Background: an optimization exercise with open tools, aiming at small area and a short achievable clock period. Do not read the settings as production practice. Where RTL was checked, it was by simulation tests only, not by an equivalence proof against the original. Some runs may be left out. An edit can pass the tests and still lose a function that they never use. Only the layout flow was run in runs 3 and 4; the RTL was not checked for function there.

Fig. 1: run 1, port wiring
Drawn at 1.5 px/um.
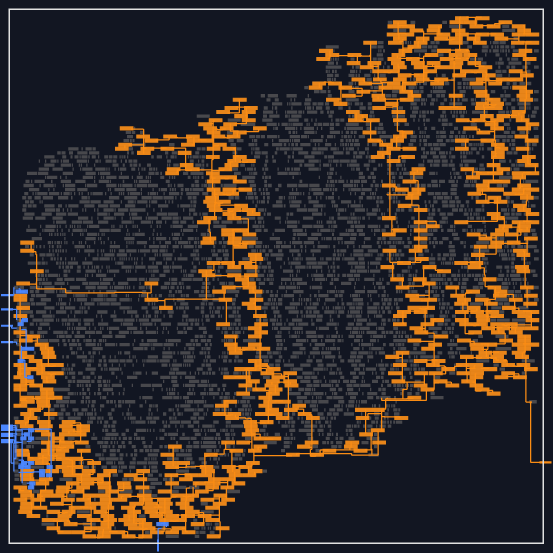
Fig. 2: run 1, met1 routing
Drawn at 2 px/um. Supply wires on this layer in grey.
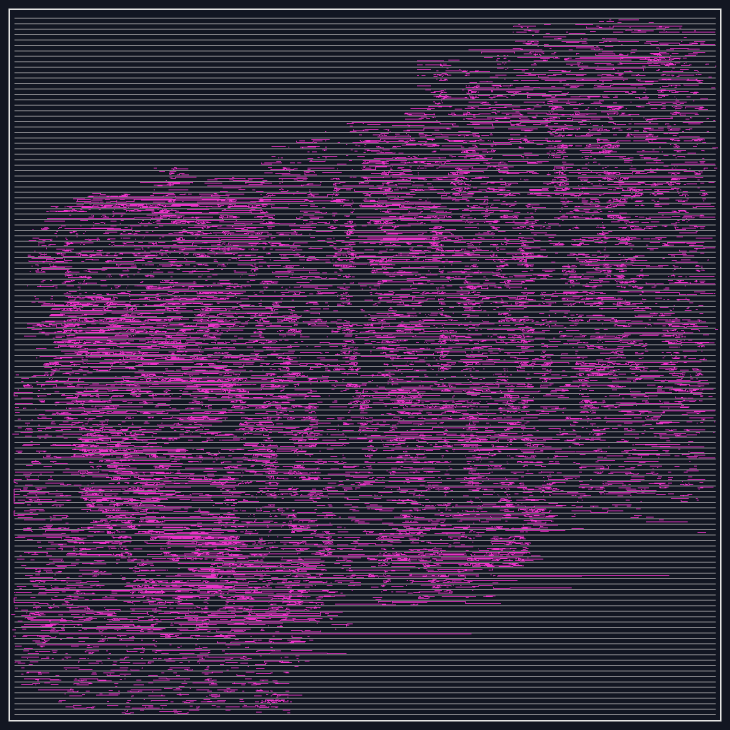
Fig. 3: run 1, M3 wires
Drawn at 1 px/um.
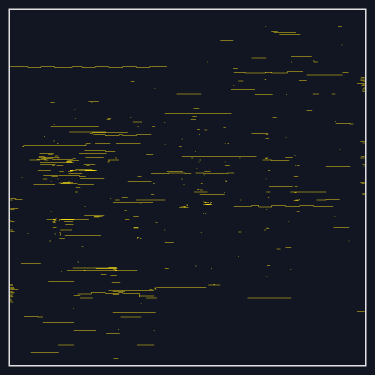
==> flow/run.sh <==
#!/bin/bash
# synth_recipe.tcl (not shown) runs the flow's synth.tcl, then flattens the netlist and writes it again
# the make line also repeats each setting of config.mk as NAME=value (left out here)
make -C /OpenROAD-flow-scripts/flow DESIGN_CONFIG=/design/flow/config.mk WORK_HOME=/design/flow/orfs CLKGATE_MAP_FILE= SYNTH_SCRIPT=/design/flow/synth_recipe.tcl finish
==> flow/constraint.sdc <==
create_clock -name core_clock -period 10.0 [get_ports {clk}]
set_input_delay 2.0000 -clock core_clock [delete_from_list [all_inputs] [get_ports {clk}]]
set_output_delay 2.0000 -clock core_clock [all_outputs]
set_load 0.01 [all_outputs]
==> flow/design.v <==
module d_ff #(
    parameter width = 12,
    parameter reset_value = 0
) (
    input [width-1:0] a,input clk,rst_n,
    output reg [width-1:0] q,
    output [width-1:0]qbar
);
    always @(posedge clk or negedge rst_n) begin
        if (!rst_n) begin
            q <= 0;  
        end else begin
            q <= a;  
        end
    end
    assign qbar = ~q;  
endmodule
module mux2_1 #(
    parameter width = 12
) (
    input [width-1:0] a, b,
    input sel,
    output [width-1:0] out
);
    assign out = sel ? b : a;  
endmodule
module buffer #(
    parameter buffer_size = 8,
    parameter width = 12
) (
    input clk,rst_n,input signed [width-1:0] data_in,
    output signed [width-1:0] data_out
);  
    wire signed [width-1:0] buffer_data[0:buffer_size-1];
    generate
        genvar i;
        for (i = 0; i < buffer_size; i = i + 1) begin : buffer_gen
            if (i==0) begin
                d_ff #(
                .width(width),
                .reset_value(0)
            ) dffi (
                .a(data_in),
                .clk(clk),
                .rst_n(rst_n),
                .q(buffer_data[i]),
                .qbar()  
            );
            end
            else if(i!= buffer_size-1)begin
            d_ff #(
                .width(width),
                .reset_value(0)
            ) dffi (
                .a(buffer_data[i-1]),
                .clk(clk),
                .rst_n(rst_n),
                .q(buffer_data[i]),
                .qbar()  
            );
            end else begin
                d_ff #(
                    .width(width),
                    .reset_value(0)
                ) dffo (
                    .a(buffer_data[i-1]),
                    .clk(clk),
                    .rst_n(rst_n),
                    .q(data_out),
                    .qbar()  
                );
            end
        end
    endgenerate
endmodule
module butterfly #(
    parameter width = 12,
    parameter stage = "stage1"
) (
    input signed [width-1:0]a,b,output reg signed [width-1:0] sum,difference
    );
    wire signed [width:0] s,diff;
    reg signed [width:0] shrs,shrd,rounds,roundd;
    reg rs,rd,ls,ld;
    assign s = a + b;
    assign diff = a - b;
    always @(*) begin
        case (stage)
            "stage1","stage3": begin
                shrs=s>>>1;  
                shrd=diff>>>1;  
                sum = shrs[width-1:0]; 
                difference = shrd[width-1:0];
            end
            "stage2","stage4": begin
                sum = s[width-1:0]; 
                difference = diff[width-1:0]; 
            end
            default: begin
                sum = 0;
                difference = 0;
            end
        endcase
    end
endmodule
module multiplier #(
    parameter width = 12,
    parameter stage = "stage1"
) (
    input signed[width-1:0] a, b,
    output signed [width*2-1:0] product
);
    wire signed [width*2-1:0] p;
    assign product = a * b;
endmodule
module rotator #(
    parameter width = 12,
    parameter stage = "stage1"
)(
    input signed [width-1:0] line1, line2,c,s,
    input sel_1,clk,rst_n,
    output signed [width-1:0] line1_out,
    output reg signed [width-1:0] line2_out
);
    wire signed [2*width-1:0] line2_c, line2_s,line2_s_reg,line2_s_s0,line2_s_s1,line2_s_s00, line2_s_s11,line2_s_s11_reg;
    d_ff #(
        .width(width),
        .reset_value(0)
    ) d1 (
        .a(line1), 
        .clk(clk),
        .rst_n(rst_n),
        .q(line1_out)
    );
    multiplier #(
        .width(width),
        .stage(stage)
    ) mc(
        .a(line2),
        .b(c),
        .product(line2_c)
    );
    multiplier #(
        .width(width),
        .stage(stage)
    ) ms(
        .a(line2),
        .b(s),
        .product(line2_s)
    );
    mux2_1 #(
        .width(2*width)
    ) mux1 (
        .b(line2_c),
        .a(line2_s),
        .sel(sel_1),
        .out(line2_s_s0)
    );
    mux2_1 #(
        .width(2*width)
    ) mux2 (
        .b(line2_s),
        .a(line2_c),
        .sel(sel_1),
        .out(line2_s_s1)
    );
    d_ff #(
        .width(2*width),
        .reset_value(0)
    ) d2 (
        .a(line2_s_s1), 
        .clk(clk),
        .rst_n(rst_n),
        .q(line2_s_reg)
    );
    mux2_1 #(
        .width(2*width)
    ) mux3 (
        .b(line2_s_reg),
        .a(line2_s_s0),
        .sel(sel_1),
        .out(line2_s_s00)
    );
    mux2_1 #(
        .width(2*width)
    ) mux4 (
        .b(line2_s_s0),
        .a(line2_s_reg),
        .sel(sel_1),
        .out(line2_s_s11)
    );
    d_ff #(
        .width(2*width),
        .reset_value(0)
    ) d3 (
        .a(line2_s_s11), 
        .clk(clk),
        .rst_n(rst_n),
        .q(line2_s_s11_reg)
    );
    reg signed [2*width:0]s_ext,sht_ext;
    always @(*) begin
        case (stage)
           "stage1","stage2","stage3":begin
            if (sel_1) begin
                s_ext=line2_s_s11_reg+line2_s_s00;
                sht_ext=s_ext>>>10;
                line2_out=sht_ext[width-1:0];
            end
            else begin
                s_ext=line2_s_s11_reg-line2_s_s00;
                sht_ext=s_ext>>>10;
                line2_out=sht_ext[width-1:0];
            end
           end
        endcase
    end
endmodule
module memc#(
    parameter stage = "stage1",
    parameter width = 12
) (
    input clk,
    input step,  
    input reset,enable,
    output reg signed [width-1:0] mem_out  
);
    reg [2:0] addr;  
    always @(posedge clk or negedge reset) begin
        if (!reset) begin
            addr <= 0;  
        end else if(step && enable)begin
            addr <= addr + 1;  
        end
    end
    always @(*) begin
        case (stage)
            "stage1": begin
                case (addr)
                    3'd0: mem_out = 12'b010000000000;
                    3'd1: mem_out = 12'b001011010100;
                    3'd2: mem_out = 12'b000000000000;
                    3'd3: mem_out = 12'b110100101011;
                    3'd4: mem_out = 12'b001110110010;
                    3'd5: mem_out = 12'b000110000111;
                    3'd6: mem_out = 12'b111001111000;
                    3'd7: mem_out = 12'b110001001101;
                    default: mem_out = 12'b000000000000;
                endcase
            end
            "stage2": begin
                case (addr)
                    3'd0: mem_out = 12'b010000000000;
                    3'd1: mem_out = 12'b000000000000;
                    3'd2: mem_out = 12'b010000000000;
                    3'd3: mem_out = 12'b000000000000;
                    3'd4: mem_out = 12'b001011010100;
                    3'd5: mem_out = 12'b110100101011;
                    3'd6: mem_out = 12'b001011010100;
                    3'd7: mem_out = 12'b110100101011;
                    default: mem_out = 12'b000000000000;
                endcase
            end
            "stage3": begin
                case (addr)
                    3'd0, 3'd1, 3'd2, 3'd3: mem_out = 12'b010000000000;
                    3'd4, 3'd5, 3'd6, 3'd7: mem_out = 12'b000000000000;
                    default: mem_out = 12'b000000000000;
                endcase
            end
            default: mem_out = 12'b000000000000;  
        endcase
    end
endmodule
module mems#(
    parameter stage = "stage1",
    parameter width = 12
) (
    input clk,
    input step,  
    input reset,enable,
    output reg signed [width-1:0] mem_out
);
    reg [2:0] addr;  
    always @(posedge clk or negedge reset) begin
        if (!reset) begin
            addr <= 0;  
        end else if(step && enable) begin
            addr <= addr + 1;  
        end
    end
    always @(*) begin
        case (stage)
            "stage1": begin
                case (addr)
                    3'd0: mem_out = 12'b000000000000;
                    3'd1: mem_out = 12'b110100101011;
                    3'd2: mem_out = 12'b110000000000;
                    3'd3: mem_out = 12'b110100101011;
                    3'd4: mem_out = 12'b111001111000;
                    3'd5: mem_out = 12'b110001001101;
                    3'd6: mem_out = 12'b110001001101;
                    3'd7: mem_out = 12'b111001111000;
                    default: mem_out = 12'b000000000000;
                endcase
            end
            "stage2": begin
                case (addr)
                    3'd0: mem_out = 12'b000000000000;
                    3'd1: mem_out = 12'b110000000000;
                    3'd2: mem_out = 12'b000000000000;
                    3'd3: mem_out = 12'b110000000000;
                    default: mem_out = 12'b110100101011;
                endcase
            end
            "stage3": begin
                case (addr)
                    3'd0: mem_out = 12'b000000000000;
                    3'd1: mem_out = 12'b000000000000;
                    3'd2: mem_out = 12'b000000000000;
                    3'd3: mem_out = 12'b000000000000;
                    default: mem_out = 12'b110000000000;
                endcase
            end
            default: mem_out = 12'b000000000000;
        endcase
    end
endmodule
module control_unit (
    input clk,
    input rst_n,
    output sel_1,
    output reg sel_2,sel_3,sel_4
);
    reg [3:0]counter;
    always @(posedge clk or negedge rst_n) begin
        if (!rst_n) begin
            counter<=0;
        end else begin
            counter<=counter+1;
        end
    end
    always @(posedge clk or negedge rst_n ) begin
        if (!rst_n) begin
            sel_4 <= 0;
            sel_3 <= 0;
            sel_2 <= 0;
        end
        else begin
            sel_4 <= counter[3];  
            sel_3 <= counter[2];  
            sel_2 <= counter[1];  
        end
    end
    assign sel_1 = counter[0];  
endmodule
module input_phase #(
    parameter width = 12  
) (
    input signed [width-1:0] R, I,
    input clk, rst_n,sel_1,
    output signed [width-1:0]  line2,
    output signed [width-1:0]  line1_reg
);
    wire signed [width-1:0] I_reg, line1;
    d_ff #(
        .width(width),
        .reset_value(0)
    ) d1 (
        .a(I), 
        .clk(clk),
        .rst_n(rst_n),
        .q(I_reg)
    );
    mux2_1 #(
        .width(width)
    ) mux1 (
        .a(R),
        .b(I_reg),
        .sel(sel_1),
        .out(line1)
    );
    mux2_1 #(
        .width(width)
    ) mux2 (
        .a(I_reg),
        .b(R),
        .sel(sel_1),
        .out(line2)
    );
    d_ff #(
        .width(width),
        .reset_value(0)
    ) d2 (
        .a(line1), 
        .clk(clk),
        .rst_n(rst_n),
        .q(line1_reg)
    );
endmodule
module output_phase #(
    parameter width = 12  
) (
    input signed [width-1:0] line1, line2,
    input clk, rst_n,sel_1,
    output signed [width-1:0]  I,
    output signed [width-1:0]  R_reg
);
    wire signed [width-1:0] line2_reg, R;
    d_ff #(
        .width(width),
        .reset_value(0)
    ) d1 (
        .a(line2), 
        .clk(clk),
        .rst_n(rst_n),
        .q(line2_reg)
    );
    mux2_1 #(
        .width(width)
    ) mux1 (
        .a(line1),
        .b(line2_reg),
        .sel(sel_1),
        .out(R)
    );
    mux2_1 #(
        .width(width)
    ) mux2 (
        .a(line2_reg),
        .b(line1),
        .sel(sel_1),
        .out(I)
    );
    d_ff #(
        .width(width),
        .reset_value(0)
    ) d2 (
        .a(R), 
        .clk(clk),
        .rst_n(rst_n),
        .q(R_reg)
    );
endmodule
module stage0 #(
    parameter width = 12  
) (
    input clk,rst_n,sel_4,
    input signed [width-1:0] line1,line2,
    output signed [width-1:0] line1_0,line2_0
);
    wire signed [width-1:0] line2_reg,line1_sel;
    buffer #(
        .width(width)
    ) b1 (
        .data_in(line2),
        .data_out(line2_reg),
        .clk(clk),
        .rst_n(rst_n)
    );
    mux2_1 #(
        .width(width)
    ) m1 (
        .a(line1),
        .b(line2_reg),
        .sel(sel_4),
        .out(line1_sel)
    );
    mux2_1 #(
        .width(width)
    ) m2 (
        .a(line2_reg),
        .b(line1),
        .sel(sel_4),
        .out(line2_0)
    );
    buffer #(
        .width(width)
    ) b2 (
        .data_in(line1_sel),
        .data_out(line1_0),
        .clk(clk),
        .rst_n(rst_n)
    );
endmodule
module stage1 #(
    parameter width = 12,
    parameter buffer_size = 4
) (
    input clk,rst_n,sel_3,sel_1,
    input signed [width-1:0] line1,line2,
    output signed [width-1:0] line1_1,line2_1
);
    wire signed [width-1:0] line1_fly,line2_fly;
    wire signed [width-1:0] line1_fly_rot,line2_fly_rot;
    wire signed [width-1:0] line2_fly_rot_reg;
    wire signed [width-1:0] line1_not_reg;
    wire enable;
    wire signed [width-1:0] c,s;
    reg sel;
    always @(posedge clk or negedge rst_n) begin
        if (!rst_n) begin
            sel <= 0;
        end else begin
            sel <= sel_3;
        end
    end
    reg [3:0]counter;
    always @(posedge clk or negedge rst_n) begin
        if (!rst_n) begin
            counter <= 0;
        end else if (counter !=11) begin
            counter <= counter + 1;
        end
    end
    assign enable = counter[3] & counter[1];  
    butterfly #(
        .width(width),
        .stage("stage1")
    ) b1 (
        .a(line1),
        .b(line2),
        .sum(line1_fly),
        .difference(line2_fly)
    );
    memc #(
        .stage("stage1"),
        .width(width)
    ) m1 (
        .clk(clk),
        .step(~sel_1),
        .reset(rst_n),
        .enable(enable),
        .mem_out(c)
    );
    mems #(
        .stage("stage1"),
        .width(width)
    ) m2 (
        .clk(clk),
        .step(~sel_1),
        .reset(rst_n),
        .enable(enable),
        .mem_out(s)
    );
    rotator #(
        .width(width),
        .stage("stage1")
    ) r1 (
        .line1(line1_fly),
        .line2(line2_fly),
        .c(c),
        .s(s),
        .sel_1(sel_1),
        .clk(clk),
        .rst_n(rst_n),
        .line1_out(line1_fly_rot),
        .line2_out(line2_fly_rot)
    );
    buffer #(
        .width(width),
        .buffer_size(buffer_size)
    ) buf1 (
        .data_in(line2_fly_rot),
        .data_out(line2_fly_rot_reg),
        .clk(clk),
        .rst_n(rst_n)
    );
    mux2_1 #(
        .width(width)
    ) mux1 (
        .a(line1_fly_rot),
        .b(line2_fly_rot_reg),
        .sel(sel),
        .out(line1_not_reg)
    );
    mux2_1 #(
        .width(width)
    ) mux2 (
        .a(line2_fly_rot_reg),
        .b(line1_fly_rot),
        .sel(sel),
        .out(line2_1)
    );
    buffer #(
        .width(width),
        .buffer_size(buffer_size)
    ) buf2 (
        .data_in(line1_not_reg),
        .data_out(line1_1),
        .clk(clk),
        .rst_n(rst_n)
    );
endmodule
module stage2 #(
    parameter width = 12,
    parameter buffer_size = 2
) (
    input clk,rst_n,sel_2,sel_1,
    input signed [width-1:0] line1,line2,
    output signed [width-1:0] line1_2,line2_2
);
    wire signed [width-1:0] line1_fly,line2_fly;
    wire signed [width-1:0] line1_fly_rot,line2_fly_rot;
    wire signed [width-1:0] line2_fly_rot_reg;
    wire signed [width-1:0] line1_not_reg;
    reg enable;
    wire signed [width-1:0] c,s;
    reg [3:0]counter;
    always @(posedge clk or negedge rst_n) begin
        if (!rst_n) begin
            counter <= 0;
        end else if (counter !=14) begin
            counter <= counter + 1;
        end
    end
    always @(*) begin
        enable<=counter[3]&counter[2]&counter[1]&!counter[0];
    end
    butterfly #(
        .width(width),
        .stage("stage2")
    ) b1 (
        .a(line1),
        .b(line2),
        .sum(line1_fly),
        .difference(line2_fly)
    );
    memc #(
        .stage("stage2"),
        .width(width)
    ) m1 (
        .clk(clk),
        .step(sel_1),
        .reset(rst_n),
        .enable(enable),
        .mem_out(c)
    );
    mems #(
        .stage("stage2"),
        .width(width)
    ) m2 (
        .clk(clk),
        .step(sel_1),
        .reset(rst_n),
        .enable(enable),
        .mem_out(s)
    );
    rotator #(
        .width(width),
        .stage("stage2")
    ) r1 (
        .line1(line1_fly),
        .line2(line2_fly),
        .c(c),
        .s(s),
        .sel_1(~sel_1),
        .clk(clk),
        .rst_n(rst_n),
        .line1_out(line1_fly_rot),
        .line2_out(line2_fly_rot)
    );
    buffer #(
        .width(width),
        .buffer_size(buffer_size)
    ) buf1 (
        .data_in(line2_fly_rot),
        .data_out(line2_fly_rot_reg),
        .clk(clk),
        .rst_n(rst_n)
    );
    mux2_1 #(
        .width(width)
    ) mux1 (
        .b(line1_fly_rot),
        .a(line2_fly_rot_reg),
        .sel(sel_2),
        .out(line1_not_reg)
    );
    mux2_1 #(
        .width(width)
    ) mux2 (
        .b(line2_fly_rot_reg),
        .a(line1_fly_rot),
        .sel(sel_2),
        .out(line2_2)
    );
    buffer #(
        .width(width),
        .buffer_size(buffer_size)
    ) buf2 (
        .data_in(line1_not_reg),
        .data_out(line1_2),
        .clk(clk),
        .rst_n(rst_n)
    );
endmodule
module stage3 #(
    parameter width = 12,
    parameter buffer_size = 8
) (
    input clk, rst_n,
    input signed [width-1:0] line1_2, line2_2,
    input sel_3,sel_1,
    output signed [width-1:0] line1_3, line2_3
);
    wire signed [width-1:0] line1_fly, line2_fly;
    wire signed [width-1:0] line1_fly_rot, line2_fly_rot;
    wire signed [width-1:0] line2_fly_rot_reg;
    wire signed [width-1:0] line1_not_reg;
    wire signed [width-1:0] c, s;
    reg [4:0]counter;
    reg enable;
    always @(posedge clk or negedge rst_n) begin
        if (!rst_n) begin
            counter <= 0;
        end else if (counter !=17) begin
            counter <= counter + 1;
        end
    end
    always @(*) begin
        enable<=counter[4]&counter[0];
    end
    reg sel_3_reg;
    always @(posedge clk or negedge rst_n) begin
        if (!rst_n) begin
            sel_3_reg<=0;
        end
        else begin
            sel_3_reg<=sel_3;
        end
    end
    butterfly #(
        .width(width),
        .stage("stage3")
    ) b1 (
        .a(line1_2),
        .b(line2_2),
        .sum(line1_fly),
        .difference(line2_fly)
    );
    memc #(
        .stage("stage3"),
        .width(width)
    ) m1 (
        .clk(clk),
        .step(~sel_1),
        .reset(rst_n),
        .mem_out(c),
        .enable(enable)
    );
    mems #(
        .stage("stage3"),
        .width(width)
    ) m2 (
        .clk(clk),
        .step(~sel_1),
        .reset(rst_n),
        .mem_out(s),
        .enable(enable)
    );
    rotator #(
        .width(width)
    ) r1 (
        .line1(line1_fly),
        .line2(line2_fly),
        .c(c),
        .s(s),
        .sel_1(sel_1),
        .clk(clk),
        .rst_n(rst_n),
        .line1_out(line1_fly_rot),
        .line2_out(line2_fly_rot)
    );
    buffer #(
        .width(width)
    ) buf1 (
        .data_in(line2_fly_rot),
        .data_out(line2_fly_rot_reg),
        .clk(clk),
        .rst_n(rst_n)
    );
    mux2_1 #(
        .width(width)
    ) mux1 (
        .a(line1_fly_rot),
        .b(line2_fly_rot_reg),
        .sel(sel_3_reg),
        .out(line1_not_reg)
    );
    mux2_1 #(
        .width(width)
    ) mux2 (
        .a(line2_fly_rot_reg),
        .b(line1_fly_rot),
        .sel(sel_3_reg),
        .out(line2_3)
    );
    buffer #(
        .width(width)
    ) buf2 (
        .data_in(line1_not_reg),
        .data_out(line1_3),
        .clk(clk),
        .rst_n(rst_n)
    );
endmodule
module stage4 #(
    parameter width = 12
) (
    input signed [width-1:0] line1,line2,
    output signed [width-1:0] line1_4,line2_4
);
    butterfly #(
        .width(width),
        .stage("stage4")
    ) b1 (
        .a(line1),
        .b(line2),
        .sum(line1_4),
        .difference(line2_4)
    );
endmodule
module SDC_fft #(
    parameter width = 12
) (
    input clk, rst_n,
    input signed[width-1:0] R,I,
    output signed[width-1:0] R_out, I_out,
    output done
);
    reg [4:0] count;
    always @(posedge clk or negedge rst_n) begin
        if (!rst_n) begin
            count <= 0;
        end
        else if(count!=27 ) begin
            count <= count + 1;
        end
        else begin
            count <= count;
        end
    end
    assign done = count[4]&count[3]&~count[2]&count[1]&count[0];
    wire sel_1,sel_2,sel_3,sel_4;
    control_unit cu (
        .clk(clk),
        .rst_n(rst_n),
        .sel_1(sel_1),
        .sel_4(sel_4),
        .sel_2(sel_2),
        .sel_3(sel_3)
    );
    wire signed [width-1:0] line1,line2;
    wire signed [width-1:0] line1_0,line2_0;
    wire signed [width-1:0] line1_1,line2_1;
    wire signed [width-1:0] line1_2,line2_2;
    wire signed [width-1:0] line1_3,line2_3;
    wire signed [width-1:0] line1_4,line2_4;
    input_phase #(
        .width(width)
    ) ip (
        .R(R),
        .I(I),
        .clk(clk),
        .rst_n(rst_n),
        .sel_1(sel_1),
        .line1_reg(line1),
        .line2(line2)
    );
    stage0 #(
        .width(width)
    ) s0 (
        .clk(clk),
        .rst_n(rst_n),
        .sel_4(sel_4),
        .line1(line1),
        .line2(line2),
        .line1_0(line1_0),
        .line2_0(line2_0)
    );
    stage1 #(
        .width(width),
        .buffer_size(4)
    ) s1 (
        .clk(clk),
        .rst_n(rst_n),
        .sel_1(sel_1),
        .sel_3(sel_3),
        .line1(line1_0),
        .line2(line2_0),
        .line1_1(line1_1),
        .line2_1(line2_1)
    );
    stage2 #(
        .width(width),
        .buffer_size(2)
    ) s2 (
        .clk(clk),
        .rst_n(rst_n),
        .sel_2(sel_2),
        .sel_1(sel_1),
        .line1(line1_1),
        .line2(line2_1),
        .line1_2(line1_2),
        .line2_2(line2_2)
    );
    stage3 #(
        .width(width),
        .buffer_size(8)
    ) s3 (
        .clk(clk),
        .rst_n(rst_n),
        .sel_1(sel_1),
        .sel_3(sel_4),
        .line1_2(line1_2),
        .line2_2(line2_2),
        .line1_3(line1_3),
        .line2_3(line2_3)
    );
    stage4 #(
        .width(width)
    ) s4 (
        .line1(line1_3),
        .line2(line2_3),
        .line1_4(line1_4),
        .line2_4(line2_4)
    );
    output_phase #(
        .width(width)
    ) op (
        .clk(clk),
        .rst_n(rst_n),
        .sel_1(sel_1),
        .line1(line1_4),
        .line2(line2_4),
        .R_reg(R_out),
        .I(I_out)
    );
endmodule
==> flow/config.mk <==
export PLATFORM = sky130hd
export DESIGN_NAME = SDC_fft
export DESIGN_NICKNAME = SDC_fft
export VERILOG_FILES = /design/flow/design.v
export SDC_FILE = /design/flow/constraint.sdc
export NUM_CORES = 4
export LEC_CHECK = 0
export CAP_MARGIN = 20
export CORE_MARGIN = 2
export CORE_UTILIZATION = 40
export SLEW_MARGIN = 20
==> run_results.csv, run 1 <==
group,metric,value,unit
run_status,status,"complete, no violations",
setup_path,worst_ep_arrival_time,10.02,ns
synth,yosys_warnings,23,
timing,hold_violations,0,
setup_path,cp.depth,38,
final_layout,final_cells,6273,
global_route,antenna_found_initial,3,
clock_network,clk_latency,0.70,ns
timing,fin_setup_tns,0,ns
synth,synth_mux_area_share,4.65,%
synth,syn_nets,5382,
global_route,overflow,0,
synth,synth_cell_types,90,
route,via_per_inst,4.83,
final_layout,final_nets,5500,
synth,netlist_area,49300,um2
global_route,grt_first_pass_wirelength,173000,um
setup_path,crit_fanout,19,
timing,tightest_slew,0.958,ns
job,drv_cap,0,
final_layout,ff_latch_area,19200,um2
synth,netlist_top_cells_count,"769 x dfrtp_1, 746 x inv_1, 483 x ha_1",
synth,ys.flop_type,"dfrtp_1",
place,port_buffers,50,
global_route,grt_max_degree,181,
synth,yosysMostFrequentCell,"dfrtp_1",
timing,period_minus_slack,9.39,ns
synth,synth_compound_area_share,6.94,%
final_layout,drive_above_1_share,9.58,%
route,drt_wl_total,104000,um
setup_path,critPathCapture,"s1.buf1.buffer_gen[0].genblk1.dffi.q[11]",
worst_hold_path,min_path_type,"reg2reg",
setup_path,cp-startpoint,"cu.sel_4",
synth,synth_edf_count,0,
synth,synth_top_family_by_area,"adder cells",
clock_network,cts_setup_buffers,0,
place,gp_congestion,0.924,
final_layout,fill_cells,11400,
global_route,grt_usage,17.3,%
synth,synth.avg_cell_area,11.1,um2
setup_path,rr_endpoint,"s1.buf1.buffer_gen[0].genblk1.dffi.q[11]",
route,wl_met3,3280,um
route,wl_met1,42800,um
setup_path,r2r_slack,0.61,ns
setup_path,critical_path.endpoint_type,"flip-flop",
die,ioPinCount,51,
place,dp_hpwl,82900,um
setup_path,crit_required,10.63,ns
clock_network,ctsResizeCount,0,
synth,ys_async_sr_fraction,100,%
timing,fin_crit_sh,93.9,%
route,met2_length,54800,um
route,drt_iter0_markers,1440,
synth,yosys.area_share.adder,29.1,%
timing,setup_viol,0,
clock_network,clockBufferDepth,3,
setup_path,startpoint_type,"flip-flop",
timing,finClkSkew,0.0486,ns
clock_network,clk_pin_slew,0.06,ns
place,dp_cells,6113,
synth,synth_top_area_share,39.0,%
setup_path,path_class,"reg2reg",
synth,synth_seq_cells,769,
clock_network,tritoncts,"yes",
route,dr.pass1.iters,5,
global_route,grt_pass1_vias,33000,
synth,synth_area_leader_cell,"dfrtp_1",
clock_network,clock-root-buffer,"clkbuf_16",
synth,ys_seq_area_share,39.0,%
synth,synthTopCellsByArea,"dfrtp_1 39%, fa_1 17%, ha_1 12%, inv_1 5.7%, xnor2_1 3.6%",
die,die_h,355,um
timing,slew_violations,0,
route,vias,30300,
setup_path,r2r-start,"cu.sel_4",
route,wl_per_cell,16.6,um
die,rows,128,
timing,rsz0062_at_grt,"false",
die,die_area,126000,um2
setup_path,reg2reg_depth,38,
setup_path,path_buf_inv,5,
die,core_area,122000,um2
synth,syn_inst,4459,
synth,synth_xor_area_share,5.46,%
route,top_layer,"met4",
synth,yosys.area_share.simple,8.20,%
die,start_util,40.4,%
clock_network,cts_max_level,3,
timing,fmax,0.106,GHz
clock_network,numCtsBuffers,84,
setup_path,max_stage_delay,0.53,ns
die,die_w,355,um
timing,maxSlewHeadroom,36.2,%
final_layout,syn2layout_area_growth,12.2,%
route,drcViolationCount,0,
clock_network,cts.sinks,769,
final_layout,multi_input_area,26900,um2
clock_network,holdBufCountCts,0,
setup_path,cp_slowest_cell,"fa_1",
setup_path,cp_top_family,"adder cells",
route,ant_nets,0,
-- Fig. 1 (at the start) --
R -> blue  # bits 12, direction input, end cells 24, buffers 12, wire 354 um
rst_n -> orange  # bits 1, direction input, end cells 769, buffers 6, wire 4970 um

-- Fig. 2 (at the start) --
main direction = horizontal
share of all routed wire = 41%
longest straight run = 122 um

-- Fig. 3 (at the start) --
wire length on this layer = 3280 um
longest straight run = 74.5 um
share of all routed wire = 3.1%

## run 1: layout make-up
type / instances / area share [%]
clock buffer: 117 / 4.44
sequential: 769 / 34.8
timing repair buffer: 142 / 2.28
inverter: 749 / 5.09
multi-input combinational: 2831 / 48.6
tap: 1625 / 3.68
clock inverter: 39 / 1.07
antenna: 1 / 0.00453
## run 1: layer usage
layer  up-vias  track usage [%]
met5         -                0
met4         0             6.20
li1      14500                -
met3       195             2.30
met2       491             32.0
met1     15100             20.3
## run 1: layout by cell type (no fill, tap or decap), types with 85 or more instances in the layout
cell | netlist | routed
nand2_1 | 287 | 287
a21oi_1 | 128 | 127
o21ai_0 | 127 | 125
inv_1 | 746 | 746
buf_4 | 1 | 87
mux2_2 | 141 | 141
fa_1 | 414 | 414
dfrtp_1 | 769 | 767
nor2_1 | 302 | 302
xnor2_1 | 200 | 199
ha_1 | 483 | 482
xor2_1 | 104 | 104
nor3_1 | 87 | 85
## run 1: per-stage QoR
step                      cell area (um2)  setup WS [ns]  hold WS, ns  utilization [%]
final                               55300          0.606        0.318             45.3
after global routing                55300         0.0190        0.330             45.3
after CTS                           55200         0.0701        0.320             45.2
after detailed placement            52100         0.0802        0.335             42.7
after global placement              52100          0.225        0.331             42.7
after floorplan                     49300          0.465        0.331                -
## run 1: worst min path at each step
stage	startpoint	endpoint	slack (ns)	depth (start not counted)
global placement	s0.b2.buffer_gen[4].genblk1.genblk1.dffi.q[8]	s0.b2.buffer_gen[5].genblk1.genblk1.dffi.q[8]	0.33	0
global route	s0.b1.buffer_gen[2].genblk1.genblk1.dffi.q[9]	s0.b1.buffer_gen[3].genblk1.genblk1.dffi.q[9]	0.33	0
finish	s0.b1.buffer_gen[2].genblk1.genblk1.dffi.q[9]	s0.b1.buffer_gen[3].genblk1.genblk1.dffi.q[9]	0.32	0
CTS	s1.buf1.buffer_gen[2].genblk1.genblk1.dffi.q[10]	s1.buf1.buffer_gen[3].genblk1.genblk1.dffo.q[10]	0.32	0
detailed placement	s0.b1.buffer_gen[0].genblk1.dffi.q[11]	s0.b1.buffer_gen[1].genblk1.genblk1.dffi.q[11]	0.33	0
floorplan	s0.b1.buffer_gen[0].genblk1.dffi.q[0]	s0.b1.buffer_gen[1].genblk1.genblk1.dffi.q[0]	0.33	0
## Run 2: files that changed since run 1, shown whole
==> flow/design.v <==
module SDC_fft #(
    parameter width = 12
) (
    input clk, rst_n,
    input signed [width-1:0] R, I,
    output signed [width-1:0] R_out, I_out,
    output done
);
    reg [4:0] count;
    always @(posedge clk or negedge rst_n) begin
        if (!rst_n) count <= 0;
        else if (count != 27) count <= count + 1'b1;
    end
    assign done = count[4] & count[3] & ~count[2] & count[1] & count[0];
    reg [3:0] ph;
    always @(posedge clk or negedge rst_n) begin
        if (!rst_n) ph <= 4'hf;
        else ph <= ph + 1'b1;
    end
    reg signed [11:0] xr, xi;
    always @(posedge clk) begin
        xr <= R;
        xi <= I;
    end
    reg signed [11:0] d1r [0:7];
    reg signed [11:0] d1i [0:7];
    wire s1bf = ph[3];
    wire signed [12:0] s1sr = d1r[7] + xr, s1dr = d1r[7] - xr;
    wire signed [12:0] s1si = d1i[7] + xi, s1di = d1i[7] - xi;
    wire signed [11:0] s1or = s1bf ? s1sr[12:1] : d1r[7];
    wire signed [11:0] s1oi = s1bf ? s1si[12:1] : d1i[7];
    wire signed [11:0] d1inr = s1bf ? s1dr[12:1] : xr;
    wire signed [11:0] d1ini = s1bf ? s1di[12:1] : xi;
    wire [3:0] r1w = ph - 4'd15;    
    wire [2:0] r1t = r1w[3] ? 3'd0 : r1w[2:0];
    wire signed [11:0] r1or, r1oi;
    rot16 u_r1 (.vr(d1r[6]), .vi(d1i[6]), .t(r1t), .or_(r1or), .oi(r1oi));
    integer k;
    always @(posedge clk) begin
        d1r[0] <= d1inr; d1i[0] <= d1ini;
        for (k = 1; k < 7; k = k + 1) begin
            d1r[k] <= d1r[k-1]; d1i[k] <= d1i[k-1];
        end
        d1r[7] <= r1or; d1i[7] <= r1oi;
    end
    reg signed [11:0] p1r, p1i;
    always @(posedge clk) begin
        p1r <= s1or; p1i <= s1oi;
    end
    wire [3:0] e2 = ph - 4'd9;
    reg signed [11:0] d2r [0:3];
    reg signed [11:0] d2i [0:3];
    wire s2bf = e2[2];
    wire signed [11:0] s2sr = d2r[3] + p1r, s2dr = d2r[3] - p1r;
    wire signed [11:0] s2si = d2i[3] + p1i, s2di = d2i[3] - p1i;
    wire signed [11:0] s2or = s2bf ? s2sr : d2r[3];
    wire signed [11:0] s2oi = s2bf ? s2si : d2i[3];
    wire signed [11:0] d2inr = s2bf ? s2dr : p1r;
    wire signed [11:0] d2ini = s2bf ? s2di : p1i;
    wire [3:0] r2w = e2 - 4'd3;
    wire [1:0] r2m = r2w[2] ? r2w[1:0] : 2'd0;
    wire signed [11:0] r2or, r2oi;
    rot8 u_r2 (.vr(d2r[2]), .vi(d2i[2]), .m(r2m), .or_(r2or), .oi(r2oi));
    always @(posedge clk) begin
        d2r[0] <= d2inr; d2i[0] <= d2ini;
        d2r[1] <= d2r[0]; d2i[1] <= d2i[0];
        d2r[2] <= d2r[1]; d2i[2] <= d2i[1];
        d2r[3] <= r2or;   d2i[3] <= r2oi;
    end
    reg signed [11:0] p2r, p2i;
    always @(posedge clk) begin
        p2r <= s2or; p2i <= s2oi;
    end
    wire [3:0] e3 = ph - 4'd14;
    reg signed [11:0] d3r [0:1];
    reg signed [11:0] d3i [0:1];
    wire s3bf = e3[1];
    wire signed [12:0] s3sr = d3r[1] + p2r, s3dr = d3r[1] - p2r;
    wire signed [12:0] s3si = d3i[1] + p2i, s3di = d3i[1] - p2i;
    wire signed [11:0] s3or = s3bf ? s3sr[12:1] : d3r[1];
    wire signed [11:0] s3oi = s3bf ? s3si[12:1] : d3i[1];
    wire signed [11:0] d3inr = s3bf ? s3dr[12:1] : p2r;
    wire signed [11:0] d3ini = s3bf ? s3di[12:1] : p2i;
    always @(posedge clk) begin
        d3r[0] <= d3inr; d3i[0] <= d3ini;
        d3r[1] <= d3r[0]; d3i[1] <= d3i[0];
    end
    reg signed [11:0] p3r, p3i;
    always @(posedge clk) begin
        p3r <= s3or; p3i <= s3oi;
    end
    wire [3:0] e4 = ph - 4'd1;
    reg signed [11:0] d4r, d4i;
    wire s4bf = e4[0];
    wire s4j = e4[1];
    wire signed [11:0] br = s4j ? p3i : p3r;
    wire signed [11:0] bi = s4j ? p3r : p3i;
    wire signed [11:0] s4sr = d4r + br;
    wire signed [11:0] s4dr = d4r - br;
    wire signed [11:0] s4si = s4j ? d4i - bi : d4i + bi;
    wire signed [11:0] s4di = s4j ? d4i + bi : d4i - bi;
    wire signed [11:0] s4or = s4bf ? s4sr : d4r;
    wire signed [11:0] s4oi = s4bf ? s4si : d4i;
    always @(posedge clk) begin
        d4r <= s4bf ? s4dr : p3r;
        d4i <= s4bf ? s4di : p3i;
    end
    reg signed [11:0] p4r, p4i;
    always @(posedge clk) begin
        p4r <= s4or; p4i <= s4oi;
    end
    wire [3:0] e5 = ph - 4'd3;
    wire x1 = e5[2] & ~e5[1];
    reg signed [11:0] b1r [0:1];
    reg signed [11:0] b1i [0:1];
    wire signed [11:0] w1r = x1 ? p4r : b1r[1];
    wire signed [11:0] w1i = x1 ? p4i : b1i[1];
    always @(posedge clk) begin
        b1r[0] <= x1 ? b1r[1] : p4r;
        b1i[0] <= x1 ? b1i[1] : p4i;
        b1r[1] <= b1r[0]; b1i[1] <= b1i[0];
    end
    wire [3:0] e6 = ph - 4'd5;
    wire x2 = e6[3] & ~e6[2];
    reg signed [11:0] b2r [0:3];
    reg signed [11:0] b2i [0:3];
    reg signed [11:0] outr, outi;
    always @(posedge clk) begin
        b2r[0] <= x2 ? b2r[3] : w1r;
        b2i[0] <= x2 ? b2i[3] : w1i;
        for (k = 1; k < 4; k = k + 1) begin
            b2r[k] <= b2r[k-1]; b2i[k] <= b2i[k-1];
        end
        outr <= x2 ? w1r : b2r[3];
        outi <= x2 ? w1i : b2i[3];
    end
    assign R_out = outr;
    assign I_out = outi;
endmodule
module rot16 (
    input signed [11:0] vr, vi,
    input [2:0] t,
    output signed [11:0] or_, oi
);
    wire [1:0] tl = t[1:0];
    wire hi = t[2];
    wire sw = (tl == 2'd3);
    wire k7 = (tl == 2'd2);
    wire signed [21:0] p = sw ? vi : vr;
    wire signed [21:0] q = sw ? vr : vi;
    wire signed [21:0] xr = vr, xi = vi;
    function [21:0] mA(input [21:0] x, input s);
        mA = (x << 10) - (x << 4) - (s ? (x << 8) + (x << 5) : (x << 6))
             + (s ? (x << 2) : (x << 1));
    endfunction
    function [21:0] mB(input [21:0] x, input s);
        mB = (((x << 9) - (x << 7)) << s)
             + (s ? (x << 2) - (x << 5) - (x << 4) : (x << 3) - x);
    endfunction
    wire [21:0] E = mA(p, k7) + mB(q, k7);
    wire [21:0] F1 = mA(q, k7) - mB(p, k7);
    reg [21:0] re, im;
    always @(*) begin
        if (!hi) re = E + xi;
        else if (!sw) re = F1 - xr + xi;
        else re = -(F1 + xr - xi);
        if (hi) im = -(E + xr + xi);
        else if (!sw) im = F1 - xr;
        else im = -(F1 + xr);
    end
    assign or_ = (t == 3'd0) ? vr : (t == 3'd4) ? vi : re[21:10];
    assign oi = (t == 3'd0) ? vi : (t == 3'd4) ? -vr : im[21:10];
endmodule
module rot8 (
    input signed [11:0] vr, vi,
    input [1:0] m,
    output signed [11:0] or_, oi
);
    wire signed [21:0] xr = vr, xi = vi;
    wire [21:0] A = xr + xi;
    wire [21:0] B = xi - xr;
    wire [21:0] P = (A << 10) - (A << 8) - (A << 5) - (A << 4) + (A << 2);
    wire [21:0] Q = (B << 10) - (B << 8) - (B << 5) - (B << 4) + (B << 2);
    wire [21:0] re = m[1] ? Q + B : P + xi;
    wire [21:0] im = m[1] ? -(P + A) : Q - xr;
    assign or_ = (m == 2'd0) ? vr : (m == 2'd2) ? vi : re[21:10];
    assign oi = (m == 2'd0) ? vi : (m == 2'd2) ? -vr : im[21:10];
endmodule
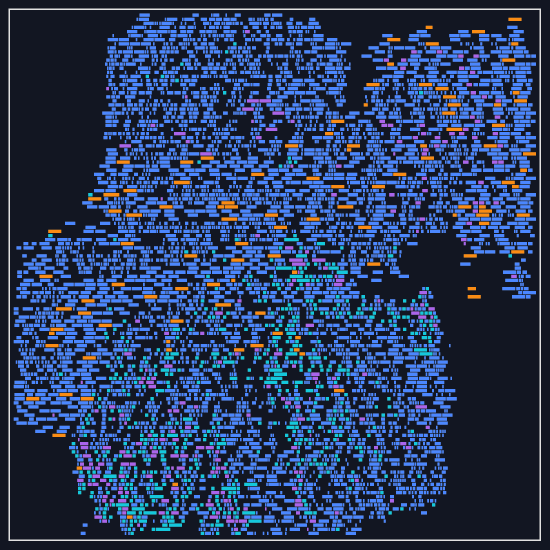
Fig. 4. Drive-strength map (run 2).
Drawn at 1.5 px/um.
drive 1 or less -> blue  # cells 5157, share 85%
drive 2 -> purple  # cells 245, share 4.0%
drive 3 to 4 -> cyan  # cells 556, share 9.2%
drive 6 and up -> orange  # cells 108, share 1.8%

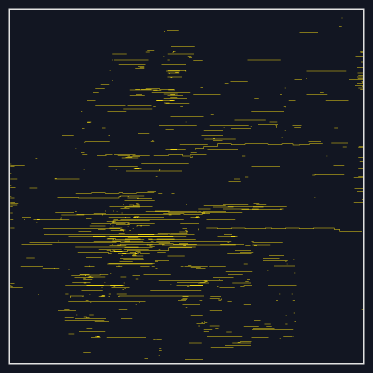
Fig. 5. M3 wires (run 2).
Drawn at 1 px/um.
longest straight run = 124 um
nets with wire on the layer = 388
share of all routed wire = 5.4%
wire length on this layer = 7410 um

==> run_results.csv, run 2 <==
group,metric,value,unit
global_route,grtUsageMet2,33.1,%
place,port_buffers,50,
final_layout,reg_top3,"d1i: 96 flops, d1r: 96 flops",
run_status,so_faults,"negative setup slack",
place,gp_congestion,0.948,
synth,synth_cell_types,100,
route,drt_iter0_markers,2780,
setup_path,crit_fanout,4,
clock_network,cts_max_level,3,
synth,yosysMostFrequentCell,"inv_1",
setup_path,cp-startpoint,"ph[0]",
final_layout,final_nets,6904,
worst_hold_path,min_path_type,"reg2reg",
clock_network,tritoncts,"yes",
route,vias,39500,
clock_network,clockBufferDepth,3,
route,via_per_inst,5.14,
clock_network,clk_latency,0.64,ns
global_route,grt_usage,21.6,%
clock_network,holdBufCountCts,0,
synth,synth_edf_count,0,
timing,finClkSkew,0.0607,ns
timing,maxSlewHeadroom,29.9,%
synth,synth_seq_cells,657,
route,wl_per_cell,17.8,um
synth,synth.avg_cell_area,8.76,um2
route,ant_nets,0,
synth,ys_seq_area_share,27.1,%
timing,period_minus_slack,10.09,ns
final_layout,final_cell_mix,"664 x inv_1, 648 x dfxtp_1, 603 x ha_1",
setup_path,worst_ep_arrival_time,10.66,ns
global_route,grt_first_pass_wirelength,213000,um
place,dp_hpwl,111000,um
synth,syn_inst,5561,
synth,ys_async_sr_fraction,1.37,%
worst_hold_path,hold_depth,0,
final_layout,syn2layout_area_growth,19.0,%
setup_path,crit_required,10.57,ns
setup_path,path_class,"reg2reg",
timing,hold_violations,0,
clock_network,numCtsBuffers,67,
timing,rsz0062_at_grt,"true",
global_route,overflow,0,
timing,fin_setup_tns,-0.0873,ns
timing,fin_crit_sh,101,%
timing,fmax,0.0991,GHz
job,drv_cap,0,
die,ioPinCount,51,
final_layout,fill_cells,11700,
final_layout,drive_above_1_share,15.0,%
synth,synth_top_area_share,26.6,%
setup_path,max_stage_delay,0.56,ns
global_route,grtUsageMet1,31.3,%
setup_path,r2r-start,"ph[0]",
global_route,met3_usage,3.26,%
synth,yosys_warnings,22,
die,die_h,353,um
synth,netlist_top_cells_count,"675 x inv_1, 648 x dfxtp_1, 621 x ha_1",
route,drt_wl_total,137000,um
global_route,busiest_layer,"met2",
global_route,grt_max_degree,97,
die,rows,128,
setup_path,startpoint_type,"flip-flop",
timing,slew_violations,0,
setup_path,critical_path.endpoint_type,"flip-flop",
die,core_area,121000,um2
clock_network,clk_pin_slew,0.07,ns
die,die_w,353,um
setup_path,cp_slowest_cell,"fa_1",
route,dr.pass1.iters,5,
synth,synthTopCellsByArea,"dfxtp_1 27%, ha_1 16%, fa_1 9.8%, xnor2_1 7.0%, inv_1 5.2%",
synth,synth_area_leader_cell,"dfxtp_1",
clock_network,cts.sinks,657,
die,start_util,40.1,%
global_route,antenna_found_initial,4,
worst_hold_path,min_from,"d1i[1][9]",
timing,layout_setup_ws,-0.0873,ns
synth,syn_nets,6447,
synth,ys.flop_type,"dfxtp_1",
run_status,status,"finished with violations",
timing,tightest_slew,1.04,ns
clock_network,clock-root-buffer,"clkbuf_16",
synth,netlist_area,48700,um2
setup_path,reg2reg_depth,48,
die,die_area,125000,um2
route,drcViolationCount,0,
global_route,grt_pass1_vias,38500,
timing,setup_viol,1,
final_layout,layout_commonest_cell,"inv_1",
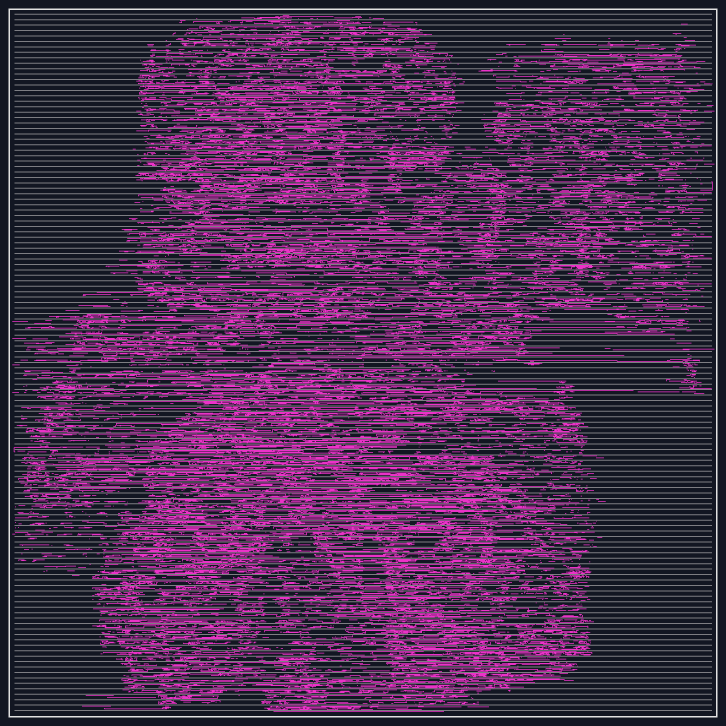
Fig. 6. Met1 routing (run 2).
Drawn at 2 px/um. Supply wires on this layer in grey.
nets with wire on the layer = 6488
longest straight run = 96.6 um
share of all routed wire = 49%

## run 2: cell count changes in the layout (fill, tap and decap cells not counted), moves of 89 or more
cell	delta
dfxtp_1	+648
ha_1	+121
dfrtp_1	-762
xnor2_1	+167
mux2_2	-89
nor2_1	+115
o21ai_0	+205
fa_1	-176
buf_4	+390
a21oi_1	+305
## run 2: final cells by class
cell class	count	area, um2	share of cell area, %
clock buffer	85	1870	3.22
tap	1625	2030	3.51
clock inverter	32	455	0.786
sequential	657	13200	22.8
inverter	682	2560	4.42
antenna	3	7.51	0.0129
timing repair buffer	540	4280	7.38
multi-input combinational	4070	33600	57.9
## run 2: kinds of logic (layout without fill, tap and decap cells)
group | after synthesis | in the layout | synth area share (%)
compound gates | 1423 | 1423 | 18.0
fa+ha+maj | 860 | 860 | 25.8
flops | 657 | 657 | 27.1
simple gates | 1194 | 1194 | 11.2
buf+inv | 834 | 1339 | 6.48
xor+xnor | 481 | 481 | 8.73
other cells | 0 | 3 | 0
mux | 112 | 112 | 2.69
## run 2: worst paths after layout
check                             end  slack (ns)
max                        d1r[7][11]       -0.09
min                         d1i[2][9]        0.28
max reg2reg                d1r[7][11]       -0.09
min reg2reg                 d1i[2][9]        0.28
max in group asynchronous    count[0]        7.86
min in group asynchronous    count[3]        1.75
## run 2: layer usage
layer / vias to the layer above / share of wire, %
li1: 19700 / -
met1: 18700 / 49
met2: 951 / 43
met3: 174 / 5.4
met4: 0 / 2.4
met5: - / 0
## run 2: per-stage QoR
step	hold WS (ns)	cells	cell area (um2)	setup WS, ns	utilization, %
2_1_floorplan	0.310	5561	49100	-0.113	-
3_3_place_gp	0.310	7536	54500	-0.225	44.9
3_5_place_dp	0.312	7536	54500	-0.338	44.9
4_1_cts	0.277	7666	57100	0.00488	47.0
5_1_grt	0.298	7691	58000	-0.451	47.8
6_report	0.279	7694	58000	-0.0873	47.8
## run 2: critical path, delay by kind of cell (launching register included)
kind	cells	cell delay, ns
buffers and inverters	4	0.30
XOR/XNOR	4	0.84
multiplexers	2	0.32
AND/OR/NAND/NOR	10	1.62
AO/OA/AOI/OAI	19	3.37
adder cells (fa/ha/maj)	9	3.00
flip-flops	1	0.54
## run 2: repair_timing
item | CTS | global route
gates cloned | 0 | 1
buffers inserted | 13 | 24
pin swaps | 31 | 89
resized for setup | 38 | 153
endpoints found under the setup margin | 10 | 16
## Run 3: large edit since run 2, in outline
flow/design.v: 188 -> 1181 lines; modules unchanged: 1
  rot16: edited, 34 -> 630 lines
  rot8: edited, 15 -> 412 lines
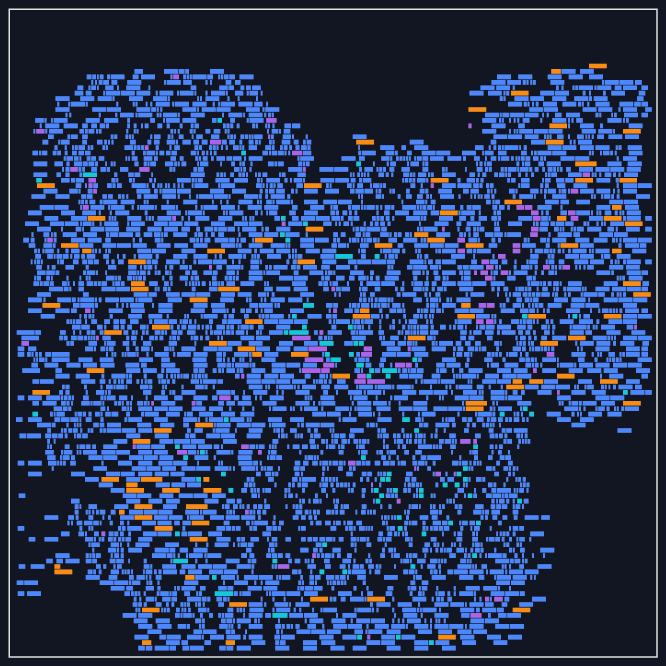
Fig. 7. Drive-strength map (run 3).
Drawn at 2 px/um.
drive 1 or less -> blue  # cells 4268, share 94%
drive 2 -> purple  # cells 96, share 2.1%
drive 3 to 4 -> cyan  # cells 82, share 1.8%
drive 6 and up -> orange  # cells 96, share 2.1%

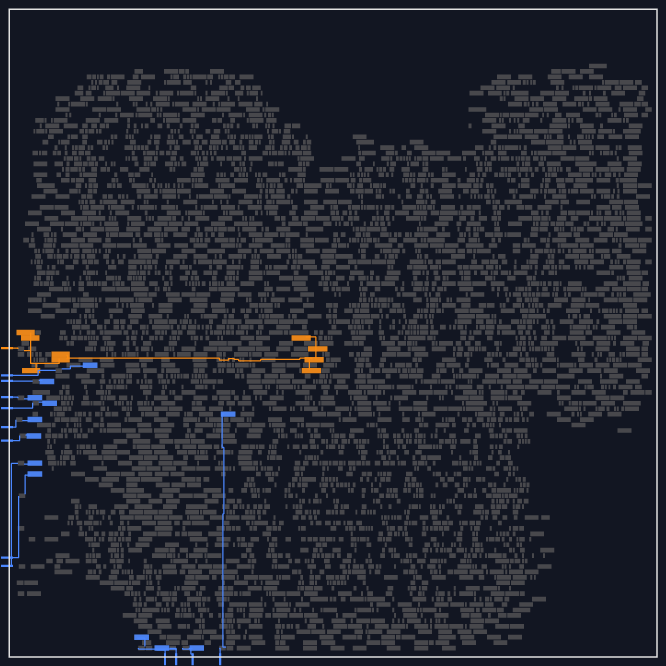
Fig. 8. Port wiring (run 3).
Drawn at 2 px/um.
rst_n -> orange  # bits 1, direction input, end cells 9, buffers 1, wire 193 um
R -> blue  # bits 12, direction input, end cells 12, buffers 12, wire 375 um

==> run_results.csv, run 3 <==
group,metric,value,unit
clock_network,clock-root-buffer,"clkbuf_16",
synth,synth_top_area_share,31.8,%
timing,fin_crit_sh,89.5,%
die,core_area,101000,um2
synth,synth_edf_count,0,
final_layout,fill_cells,9738,
route,vias,31500,
timing,finClkSkew,0.0401,ns
worst_hold_path,min_path_type,"reg2reg",
final_layout,reg_top3,"d1i: 96 flops, d1r: 96 flops",
setup_path,startpoint_type,"flip-flop",
synth,netlist_top_cells_count,"648 x dfxtp_1, 532 x inv_1, 428 x nand2_1",
die,die_h,323,um
clock_network,clk_pin_slew,0.06,ns
clock_network,ctsResizeCount,0,
global_route,grt_max_degree,97,
final_layout,final_cell_mix,"648 x dfxtp_1, 530 x inv_1, 428 x nand2_1",
timing,maxSlewHeadroom,32.0,%
setup_path,reg2reg_depth,26,
timing,hold_ws,0.303,ns
setup_path,cp_top_family,"adder cells",
timing,fmax,0.112,GHz
global_route,grt_first_pass_wirelength,176000,um
final_layout,multi_input_area,24600,um2
route,via_per_inst,5.32,
job,drv_cap,0,
route,drt_iter0_markers,3399,
synth,synth_cell_types,106,
worst_hold_path,hold_path_end,"d1i[4][4]",
setup_path,crit_required,10.51,ns
global_route,antenna_found_initial,6,
clock_network,clk_latency,0.65,ns
worst_hold_path,min_from,"d1i[3][4]",
synth,syn_inst,4540,
timing,fin_setup_tns,0,ns
clock_network,clockBufferDepth,3,
synth,ys_async_sr_fraction,1.37,%
setup_path,critical_path.endpoint_type,"flip-flop",
setup_path,path_class,"reg2reg",
run_status,status,"complete, no violations",
clock_network,cts_max_level,3,
synth,yosysMostFrequentCell,"dfxtp_1",
final_layout,drive_above_1_share,6.03,%
timing,hold_violations,0,
route,drcViolationCount,0,
synth,ys_seq_area_share,32.4,%
synth,synthTopCellsByArea,"dfxtp_1 32%, fa_1 15%, ha_1 8.2%, inv_1 4.9%, nand2_1 3.9%",
global_route,grt_usage,21.5,%
die,ioPinCount,51,
die,start_util,40.2,%
die,die_w,323,um
clock_network,numCtsBuffers,72,
clock_network,cts_setup_buffers,0,
clock_network,holdBufCountCts,0,
global_route,overflow,0,
setup_path,r2r-start,"ph[1]",
final_layout,utilization,44.3,%
global_route,grt_pass1_vias,30700,
route,drt_wl_total,111000,um
setup_path,max_stage_delay,0.83,ns
synth,synth.avg_cell_area,8.97,um2
place,placed_area,42600,um2
route,dr.pass1.iters,7,
clock_network,cts.sinks,657,
synth,syn_nets,5136,
synth,synth_area_leader_cell,"dfxtp_1",
timing,slew_violations,0,
timing,tightest_slew,1.02,ns
route,ant_nets,0,
setup_path,r2r_slack,1.05,ns
final_layout,final_nets,5081,
final_layout,ff_latch_area,13200,um2
place,dp_hpwl,83200,um
timing,period_minus_slack,8.95,ns
place,port_buffers,50,
setup_path,cp_slowest_cell,"dfstp_2",
synth,yosys_warnings,21,
clock_network,tritoncts,"yes",
setup_path,worst_ep_arrival_time,9.46,ns
synth,ys.flop_type,"dfxtp_1",
timing,setup_viol,0,
worst_hold_path,hold_depth,0,
final_layout,layout_commonest_cell,"dfxtp_1",
final_layout,syn2layout_area_growth,10.4,%
final_layout,final_area,45000,um2
synth,synth_seq_cells,657,
setup_path,worst_path_most_repeated_cell,"inv_1",
die,rows,117,
route,wl_per_cell,18.8,um
setup_path,path_buf_inv,9,
setup_path,crit_fanout,43,
place,gp_congestion,0.940,
synth,netlist_area,40700,um2
die,die_area,104000,um2
timing,rsz0062_at_grt,"false",
setup_path,rr_endpoint,"d1r[7][11]",
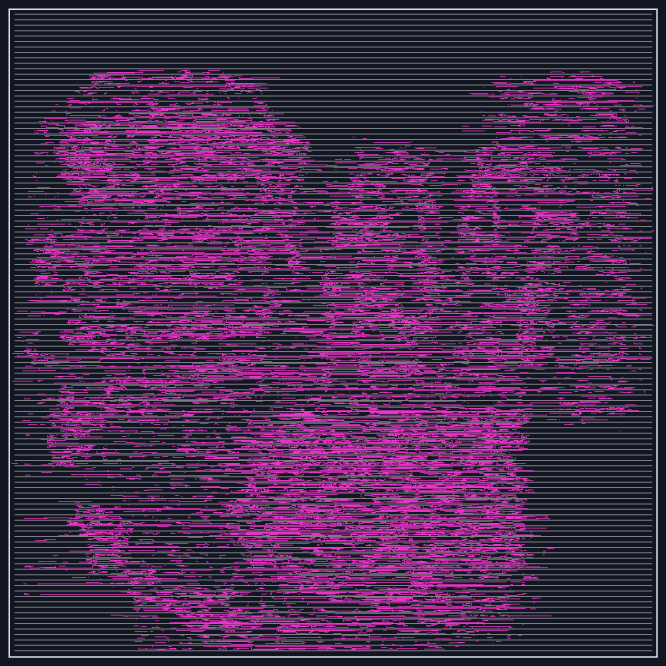
Fig. 9. Met1 routing (run 3).
Drawn at 2 px/um. Supply wires on this layer in grey.
nets with wire on the layer = 4741
main direction = horizontal
longest straight run = 82.8 um
wire length on this layer = 51.7 mm
share of all routed wire = 47%

run 3: cell count changes after synthesis, sizes merged, moves of 38 or more:
cell	before	now
o21ai	381	285
xor2	91	49
xnor2	387	167
nor2	429	360
a21o	83	25
o21bai	120	37
o22ai	8	46
o21a	60	17
inv	679	535
fa	239	304
ha	621	266
clkbuf	113	201
nand2	367	429
a21oi	463	316
run 3: final cells by class:
type | count | share of cell area (%)
multi-input cells | 3099 | 54.8
inverters | 542 | 4.52
flip-flops and latches | 657 | 29.4
clock inverters | 33 | 0.843
clock buffers | 98 | 4.49
diodes | 2 | 0.0111
well taps | 1368 | 3.81
repair buffers | 113 | 2.17
run 3: cell families (layout without fill, tap and decap cells):
| logic type | Yosys count | in the layout | share of synthesized area, % |
|---|---|---|---|
| compound gates | 1162 | 1162 | 18.8 |
| buf+inv | 784 | 786 | 7.30 |
| flops | 657 | 657 | 32.4 |
| xor+xnor | 219 | 219 | 4.85 |
| simple gates | 1071 | 1071 | 11.5 |
| mux | 77 | 77 | 1.99 |
| fa+ha+maj | 570 | 570 | 23.1 |
| other cells | 0 | 2 | 0 |
run 3: per-stage QoR:
stage | setup slack [ns] | std cells
5_1_grt | 0.601 | 5910
6_report | 1.05 | 5912
3_3_place_gp | 1.29 | 5779
4_1_cts | 1.14 | 5910
3_5_place_dp | 1.11 | 5779
2_1_floorplan | 2.00 | 4540
run 3: routing by layer:
layer  routed length, um  track usage [%]  vias to the layer above
met5                  12                0                        -
met4                4030             7.76                        2
met3                8280             4.49                      259
met2               47000             32.1                     1190
met1               51700             30.5                    14800
li1                    -                -                    15200
run 3: worst max-delay path by stage:
stage / from / end / slack (ns) / depth (start not counted)
3_5_place_dp: ph[1] / d1r[7][11] / 1.11 / 26
2_1_floorplan: ph[0] / d1r[7][11] / 2.00 / 33
4_1_cts: ph[1] / d1r[7][11] / 1.14 / 26
6_report: ph[1] / d1r[7][11] / 1.05 / 26
3_3_place_gp: ph[1] / d1r[7][11] / 1.29 / 26
5_1_grt: ph[1] / d1r[7][11] / 0.60 / 26
==> run 4: too many edits to list; what changed since run 3 <==
flow/design.v: 1181 -> 716 lines; modules unchanged: 0
  SDC_fft: edited, 139 -> 182 lines
  rotA16: new, 317 lines
  rot8: edited, 412 -> 217 lines
  removed: rot16
==> module SDC_fft as of run 4 <==
module SDC_fft #(
    parameter width = 12
) (
    input clk, rst_n,
    input signed [width-1:0] R, I,
    output signed [width-1:0] R_out, I_out,
    output done
);
    reg [4:0] count;
    always @(posedge clk or negedge rst_n) begin
        if (!rst_n) count <= 0;
        else if (count != 27) count <= count + 1'b1;
    end
    assign done = count[4] & count[3] & ~count[2] & count[1] & count[0];
    reg [3:0] cu;
    reg sel_2, sel_3, sel_4;
    always @(posedge clk or negedge rst_n) begin
        if (!rst_n) begin
            cu <= 0; sel_2 <= 0; sel_3 <= 0; sel_4 <= 0;
        end else begin
            cu <= cu + 1'b1;
            sel_4 <= cu[3]; sel_3 <= cu[2]; sel_2 <= cu[1];
        end
    end
    wire sel_1 = cu[0];
    reg [3:0] c1; reg [2:0] a1; reg s1sel;
    always @(posedge clk or negedge rst_n) begin
        if (!rst_n) begin
            c1 <= 0; a1 <= 0; s1sel <= 0;
        end else begin
            if (c1 != 11) c1 <= c1 + 1'b1;
            if (~sel_1 & c1[3] & c1[1]) a1 <= a1 + 1'b1;
            s1sel <= sel_3;
        end
    end
    reg [3:0] c2; reg [2:0] a2;
    always @(posedge clk or negedge rst_n) begin
        if (!rst_n) begin
            c2 <= 0; a2 <= 0;
        end else begin
            if (c2 != 14) c2 <= c2 + 1'b1;
            if (sel_1 & (c2 == 4'd14)) a2 <= a2 + 1'b1;
        end
    end
    reg [4:0] c3; reg [2:0] a3; reg s3sel;
    always @(posedge clk or negedge rst_n) begin
        if (!rst_n) begin
            c3 <= 0; a3 <= 0; s3sel <= 0;
        end else begin
            if (c3 != 17) c3 <= c3 + 1'b1;
            if (~sel_1 & c3[4] & c3[0]) a3 <= a3 + 1'b1;
            s3sel <= sel_4;
        end
    end
    integer k;
    reg signed [11:0] ireg, l1reg;
    wire signed [11:0] ip1 = sel_1 ? ireg : R;
    wire signed [11:0] ip2 = sel_1 ? R : ireg;
    always @(posedge clk) begin
        ireg <= I;
        l1reg <= ip1;
    end
    reg signed [11:0] b01 [0:7];
    reg signed [11:0] b02 [0:7];
    wire signed [11:0] s0l1sel = sel_4 ? b01[7] : l1reg;
    wire signed [11:0] line2_0 = sel_4 ? l1reg : b01[7];
    wire signed [11:0] line1_0 = b02[7];
    always @(posedge clk) begin
        b01[0] <= ip2; b02[0] <= s0l1sel;
        for (k = 1; k < 8; k = k + 1) begin
            b01[k] <= b01[k-1]; b02[k] <= b02[k-1];
        end
    end
    wire signed [12:0] s1s = line1_0 + line2_0, s1d = line1_0 - line2_0;
    wire signed [11:0] f11 = s1s[12:1], f12 = s1d[12:1];
    reg signed [11:0] d11;                   
    reg signed [11:0] r1vr;                  
    reg signed [11:0] p1r, p1i;              
    reg signed [12:0] p1a, p1b;              
    reg [2:0] p1t;                           
    reg [15:0] q1a, q1b;                     
    reg [11:0] g1s, g1c; reg g1l;            
    reg signed [11:0] h1, h1d;               
    wire [2:0] t1 = {a1[1:0], a1[2]};        
    wire [15:0] o1re = 16'd1 << t1;
    wire [15:0] o1im = 16'd256 << p1t;
    wire [11:0] r1s, r1c; wire r1l;
    rotA16 u_r1 (.vr(p1r), .vi(p1i), .a(p1a), .b(p1b), .d0(q1a), .d1(q1b),
                 .os(r1s), .oc(r1c), .ol(r1l));
    always @(posedge clk) begin
        d11 <= f11;
        r1vr <= f12;
        if (!sel_1) begin
            p1r <= r1vr; p1i <= f12;
            p1a <= r1vr + f12; p1b <= f12 - r1vr;
            p1t <= t1;
        end
        q1a <= sel_1 ? o1im : o1re;
        q1b <= sel_1 ? o1im : o1re;
        g1s <= r1s; g1c <= r1c; g1l <= r1l;
        h1 <= g1s + g1c + g1l;
        h1d <= h1;
    end
    wire signed [11:0] s1nr = s1sel ? h1d : d11;
    wire signed [11:0] line2_1 = s1sel ? d11 : h1d;
    reg signed [11:0] b12 [0:3];
    always @(posedge clk) begin
        b12[0] <= s1nr;
        for (k = 1; k < 4; k = k + 1) b12[k] <= b12[k-1];
    end
    wire signed [11:0] line1_1 = b12[3];
    wire signed [11:0] f21 = line1_1 + line2_1, f22 = line1_1 - line2_1;
    wire rs2 = ~sel_1;
    reg signed [11:0] d21;
    reg signed [11:0] r2vr;
    reg signed [11:0] p2r, p2i;
    reg signed [12:0] p2a, p2b;
    reg [1:0] p2m;
    reg [7:0] q2a, q2b;
    reg signed [11:0] h2;
    wire [1:0] m2 = {a2[0], a2[2]};          
    wire [7:0] o2re = 8'd1 << m2;
    wire [7:0] o2im = 8'd16 << p2m;
    wire [11:0] r2o;
    rot8 u_r2 (.vr(p2r), .vi(p2i), .a(p2a), .b(p2b), .d0(q2a), .d1(q2b), .o(r2o));
    always @(posedge clk) begin
        d21 <= f21;
        r2vr <= f22;
        if (!rs2) begin
            p2r <= r2vr; p2i <= f22;
            p2a <= r2vr + f22; p2b <= f22 - r2vr;
            p2m <= m2;
        end
        q2a <= rs2 ? o2im : o2re;
        q2b <= rs2 ? o2im : o2re;
        h2 <= r2o;
    end
    wire signed [11:0] s2nr = sel_2 ? d21 : h2;
    wire signed [11:0] line2_2 = sel_2 ? h2 : d21;
    reg signed [11:0] b22 [0:1];
    always @(posedge clk) begin
        b22[0] <= s2nr; b22[1] <= b22[0];
    end
    wire signed [11:0] line1_2 = b22[1];
    wire signed [12:0] s3s = line1_2 + line2_2, s3d = line1_2 - line2_2;
    wire signed [11:0] f31 = s3s[12:1], f32 = s3d[12:1];
    reg signed [11:0] d31;
    reg signed [11:0] r3vr;
    reg signed [11:0] p3r, p3i;
    reg p3j;                                 
    reg signed [11:0] h3 [0:6];
    always @(posedge clk) begin
        d31 <= f31;
        r3vr <= f32;
        if (!sel_1) begin
            p3r <= r3vr; p3i <= f32; p3j <= a3[2];
        end
        h3[0] <= sel_1 ? (p3j ? p3i : p3r) : (p3j ? -p3r : p3i);
        for (k = 1; k < 7; k = k + 1) h3[k] <= h3[k-1];
    end
    wire signed [11:0] s3nr = s3sel ? h3[6] : d31;
    wire signed [11:0] line2_3 = s3sel ? d31 : h3[6];
    reg signed [11:0] b32 [0:7];
    always @(posedge clk) begin
        b32[0] <= s3nr;
        for (k = 1; k < 8; k = k + 1) b32[k] <= b32[k-1];
    end
    wire signed [11:0] line1_3 = b32[7];
    wire signed [11:0] line1_3n = b32[6];
    wire signed [11:0] line2_3n = sel_4 ? f31 : h3[5];
    wire signed [11:0] l14 = line1_3 + line2_3;
    wire signed [11:0] l24 = line1_3 - line2_3;
    wire signed [11:0] l14n = line1_3n + line2_3n;
    reg signed [11:0] l2ro, rreg, ioreg;
    always @(posedge clk) begin
        l2ro <= l24;
        rreg <= sel_1 ? l2ro : l14;
        ioreg <= sel_1 ? l24 : l14n;
    end
    assign R_out = rreg;
    assign I_out = ioreg;
endmodule
--- a/flow/config.mk
+++ b/flow/config.mk
@@ -6,6 +6,8 @@
 export NUM_CORES = 4
 export LEC_CHECK = 0
+export ABC_CLOCK_PERIOD_IN_PS = 3600
 export CAP_MARGIN = 20
 export CORE_MARGIN = 2
 export CORE_UTILIZATION = 40
+export SETUP_SLACK_MARGIN = 5
 export SLEW_MARGIN = 20
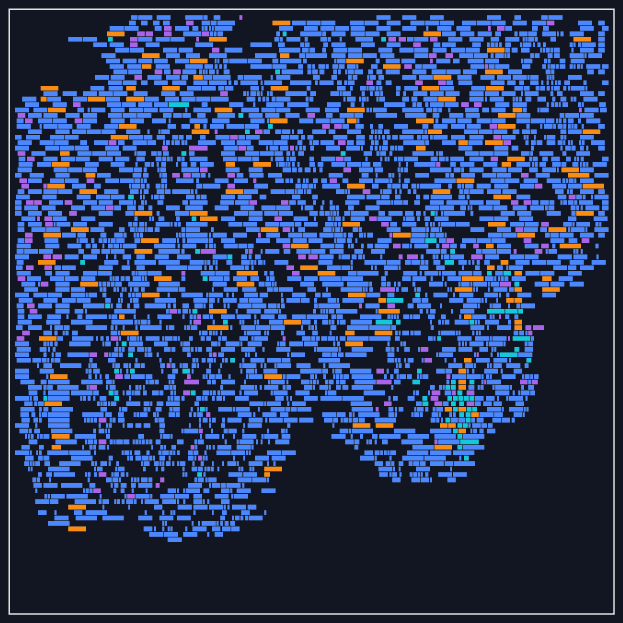
Fig. 10. Drive-strength map (run 4).
Drawn at 2 px/um.
drive 6 and up -> orange  # cells 132, share 4.0%
drive 1 or less -> blue  # cells 2947, share 88%
drive 2 -> purple  # cells 177, share 5.3%
drive 3 to 4 -> cyan  # cells 81, share 2.4%

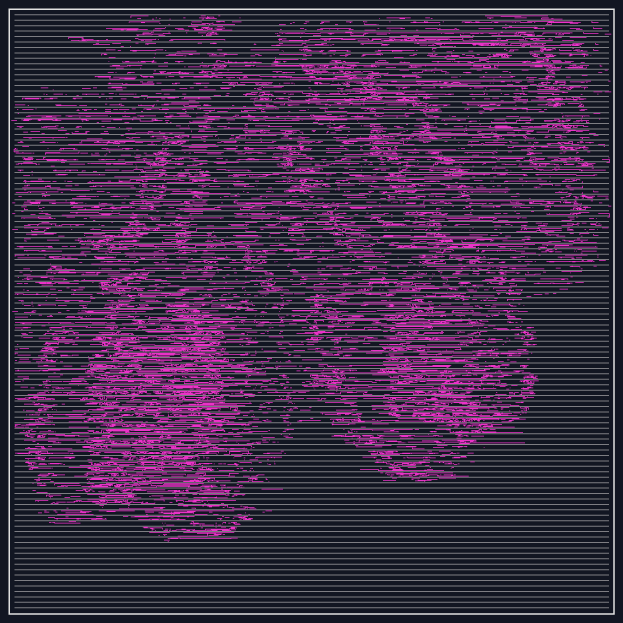
Fig. 11. Met1 routing (run 4).
Drawn at 2 px/um. Supply wires on this layer in grey.
share of all routed wire = 46%
longest straight run = 98.0 um
wire length on this layer = 33.7 mm

==> run_results.csv, run 4 <==
group,metric,value,unit
synth,synth_cell_types,69,
final_layout,final_cells,4502,
global_route,busiest_layer,"met2",
die,ioPinCount,51,
final_layout,utilization,46.0,%
clock_network,tritoncts,"yes",
setup_path,critical_path.endpoint_type,"flip-flop",
global_route,grt_first_pass_wirelength,117000,um
place,port_buffers,50,
die,start_util,40.2,%
final_layout,reg_top3,"b01: 96 flops, b02: 96 flops, b32: 96 flops",
timing,period_minus_slack,5.51,ns
setup_path,crit_fanout,6,
setup_path,worst_ep_arrival_time,6.02,ns
worst_hold_path,min_from,"b02[5][2]",
synth,netlist_area,35400,um2
synth,ys_seq_area_share,50.7,%
global_route,grtUsageMet1,21.2,%
worst_hold_path,hold_depth,0,
global_route,met3_usage,2.69,%
timing,finClkSkew,0.0211,ns
timing,tightest_slew,1.00,ns
timing,hold_violations,0,
final_layout,drive_above_1_share,11.7,%
clock_network,numCtsBuffers,80,
die,die_w,302,um
final_layout,layout_commonest_cell,"dfxtp_1",
clock_network,clk_pin_slew,0.06,ns
setup_path,rr_endpoint,"h2[5]",
timing,fmax,0.182,GHz
setup_path,r2r_slack,4.49,ns
clock_network,clock-root-buffer,"clkbuf_16",
job,drv_cap,0,
timing,fin_setup_tns,0,ns
route,drt_iter0_markers,1400,
clock_network,holdBufCountCts,0,
synth,yosys_warnings,7,
die,rows,109,
worst_hold_path,hold_path_end,"b02[6][2]",
route,via_per_inst,4.94,
synth,yosysMostFrequentCell,"dfxtp_1",
global_route,grt_pass1_vias,21900,
setup_path,worst_path_most_repeated_cell,"buf_4",
global_route,grt_max_degree,85,
synth,synth_seq_cells,824,
synth,synth.avg_cell_area,11.1,um2
route,drcViolationCount,0,
route,ant_nets,0,
clock_network,cts.sinks,824,
place,dp_hpwl,54500,um
setup_path,crit_required,10.51,ns
timing,fin_crit_sh,55.1,%
setup_path,startpoint_type,"flip-flop",
setup_path,max_stage_delay,0.40,ns
setup_path,cp_slowest_cell,"dfxtp_4",
synth,ys_async_sr_fraction,4.37,%
synth,ys.flop_type,"dfxtp_1",
die,die_h,302,um
run_status,status,"complete, no violations",
worst_hold_path,min_path_type,"reg2reg",
route,vias,22200,
timing,hold_ws,0.315,ns
synth,synth_area_leader_cell,"dfxtp_1",
timing,slew_violations,0,
setup_path,r2r-start,"q2b[3]",
global_route,overflow,0,
synth,synthTopCellsByArea,"dfxtp_1 37%, edfxtp_1 11%, fa_1 7.9%, ha_1 7.9%, inv_1 3.8%",
timing,maxSlewHeadroom,31.6,%
clock_network,clk_latency,0.64,ns
synth,syn_nets,3570,
synth,netlist_top_cells_count,"660 x dfxtp_1, 360 x inv_1, 224 x ha_1",
synth,synth_edf_count,128,
global_route,grtUsageMet2,26.9,%
global_route,antenna_found_initial,0,
final_layout,final_nets,3659,
final_layout,final_cell_mix,"654 x dfxtp_1, 352 x inv_1, 221 x ha_1",
final_layout,diodes,0,
timing,setup_viol,0,
place,gp_congestion,0.930,
route,dr.pass1.iters,6,
die,core_area,88100,um2
route,wl_per_cell,16.4,um
synth,synth_top_area_share,37.3,%
final_layout,syn2layout_area_growth,14.5,%
synth,syn_inst,3180,
setup_path,path_class,"reg2reg",
setup_path,reg2reg_depth,45,
clock_network,clockBufferDepth,3,
route,drt_wl_total,73800,um
die,die_area,91000,um2
clock_network,cts_max_level,3,
place,dp_cells,4293,
global_route,grt_usage,16.2,%
timing,rsz0062_at_grt,"true",
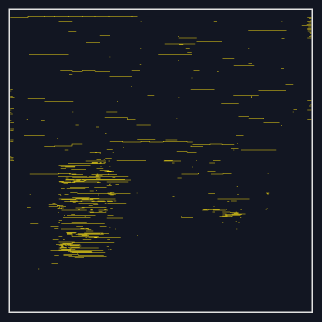
Fig. 12. M3 wires (run 4).
Drawn at 1 px/um.
nets with wire on the layer = 201
wire length on this layer = 3570 um

[run 4: cell count changes in the layout (fill, tap and decap cells not counted), moves of 158 or more]
| cell | before | now |
|---|---|---|
| a21oi_1 | 314 | 156 |
| inv_1 | 530 | 352 |
| fa_1 | 304 | 140 |
| o21ai_0 | 284 | 107 |
| nand2_1 | 428 | 163 |
| nor2_1 | 356 | 176 |
[run 4: cell families after synthesis]
family / after synthesis / share of synthesized area (%)
buf+inv: 484 / 5.14
flops: 824 / 50.7
fa+ha+maj: 364 / 15.8
compound gates: 573 / 10.9
simple gates: 577 / 7.50
mux: 198 / 6.00
xor+xnor: 160 / 3.99
[run 4: how the worst max path moves through the flow]
stage                      start     end  slack [ns]  depth (start not counted)
after floorplan           q2b[5]  h2[10]        4.67                         20
after global placement    q2b[3]  h2[10]        3.90                         21
after detailed placement  q2b[3]  h2[10]        3.85                         21
after CTS                 p2b[1]  h2[10]        4.58                         21
after global routing      p2b[1]   h2[5]        4.28                         45
final                     q2b[3]   h2[5]        4.49                         45
[run 4: timing repair]
action | CTS | global route
setup endpoints to repair | 10 | 23
pin swaps | 17 | 12
resized for setup | 24 | 35
setup buffers | 42 | 17
[run 4: metrics by stage]
| step | area [um2] | setup slack, ns |
|---|---|---|
| finish | 40500 | 4.49 |
| global route | 40500 | 4.28 |
| CTS | 40300 | 4.58 |
| detailed placement | 37100 | 3.85 |
| global placement | 37100 | 3.90 |
| floorplan | 35500 | 4.67 |
[run 4: worst max-delay path: cells and delay by family (launching register included)]
family	cells	cell delay [ns]
compound gates	3	0.45
xor+xnor	1	0.12
buf+inv	36	3.98
flops	1	0.40
simple gates	5	0.42
[run 4: layer usage]
| layer | up-vias | share of wire [%] |
|---|---|---|
| met5 | - | 0 |
| met4 | 0 | 3.3 |
| met3 | 157 | 4.8 |
| met2 | 584 | 46 |
| met1 | 10500 | 46 |
| li1 | 11000 | - |
[run 4: layout make-up]
cell class	count	area (um2)
clock buffers	116	2370
repair buffers	129	1160
flip-flops and latches	824	18000
well taps	1165	1460
clock inverters	34	384
fillers	8144	47600
inverters	362	1380
multi-input cells	1872	15800

==> gallery <==
CTS result over the die.
panel A
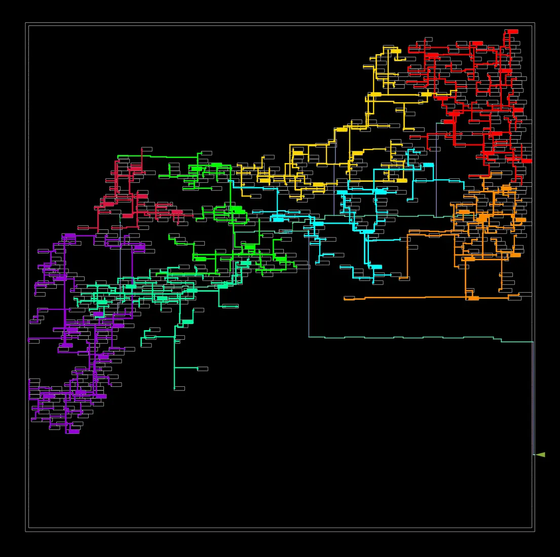
panel B
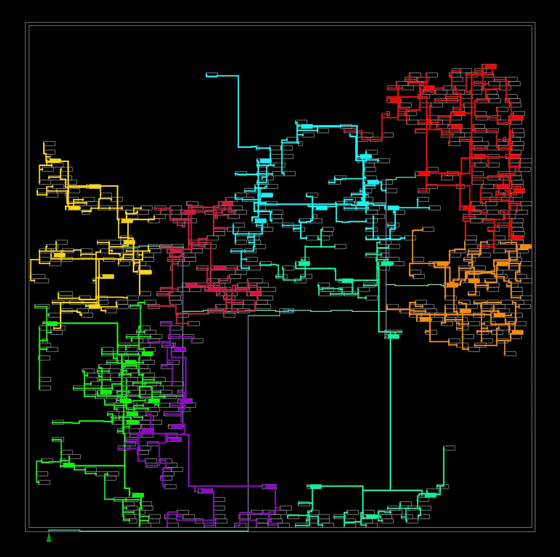
panel C
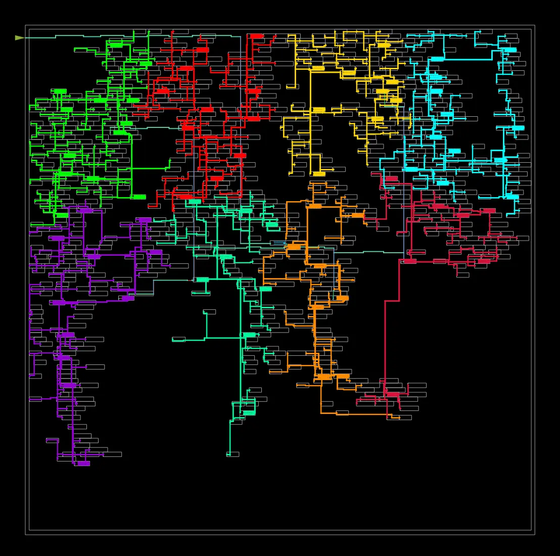
panel D
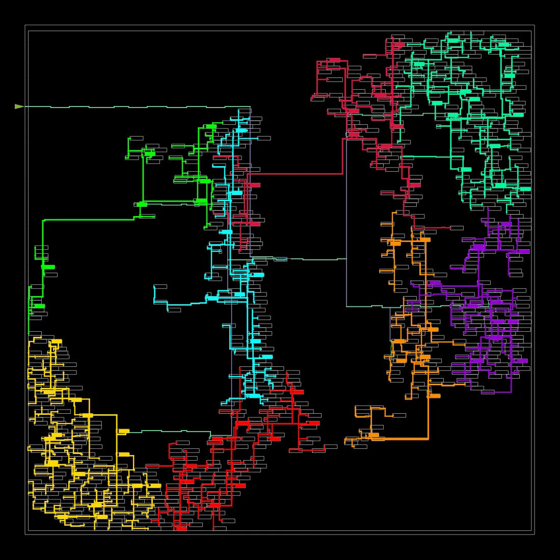
- run 3 = panel B
- run 1 = panel D
- run 4 = panel C
- run 2 = panel A

what the ideal ports hide:
No port has a modelled driver above. Below, the same layouts with a new extraction and two added sets of constraints. Step 1: set_driving_cell puts a clkbuf_16 on clk and a buf_2 on each other input, an assumption about the parent block. Step 2 also shifts input and output timing later by t, the mid clock arrival at the registers, as if the neighbouring blocks saw the same clock. Slacks: ideal ports / drivers / drivers and shift; pairs: ideal ports / drivers.
run | shift t [ns] | slack for setup (ns) | hold slack, ns | worst slew at a driven data input, ns
run 1 | 0.739 | 0.606 / 0.606 / 0.606 | 0.318 / 0.318 / 0.318 | 0.07
run 2 | 0.684 | -0.087 / -0.087 / -0.087 | 0.279 / 0.279 / 0.279 | 0.04
run 3 | 0.693 | 1.054 / 1.054 / 1.054 | 0.303 / 0.303 / 0.303 | 0.05
run 4 | 0.689 | 4.492 / 4.492 / 4.492 | 0.315 / 0.315 / 0.315 | 0.04
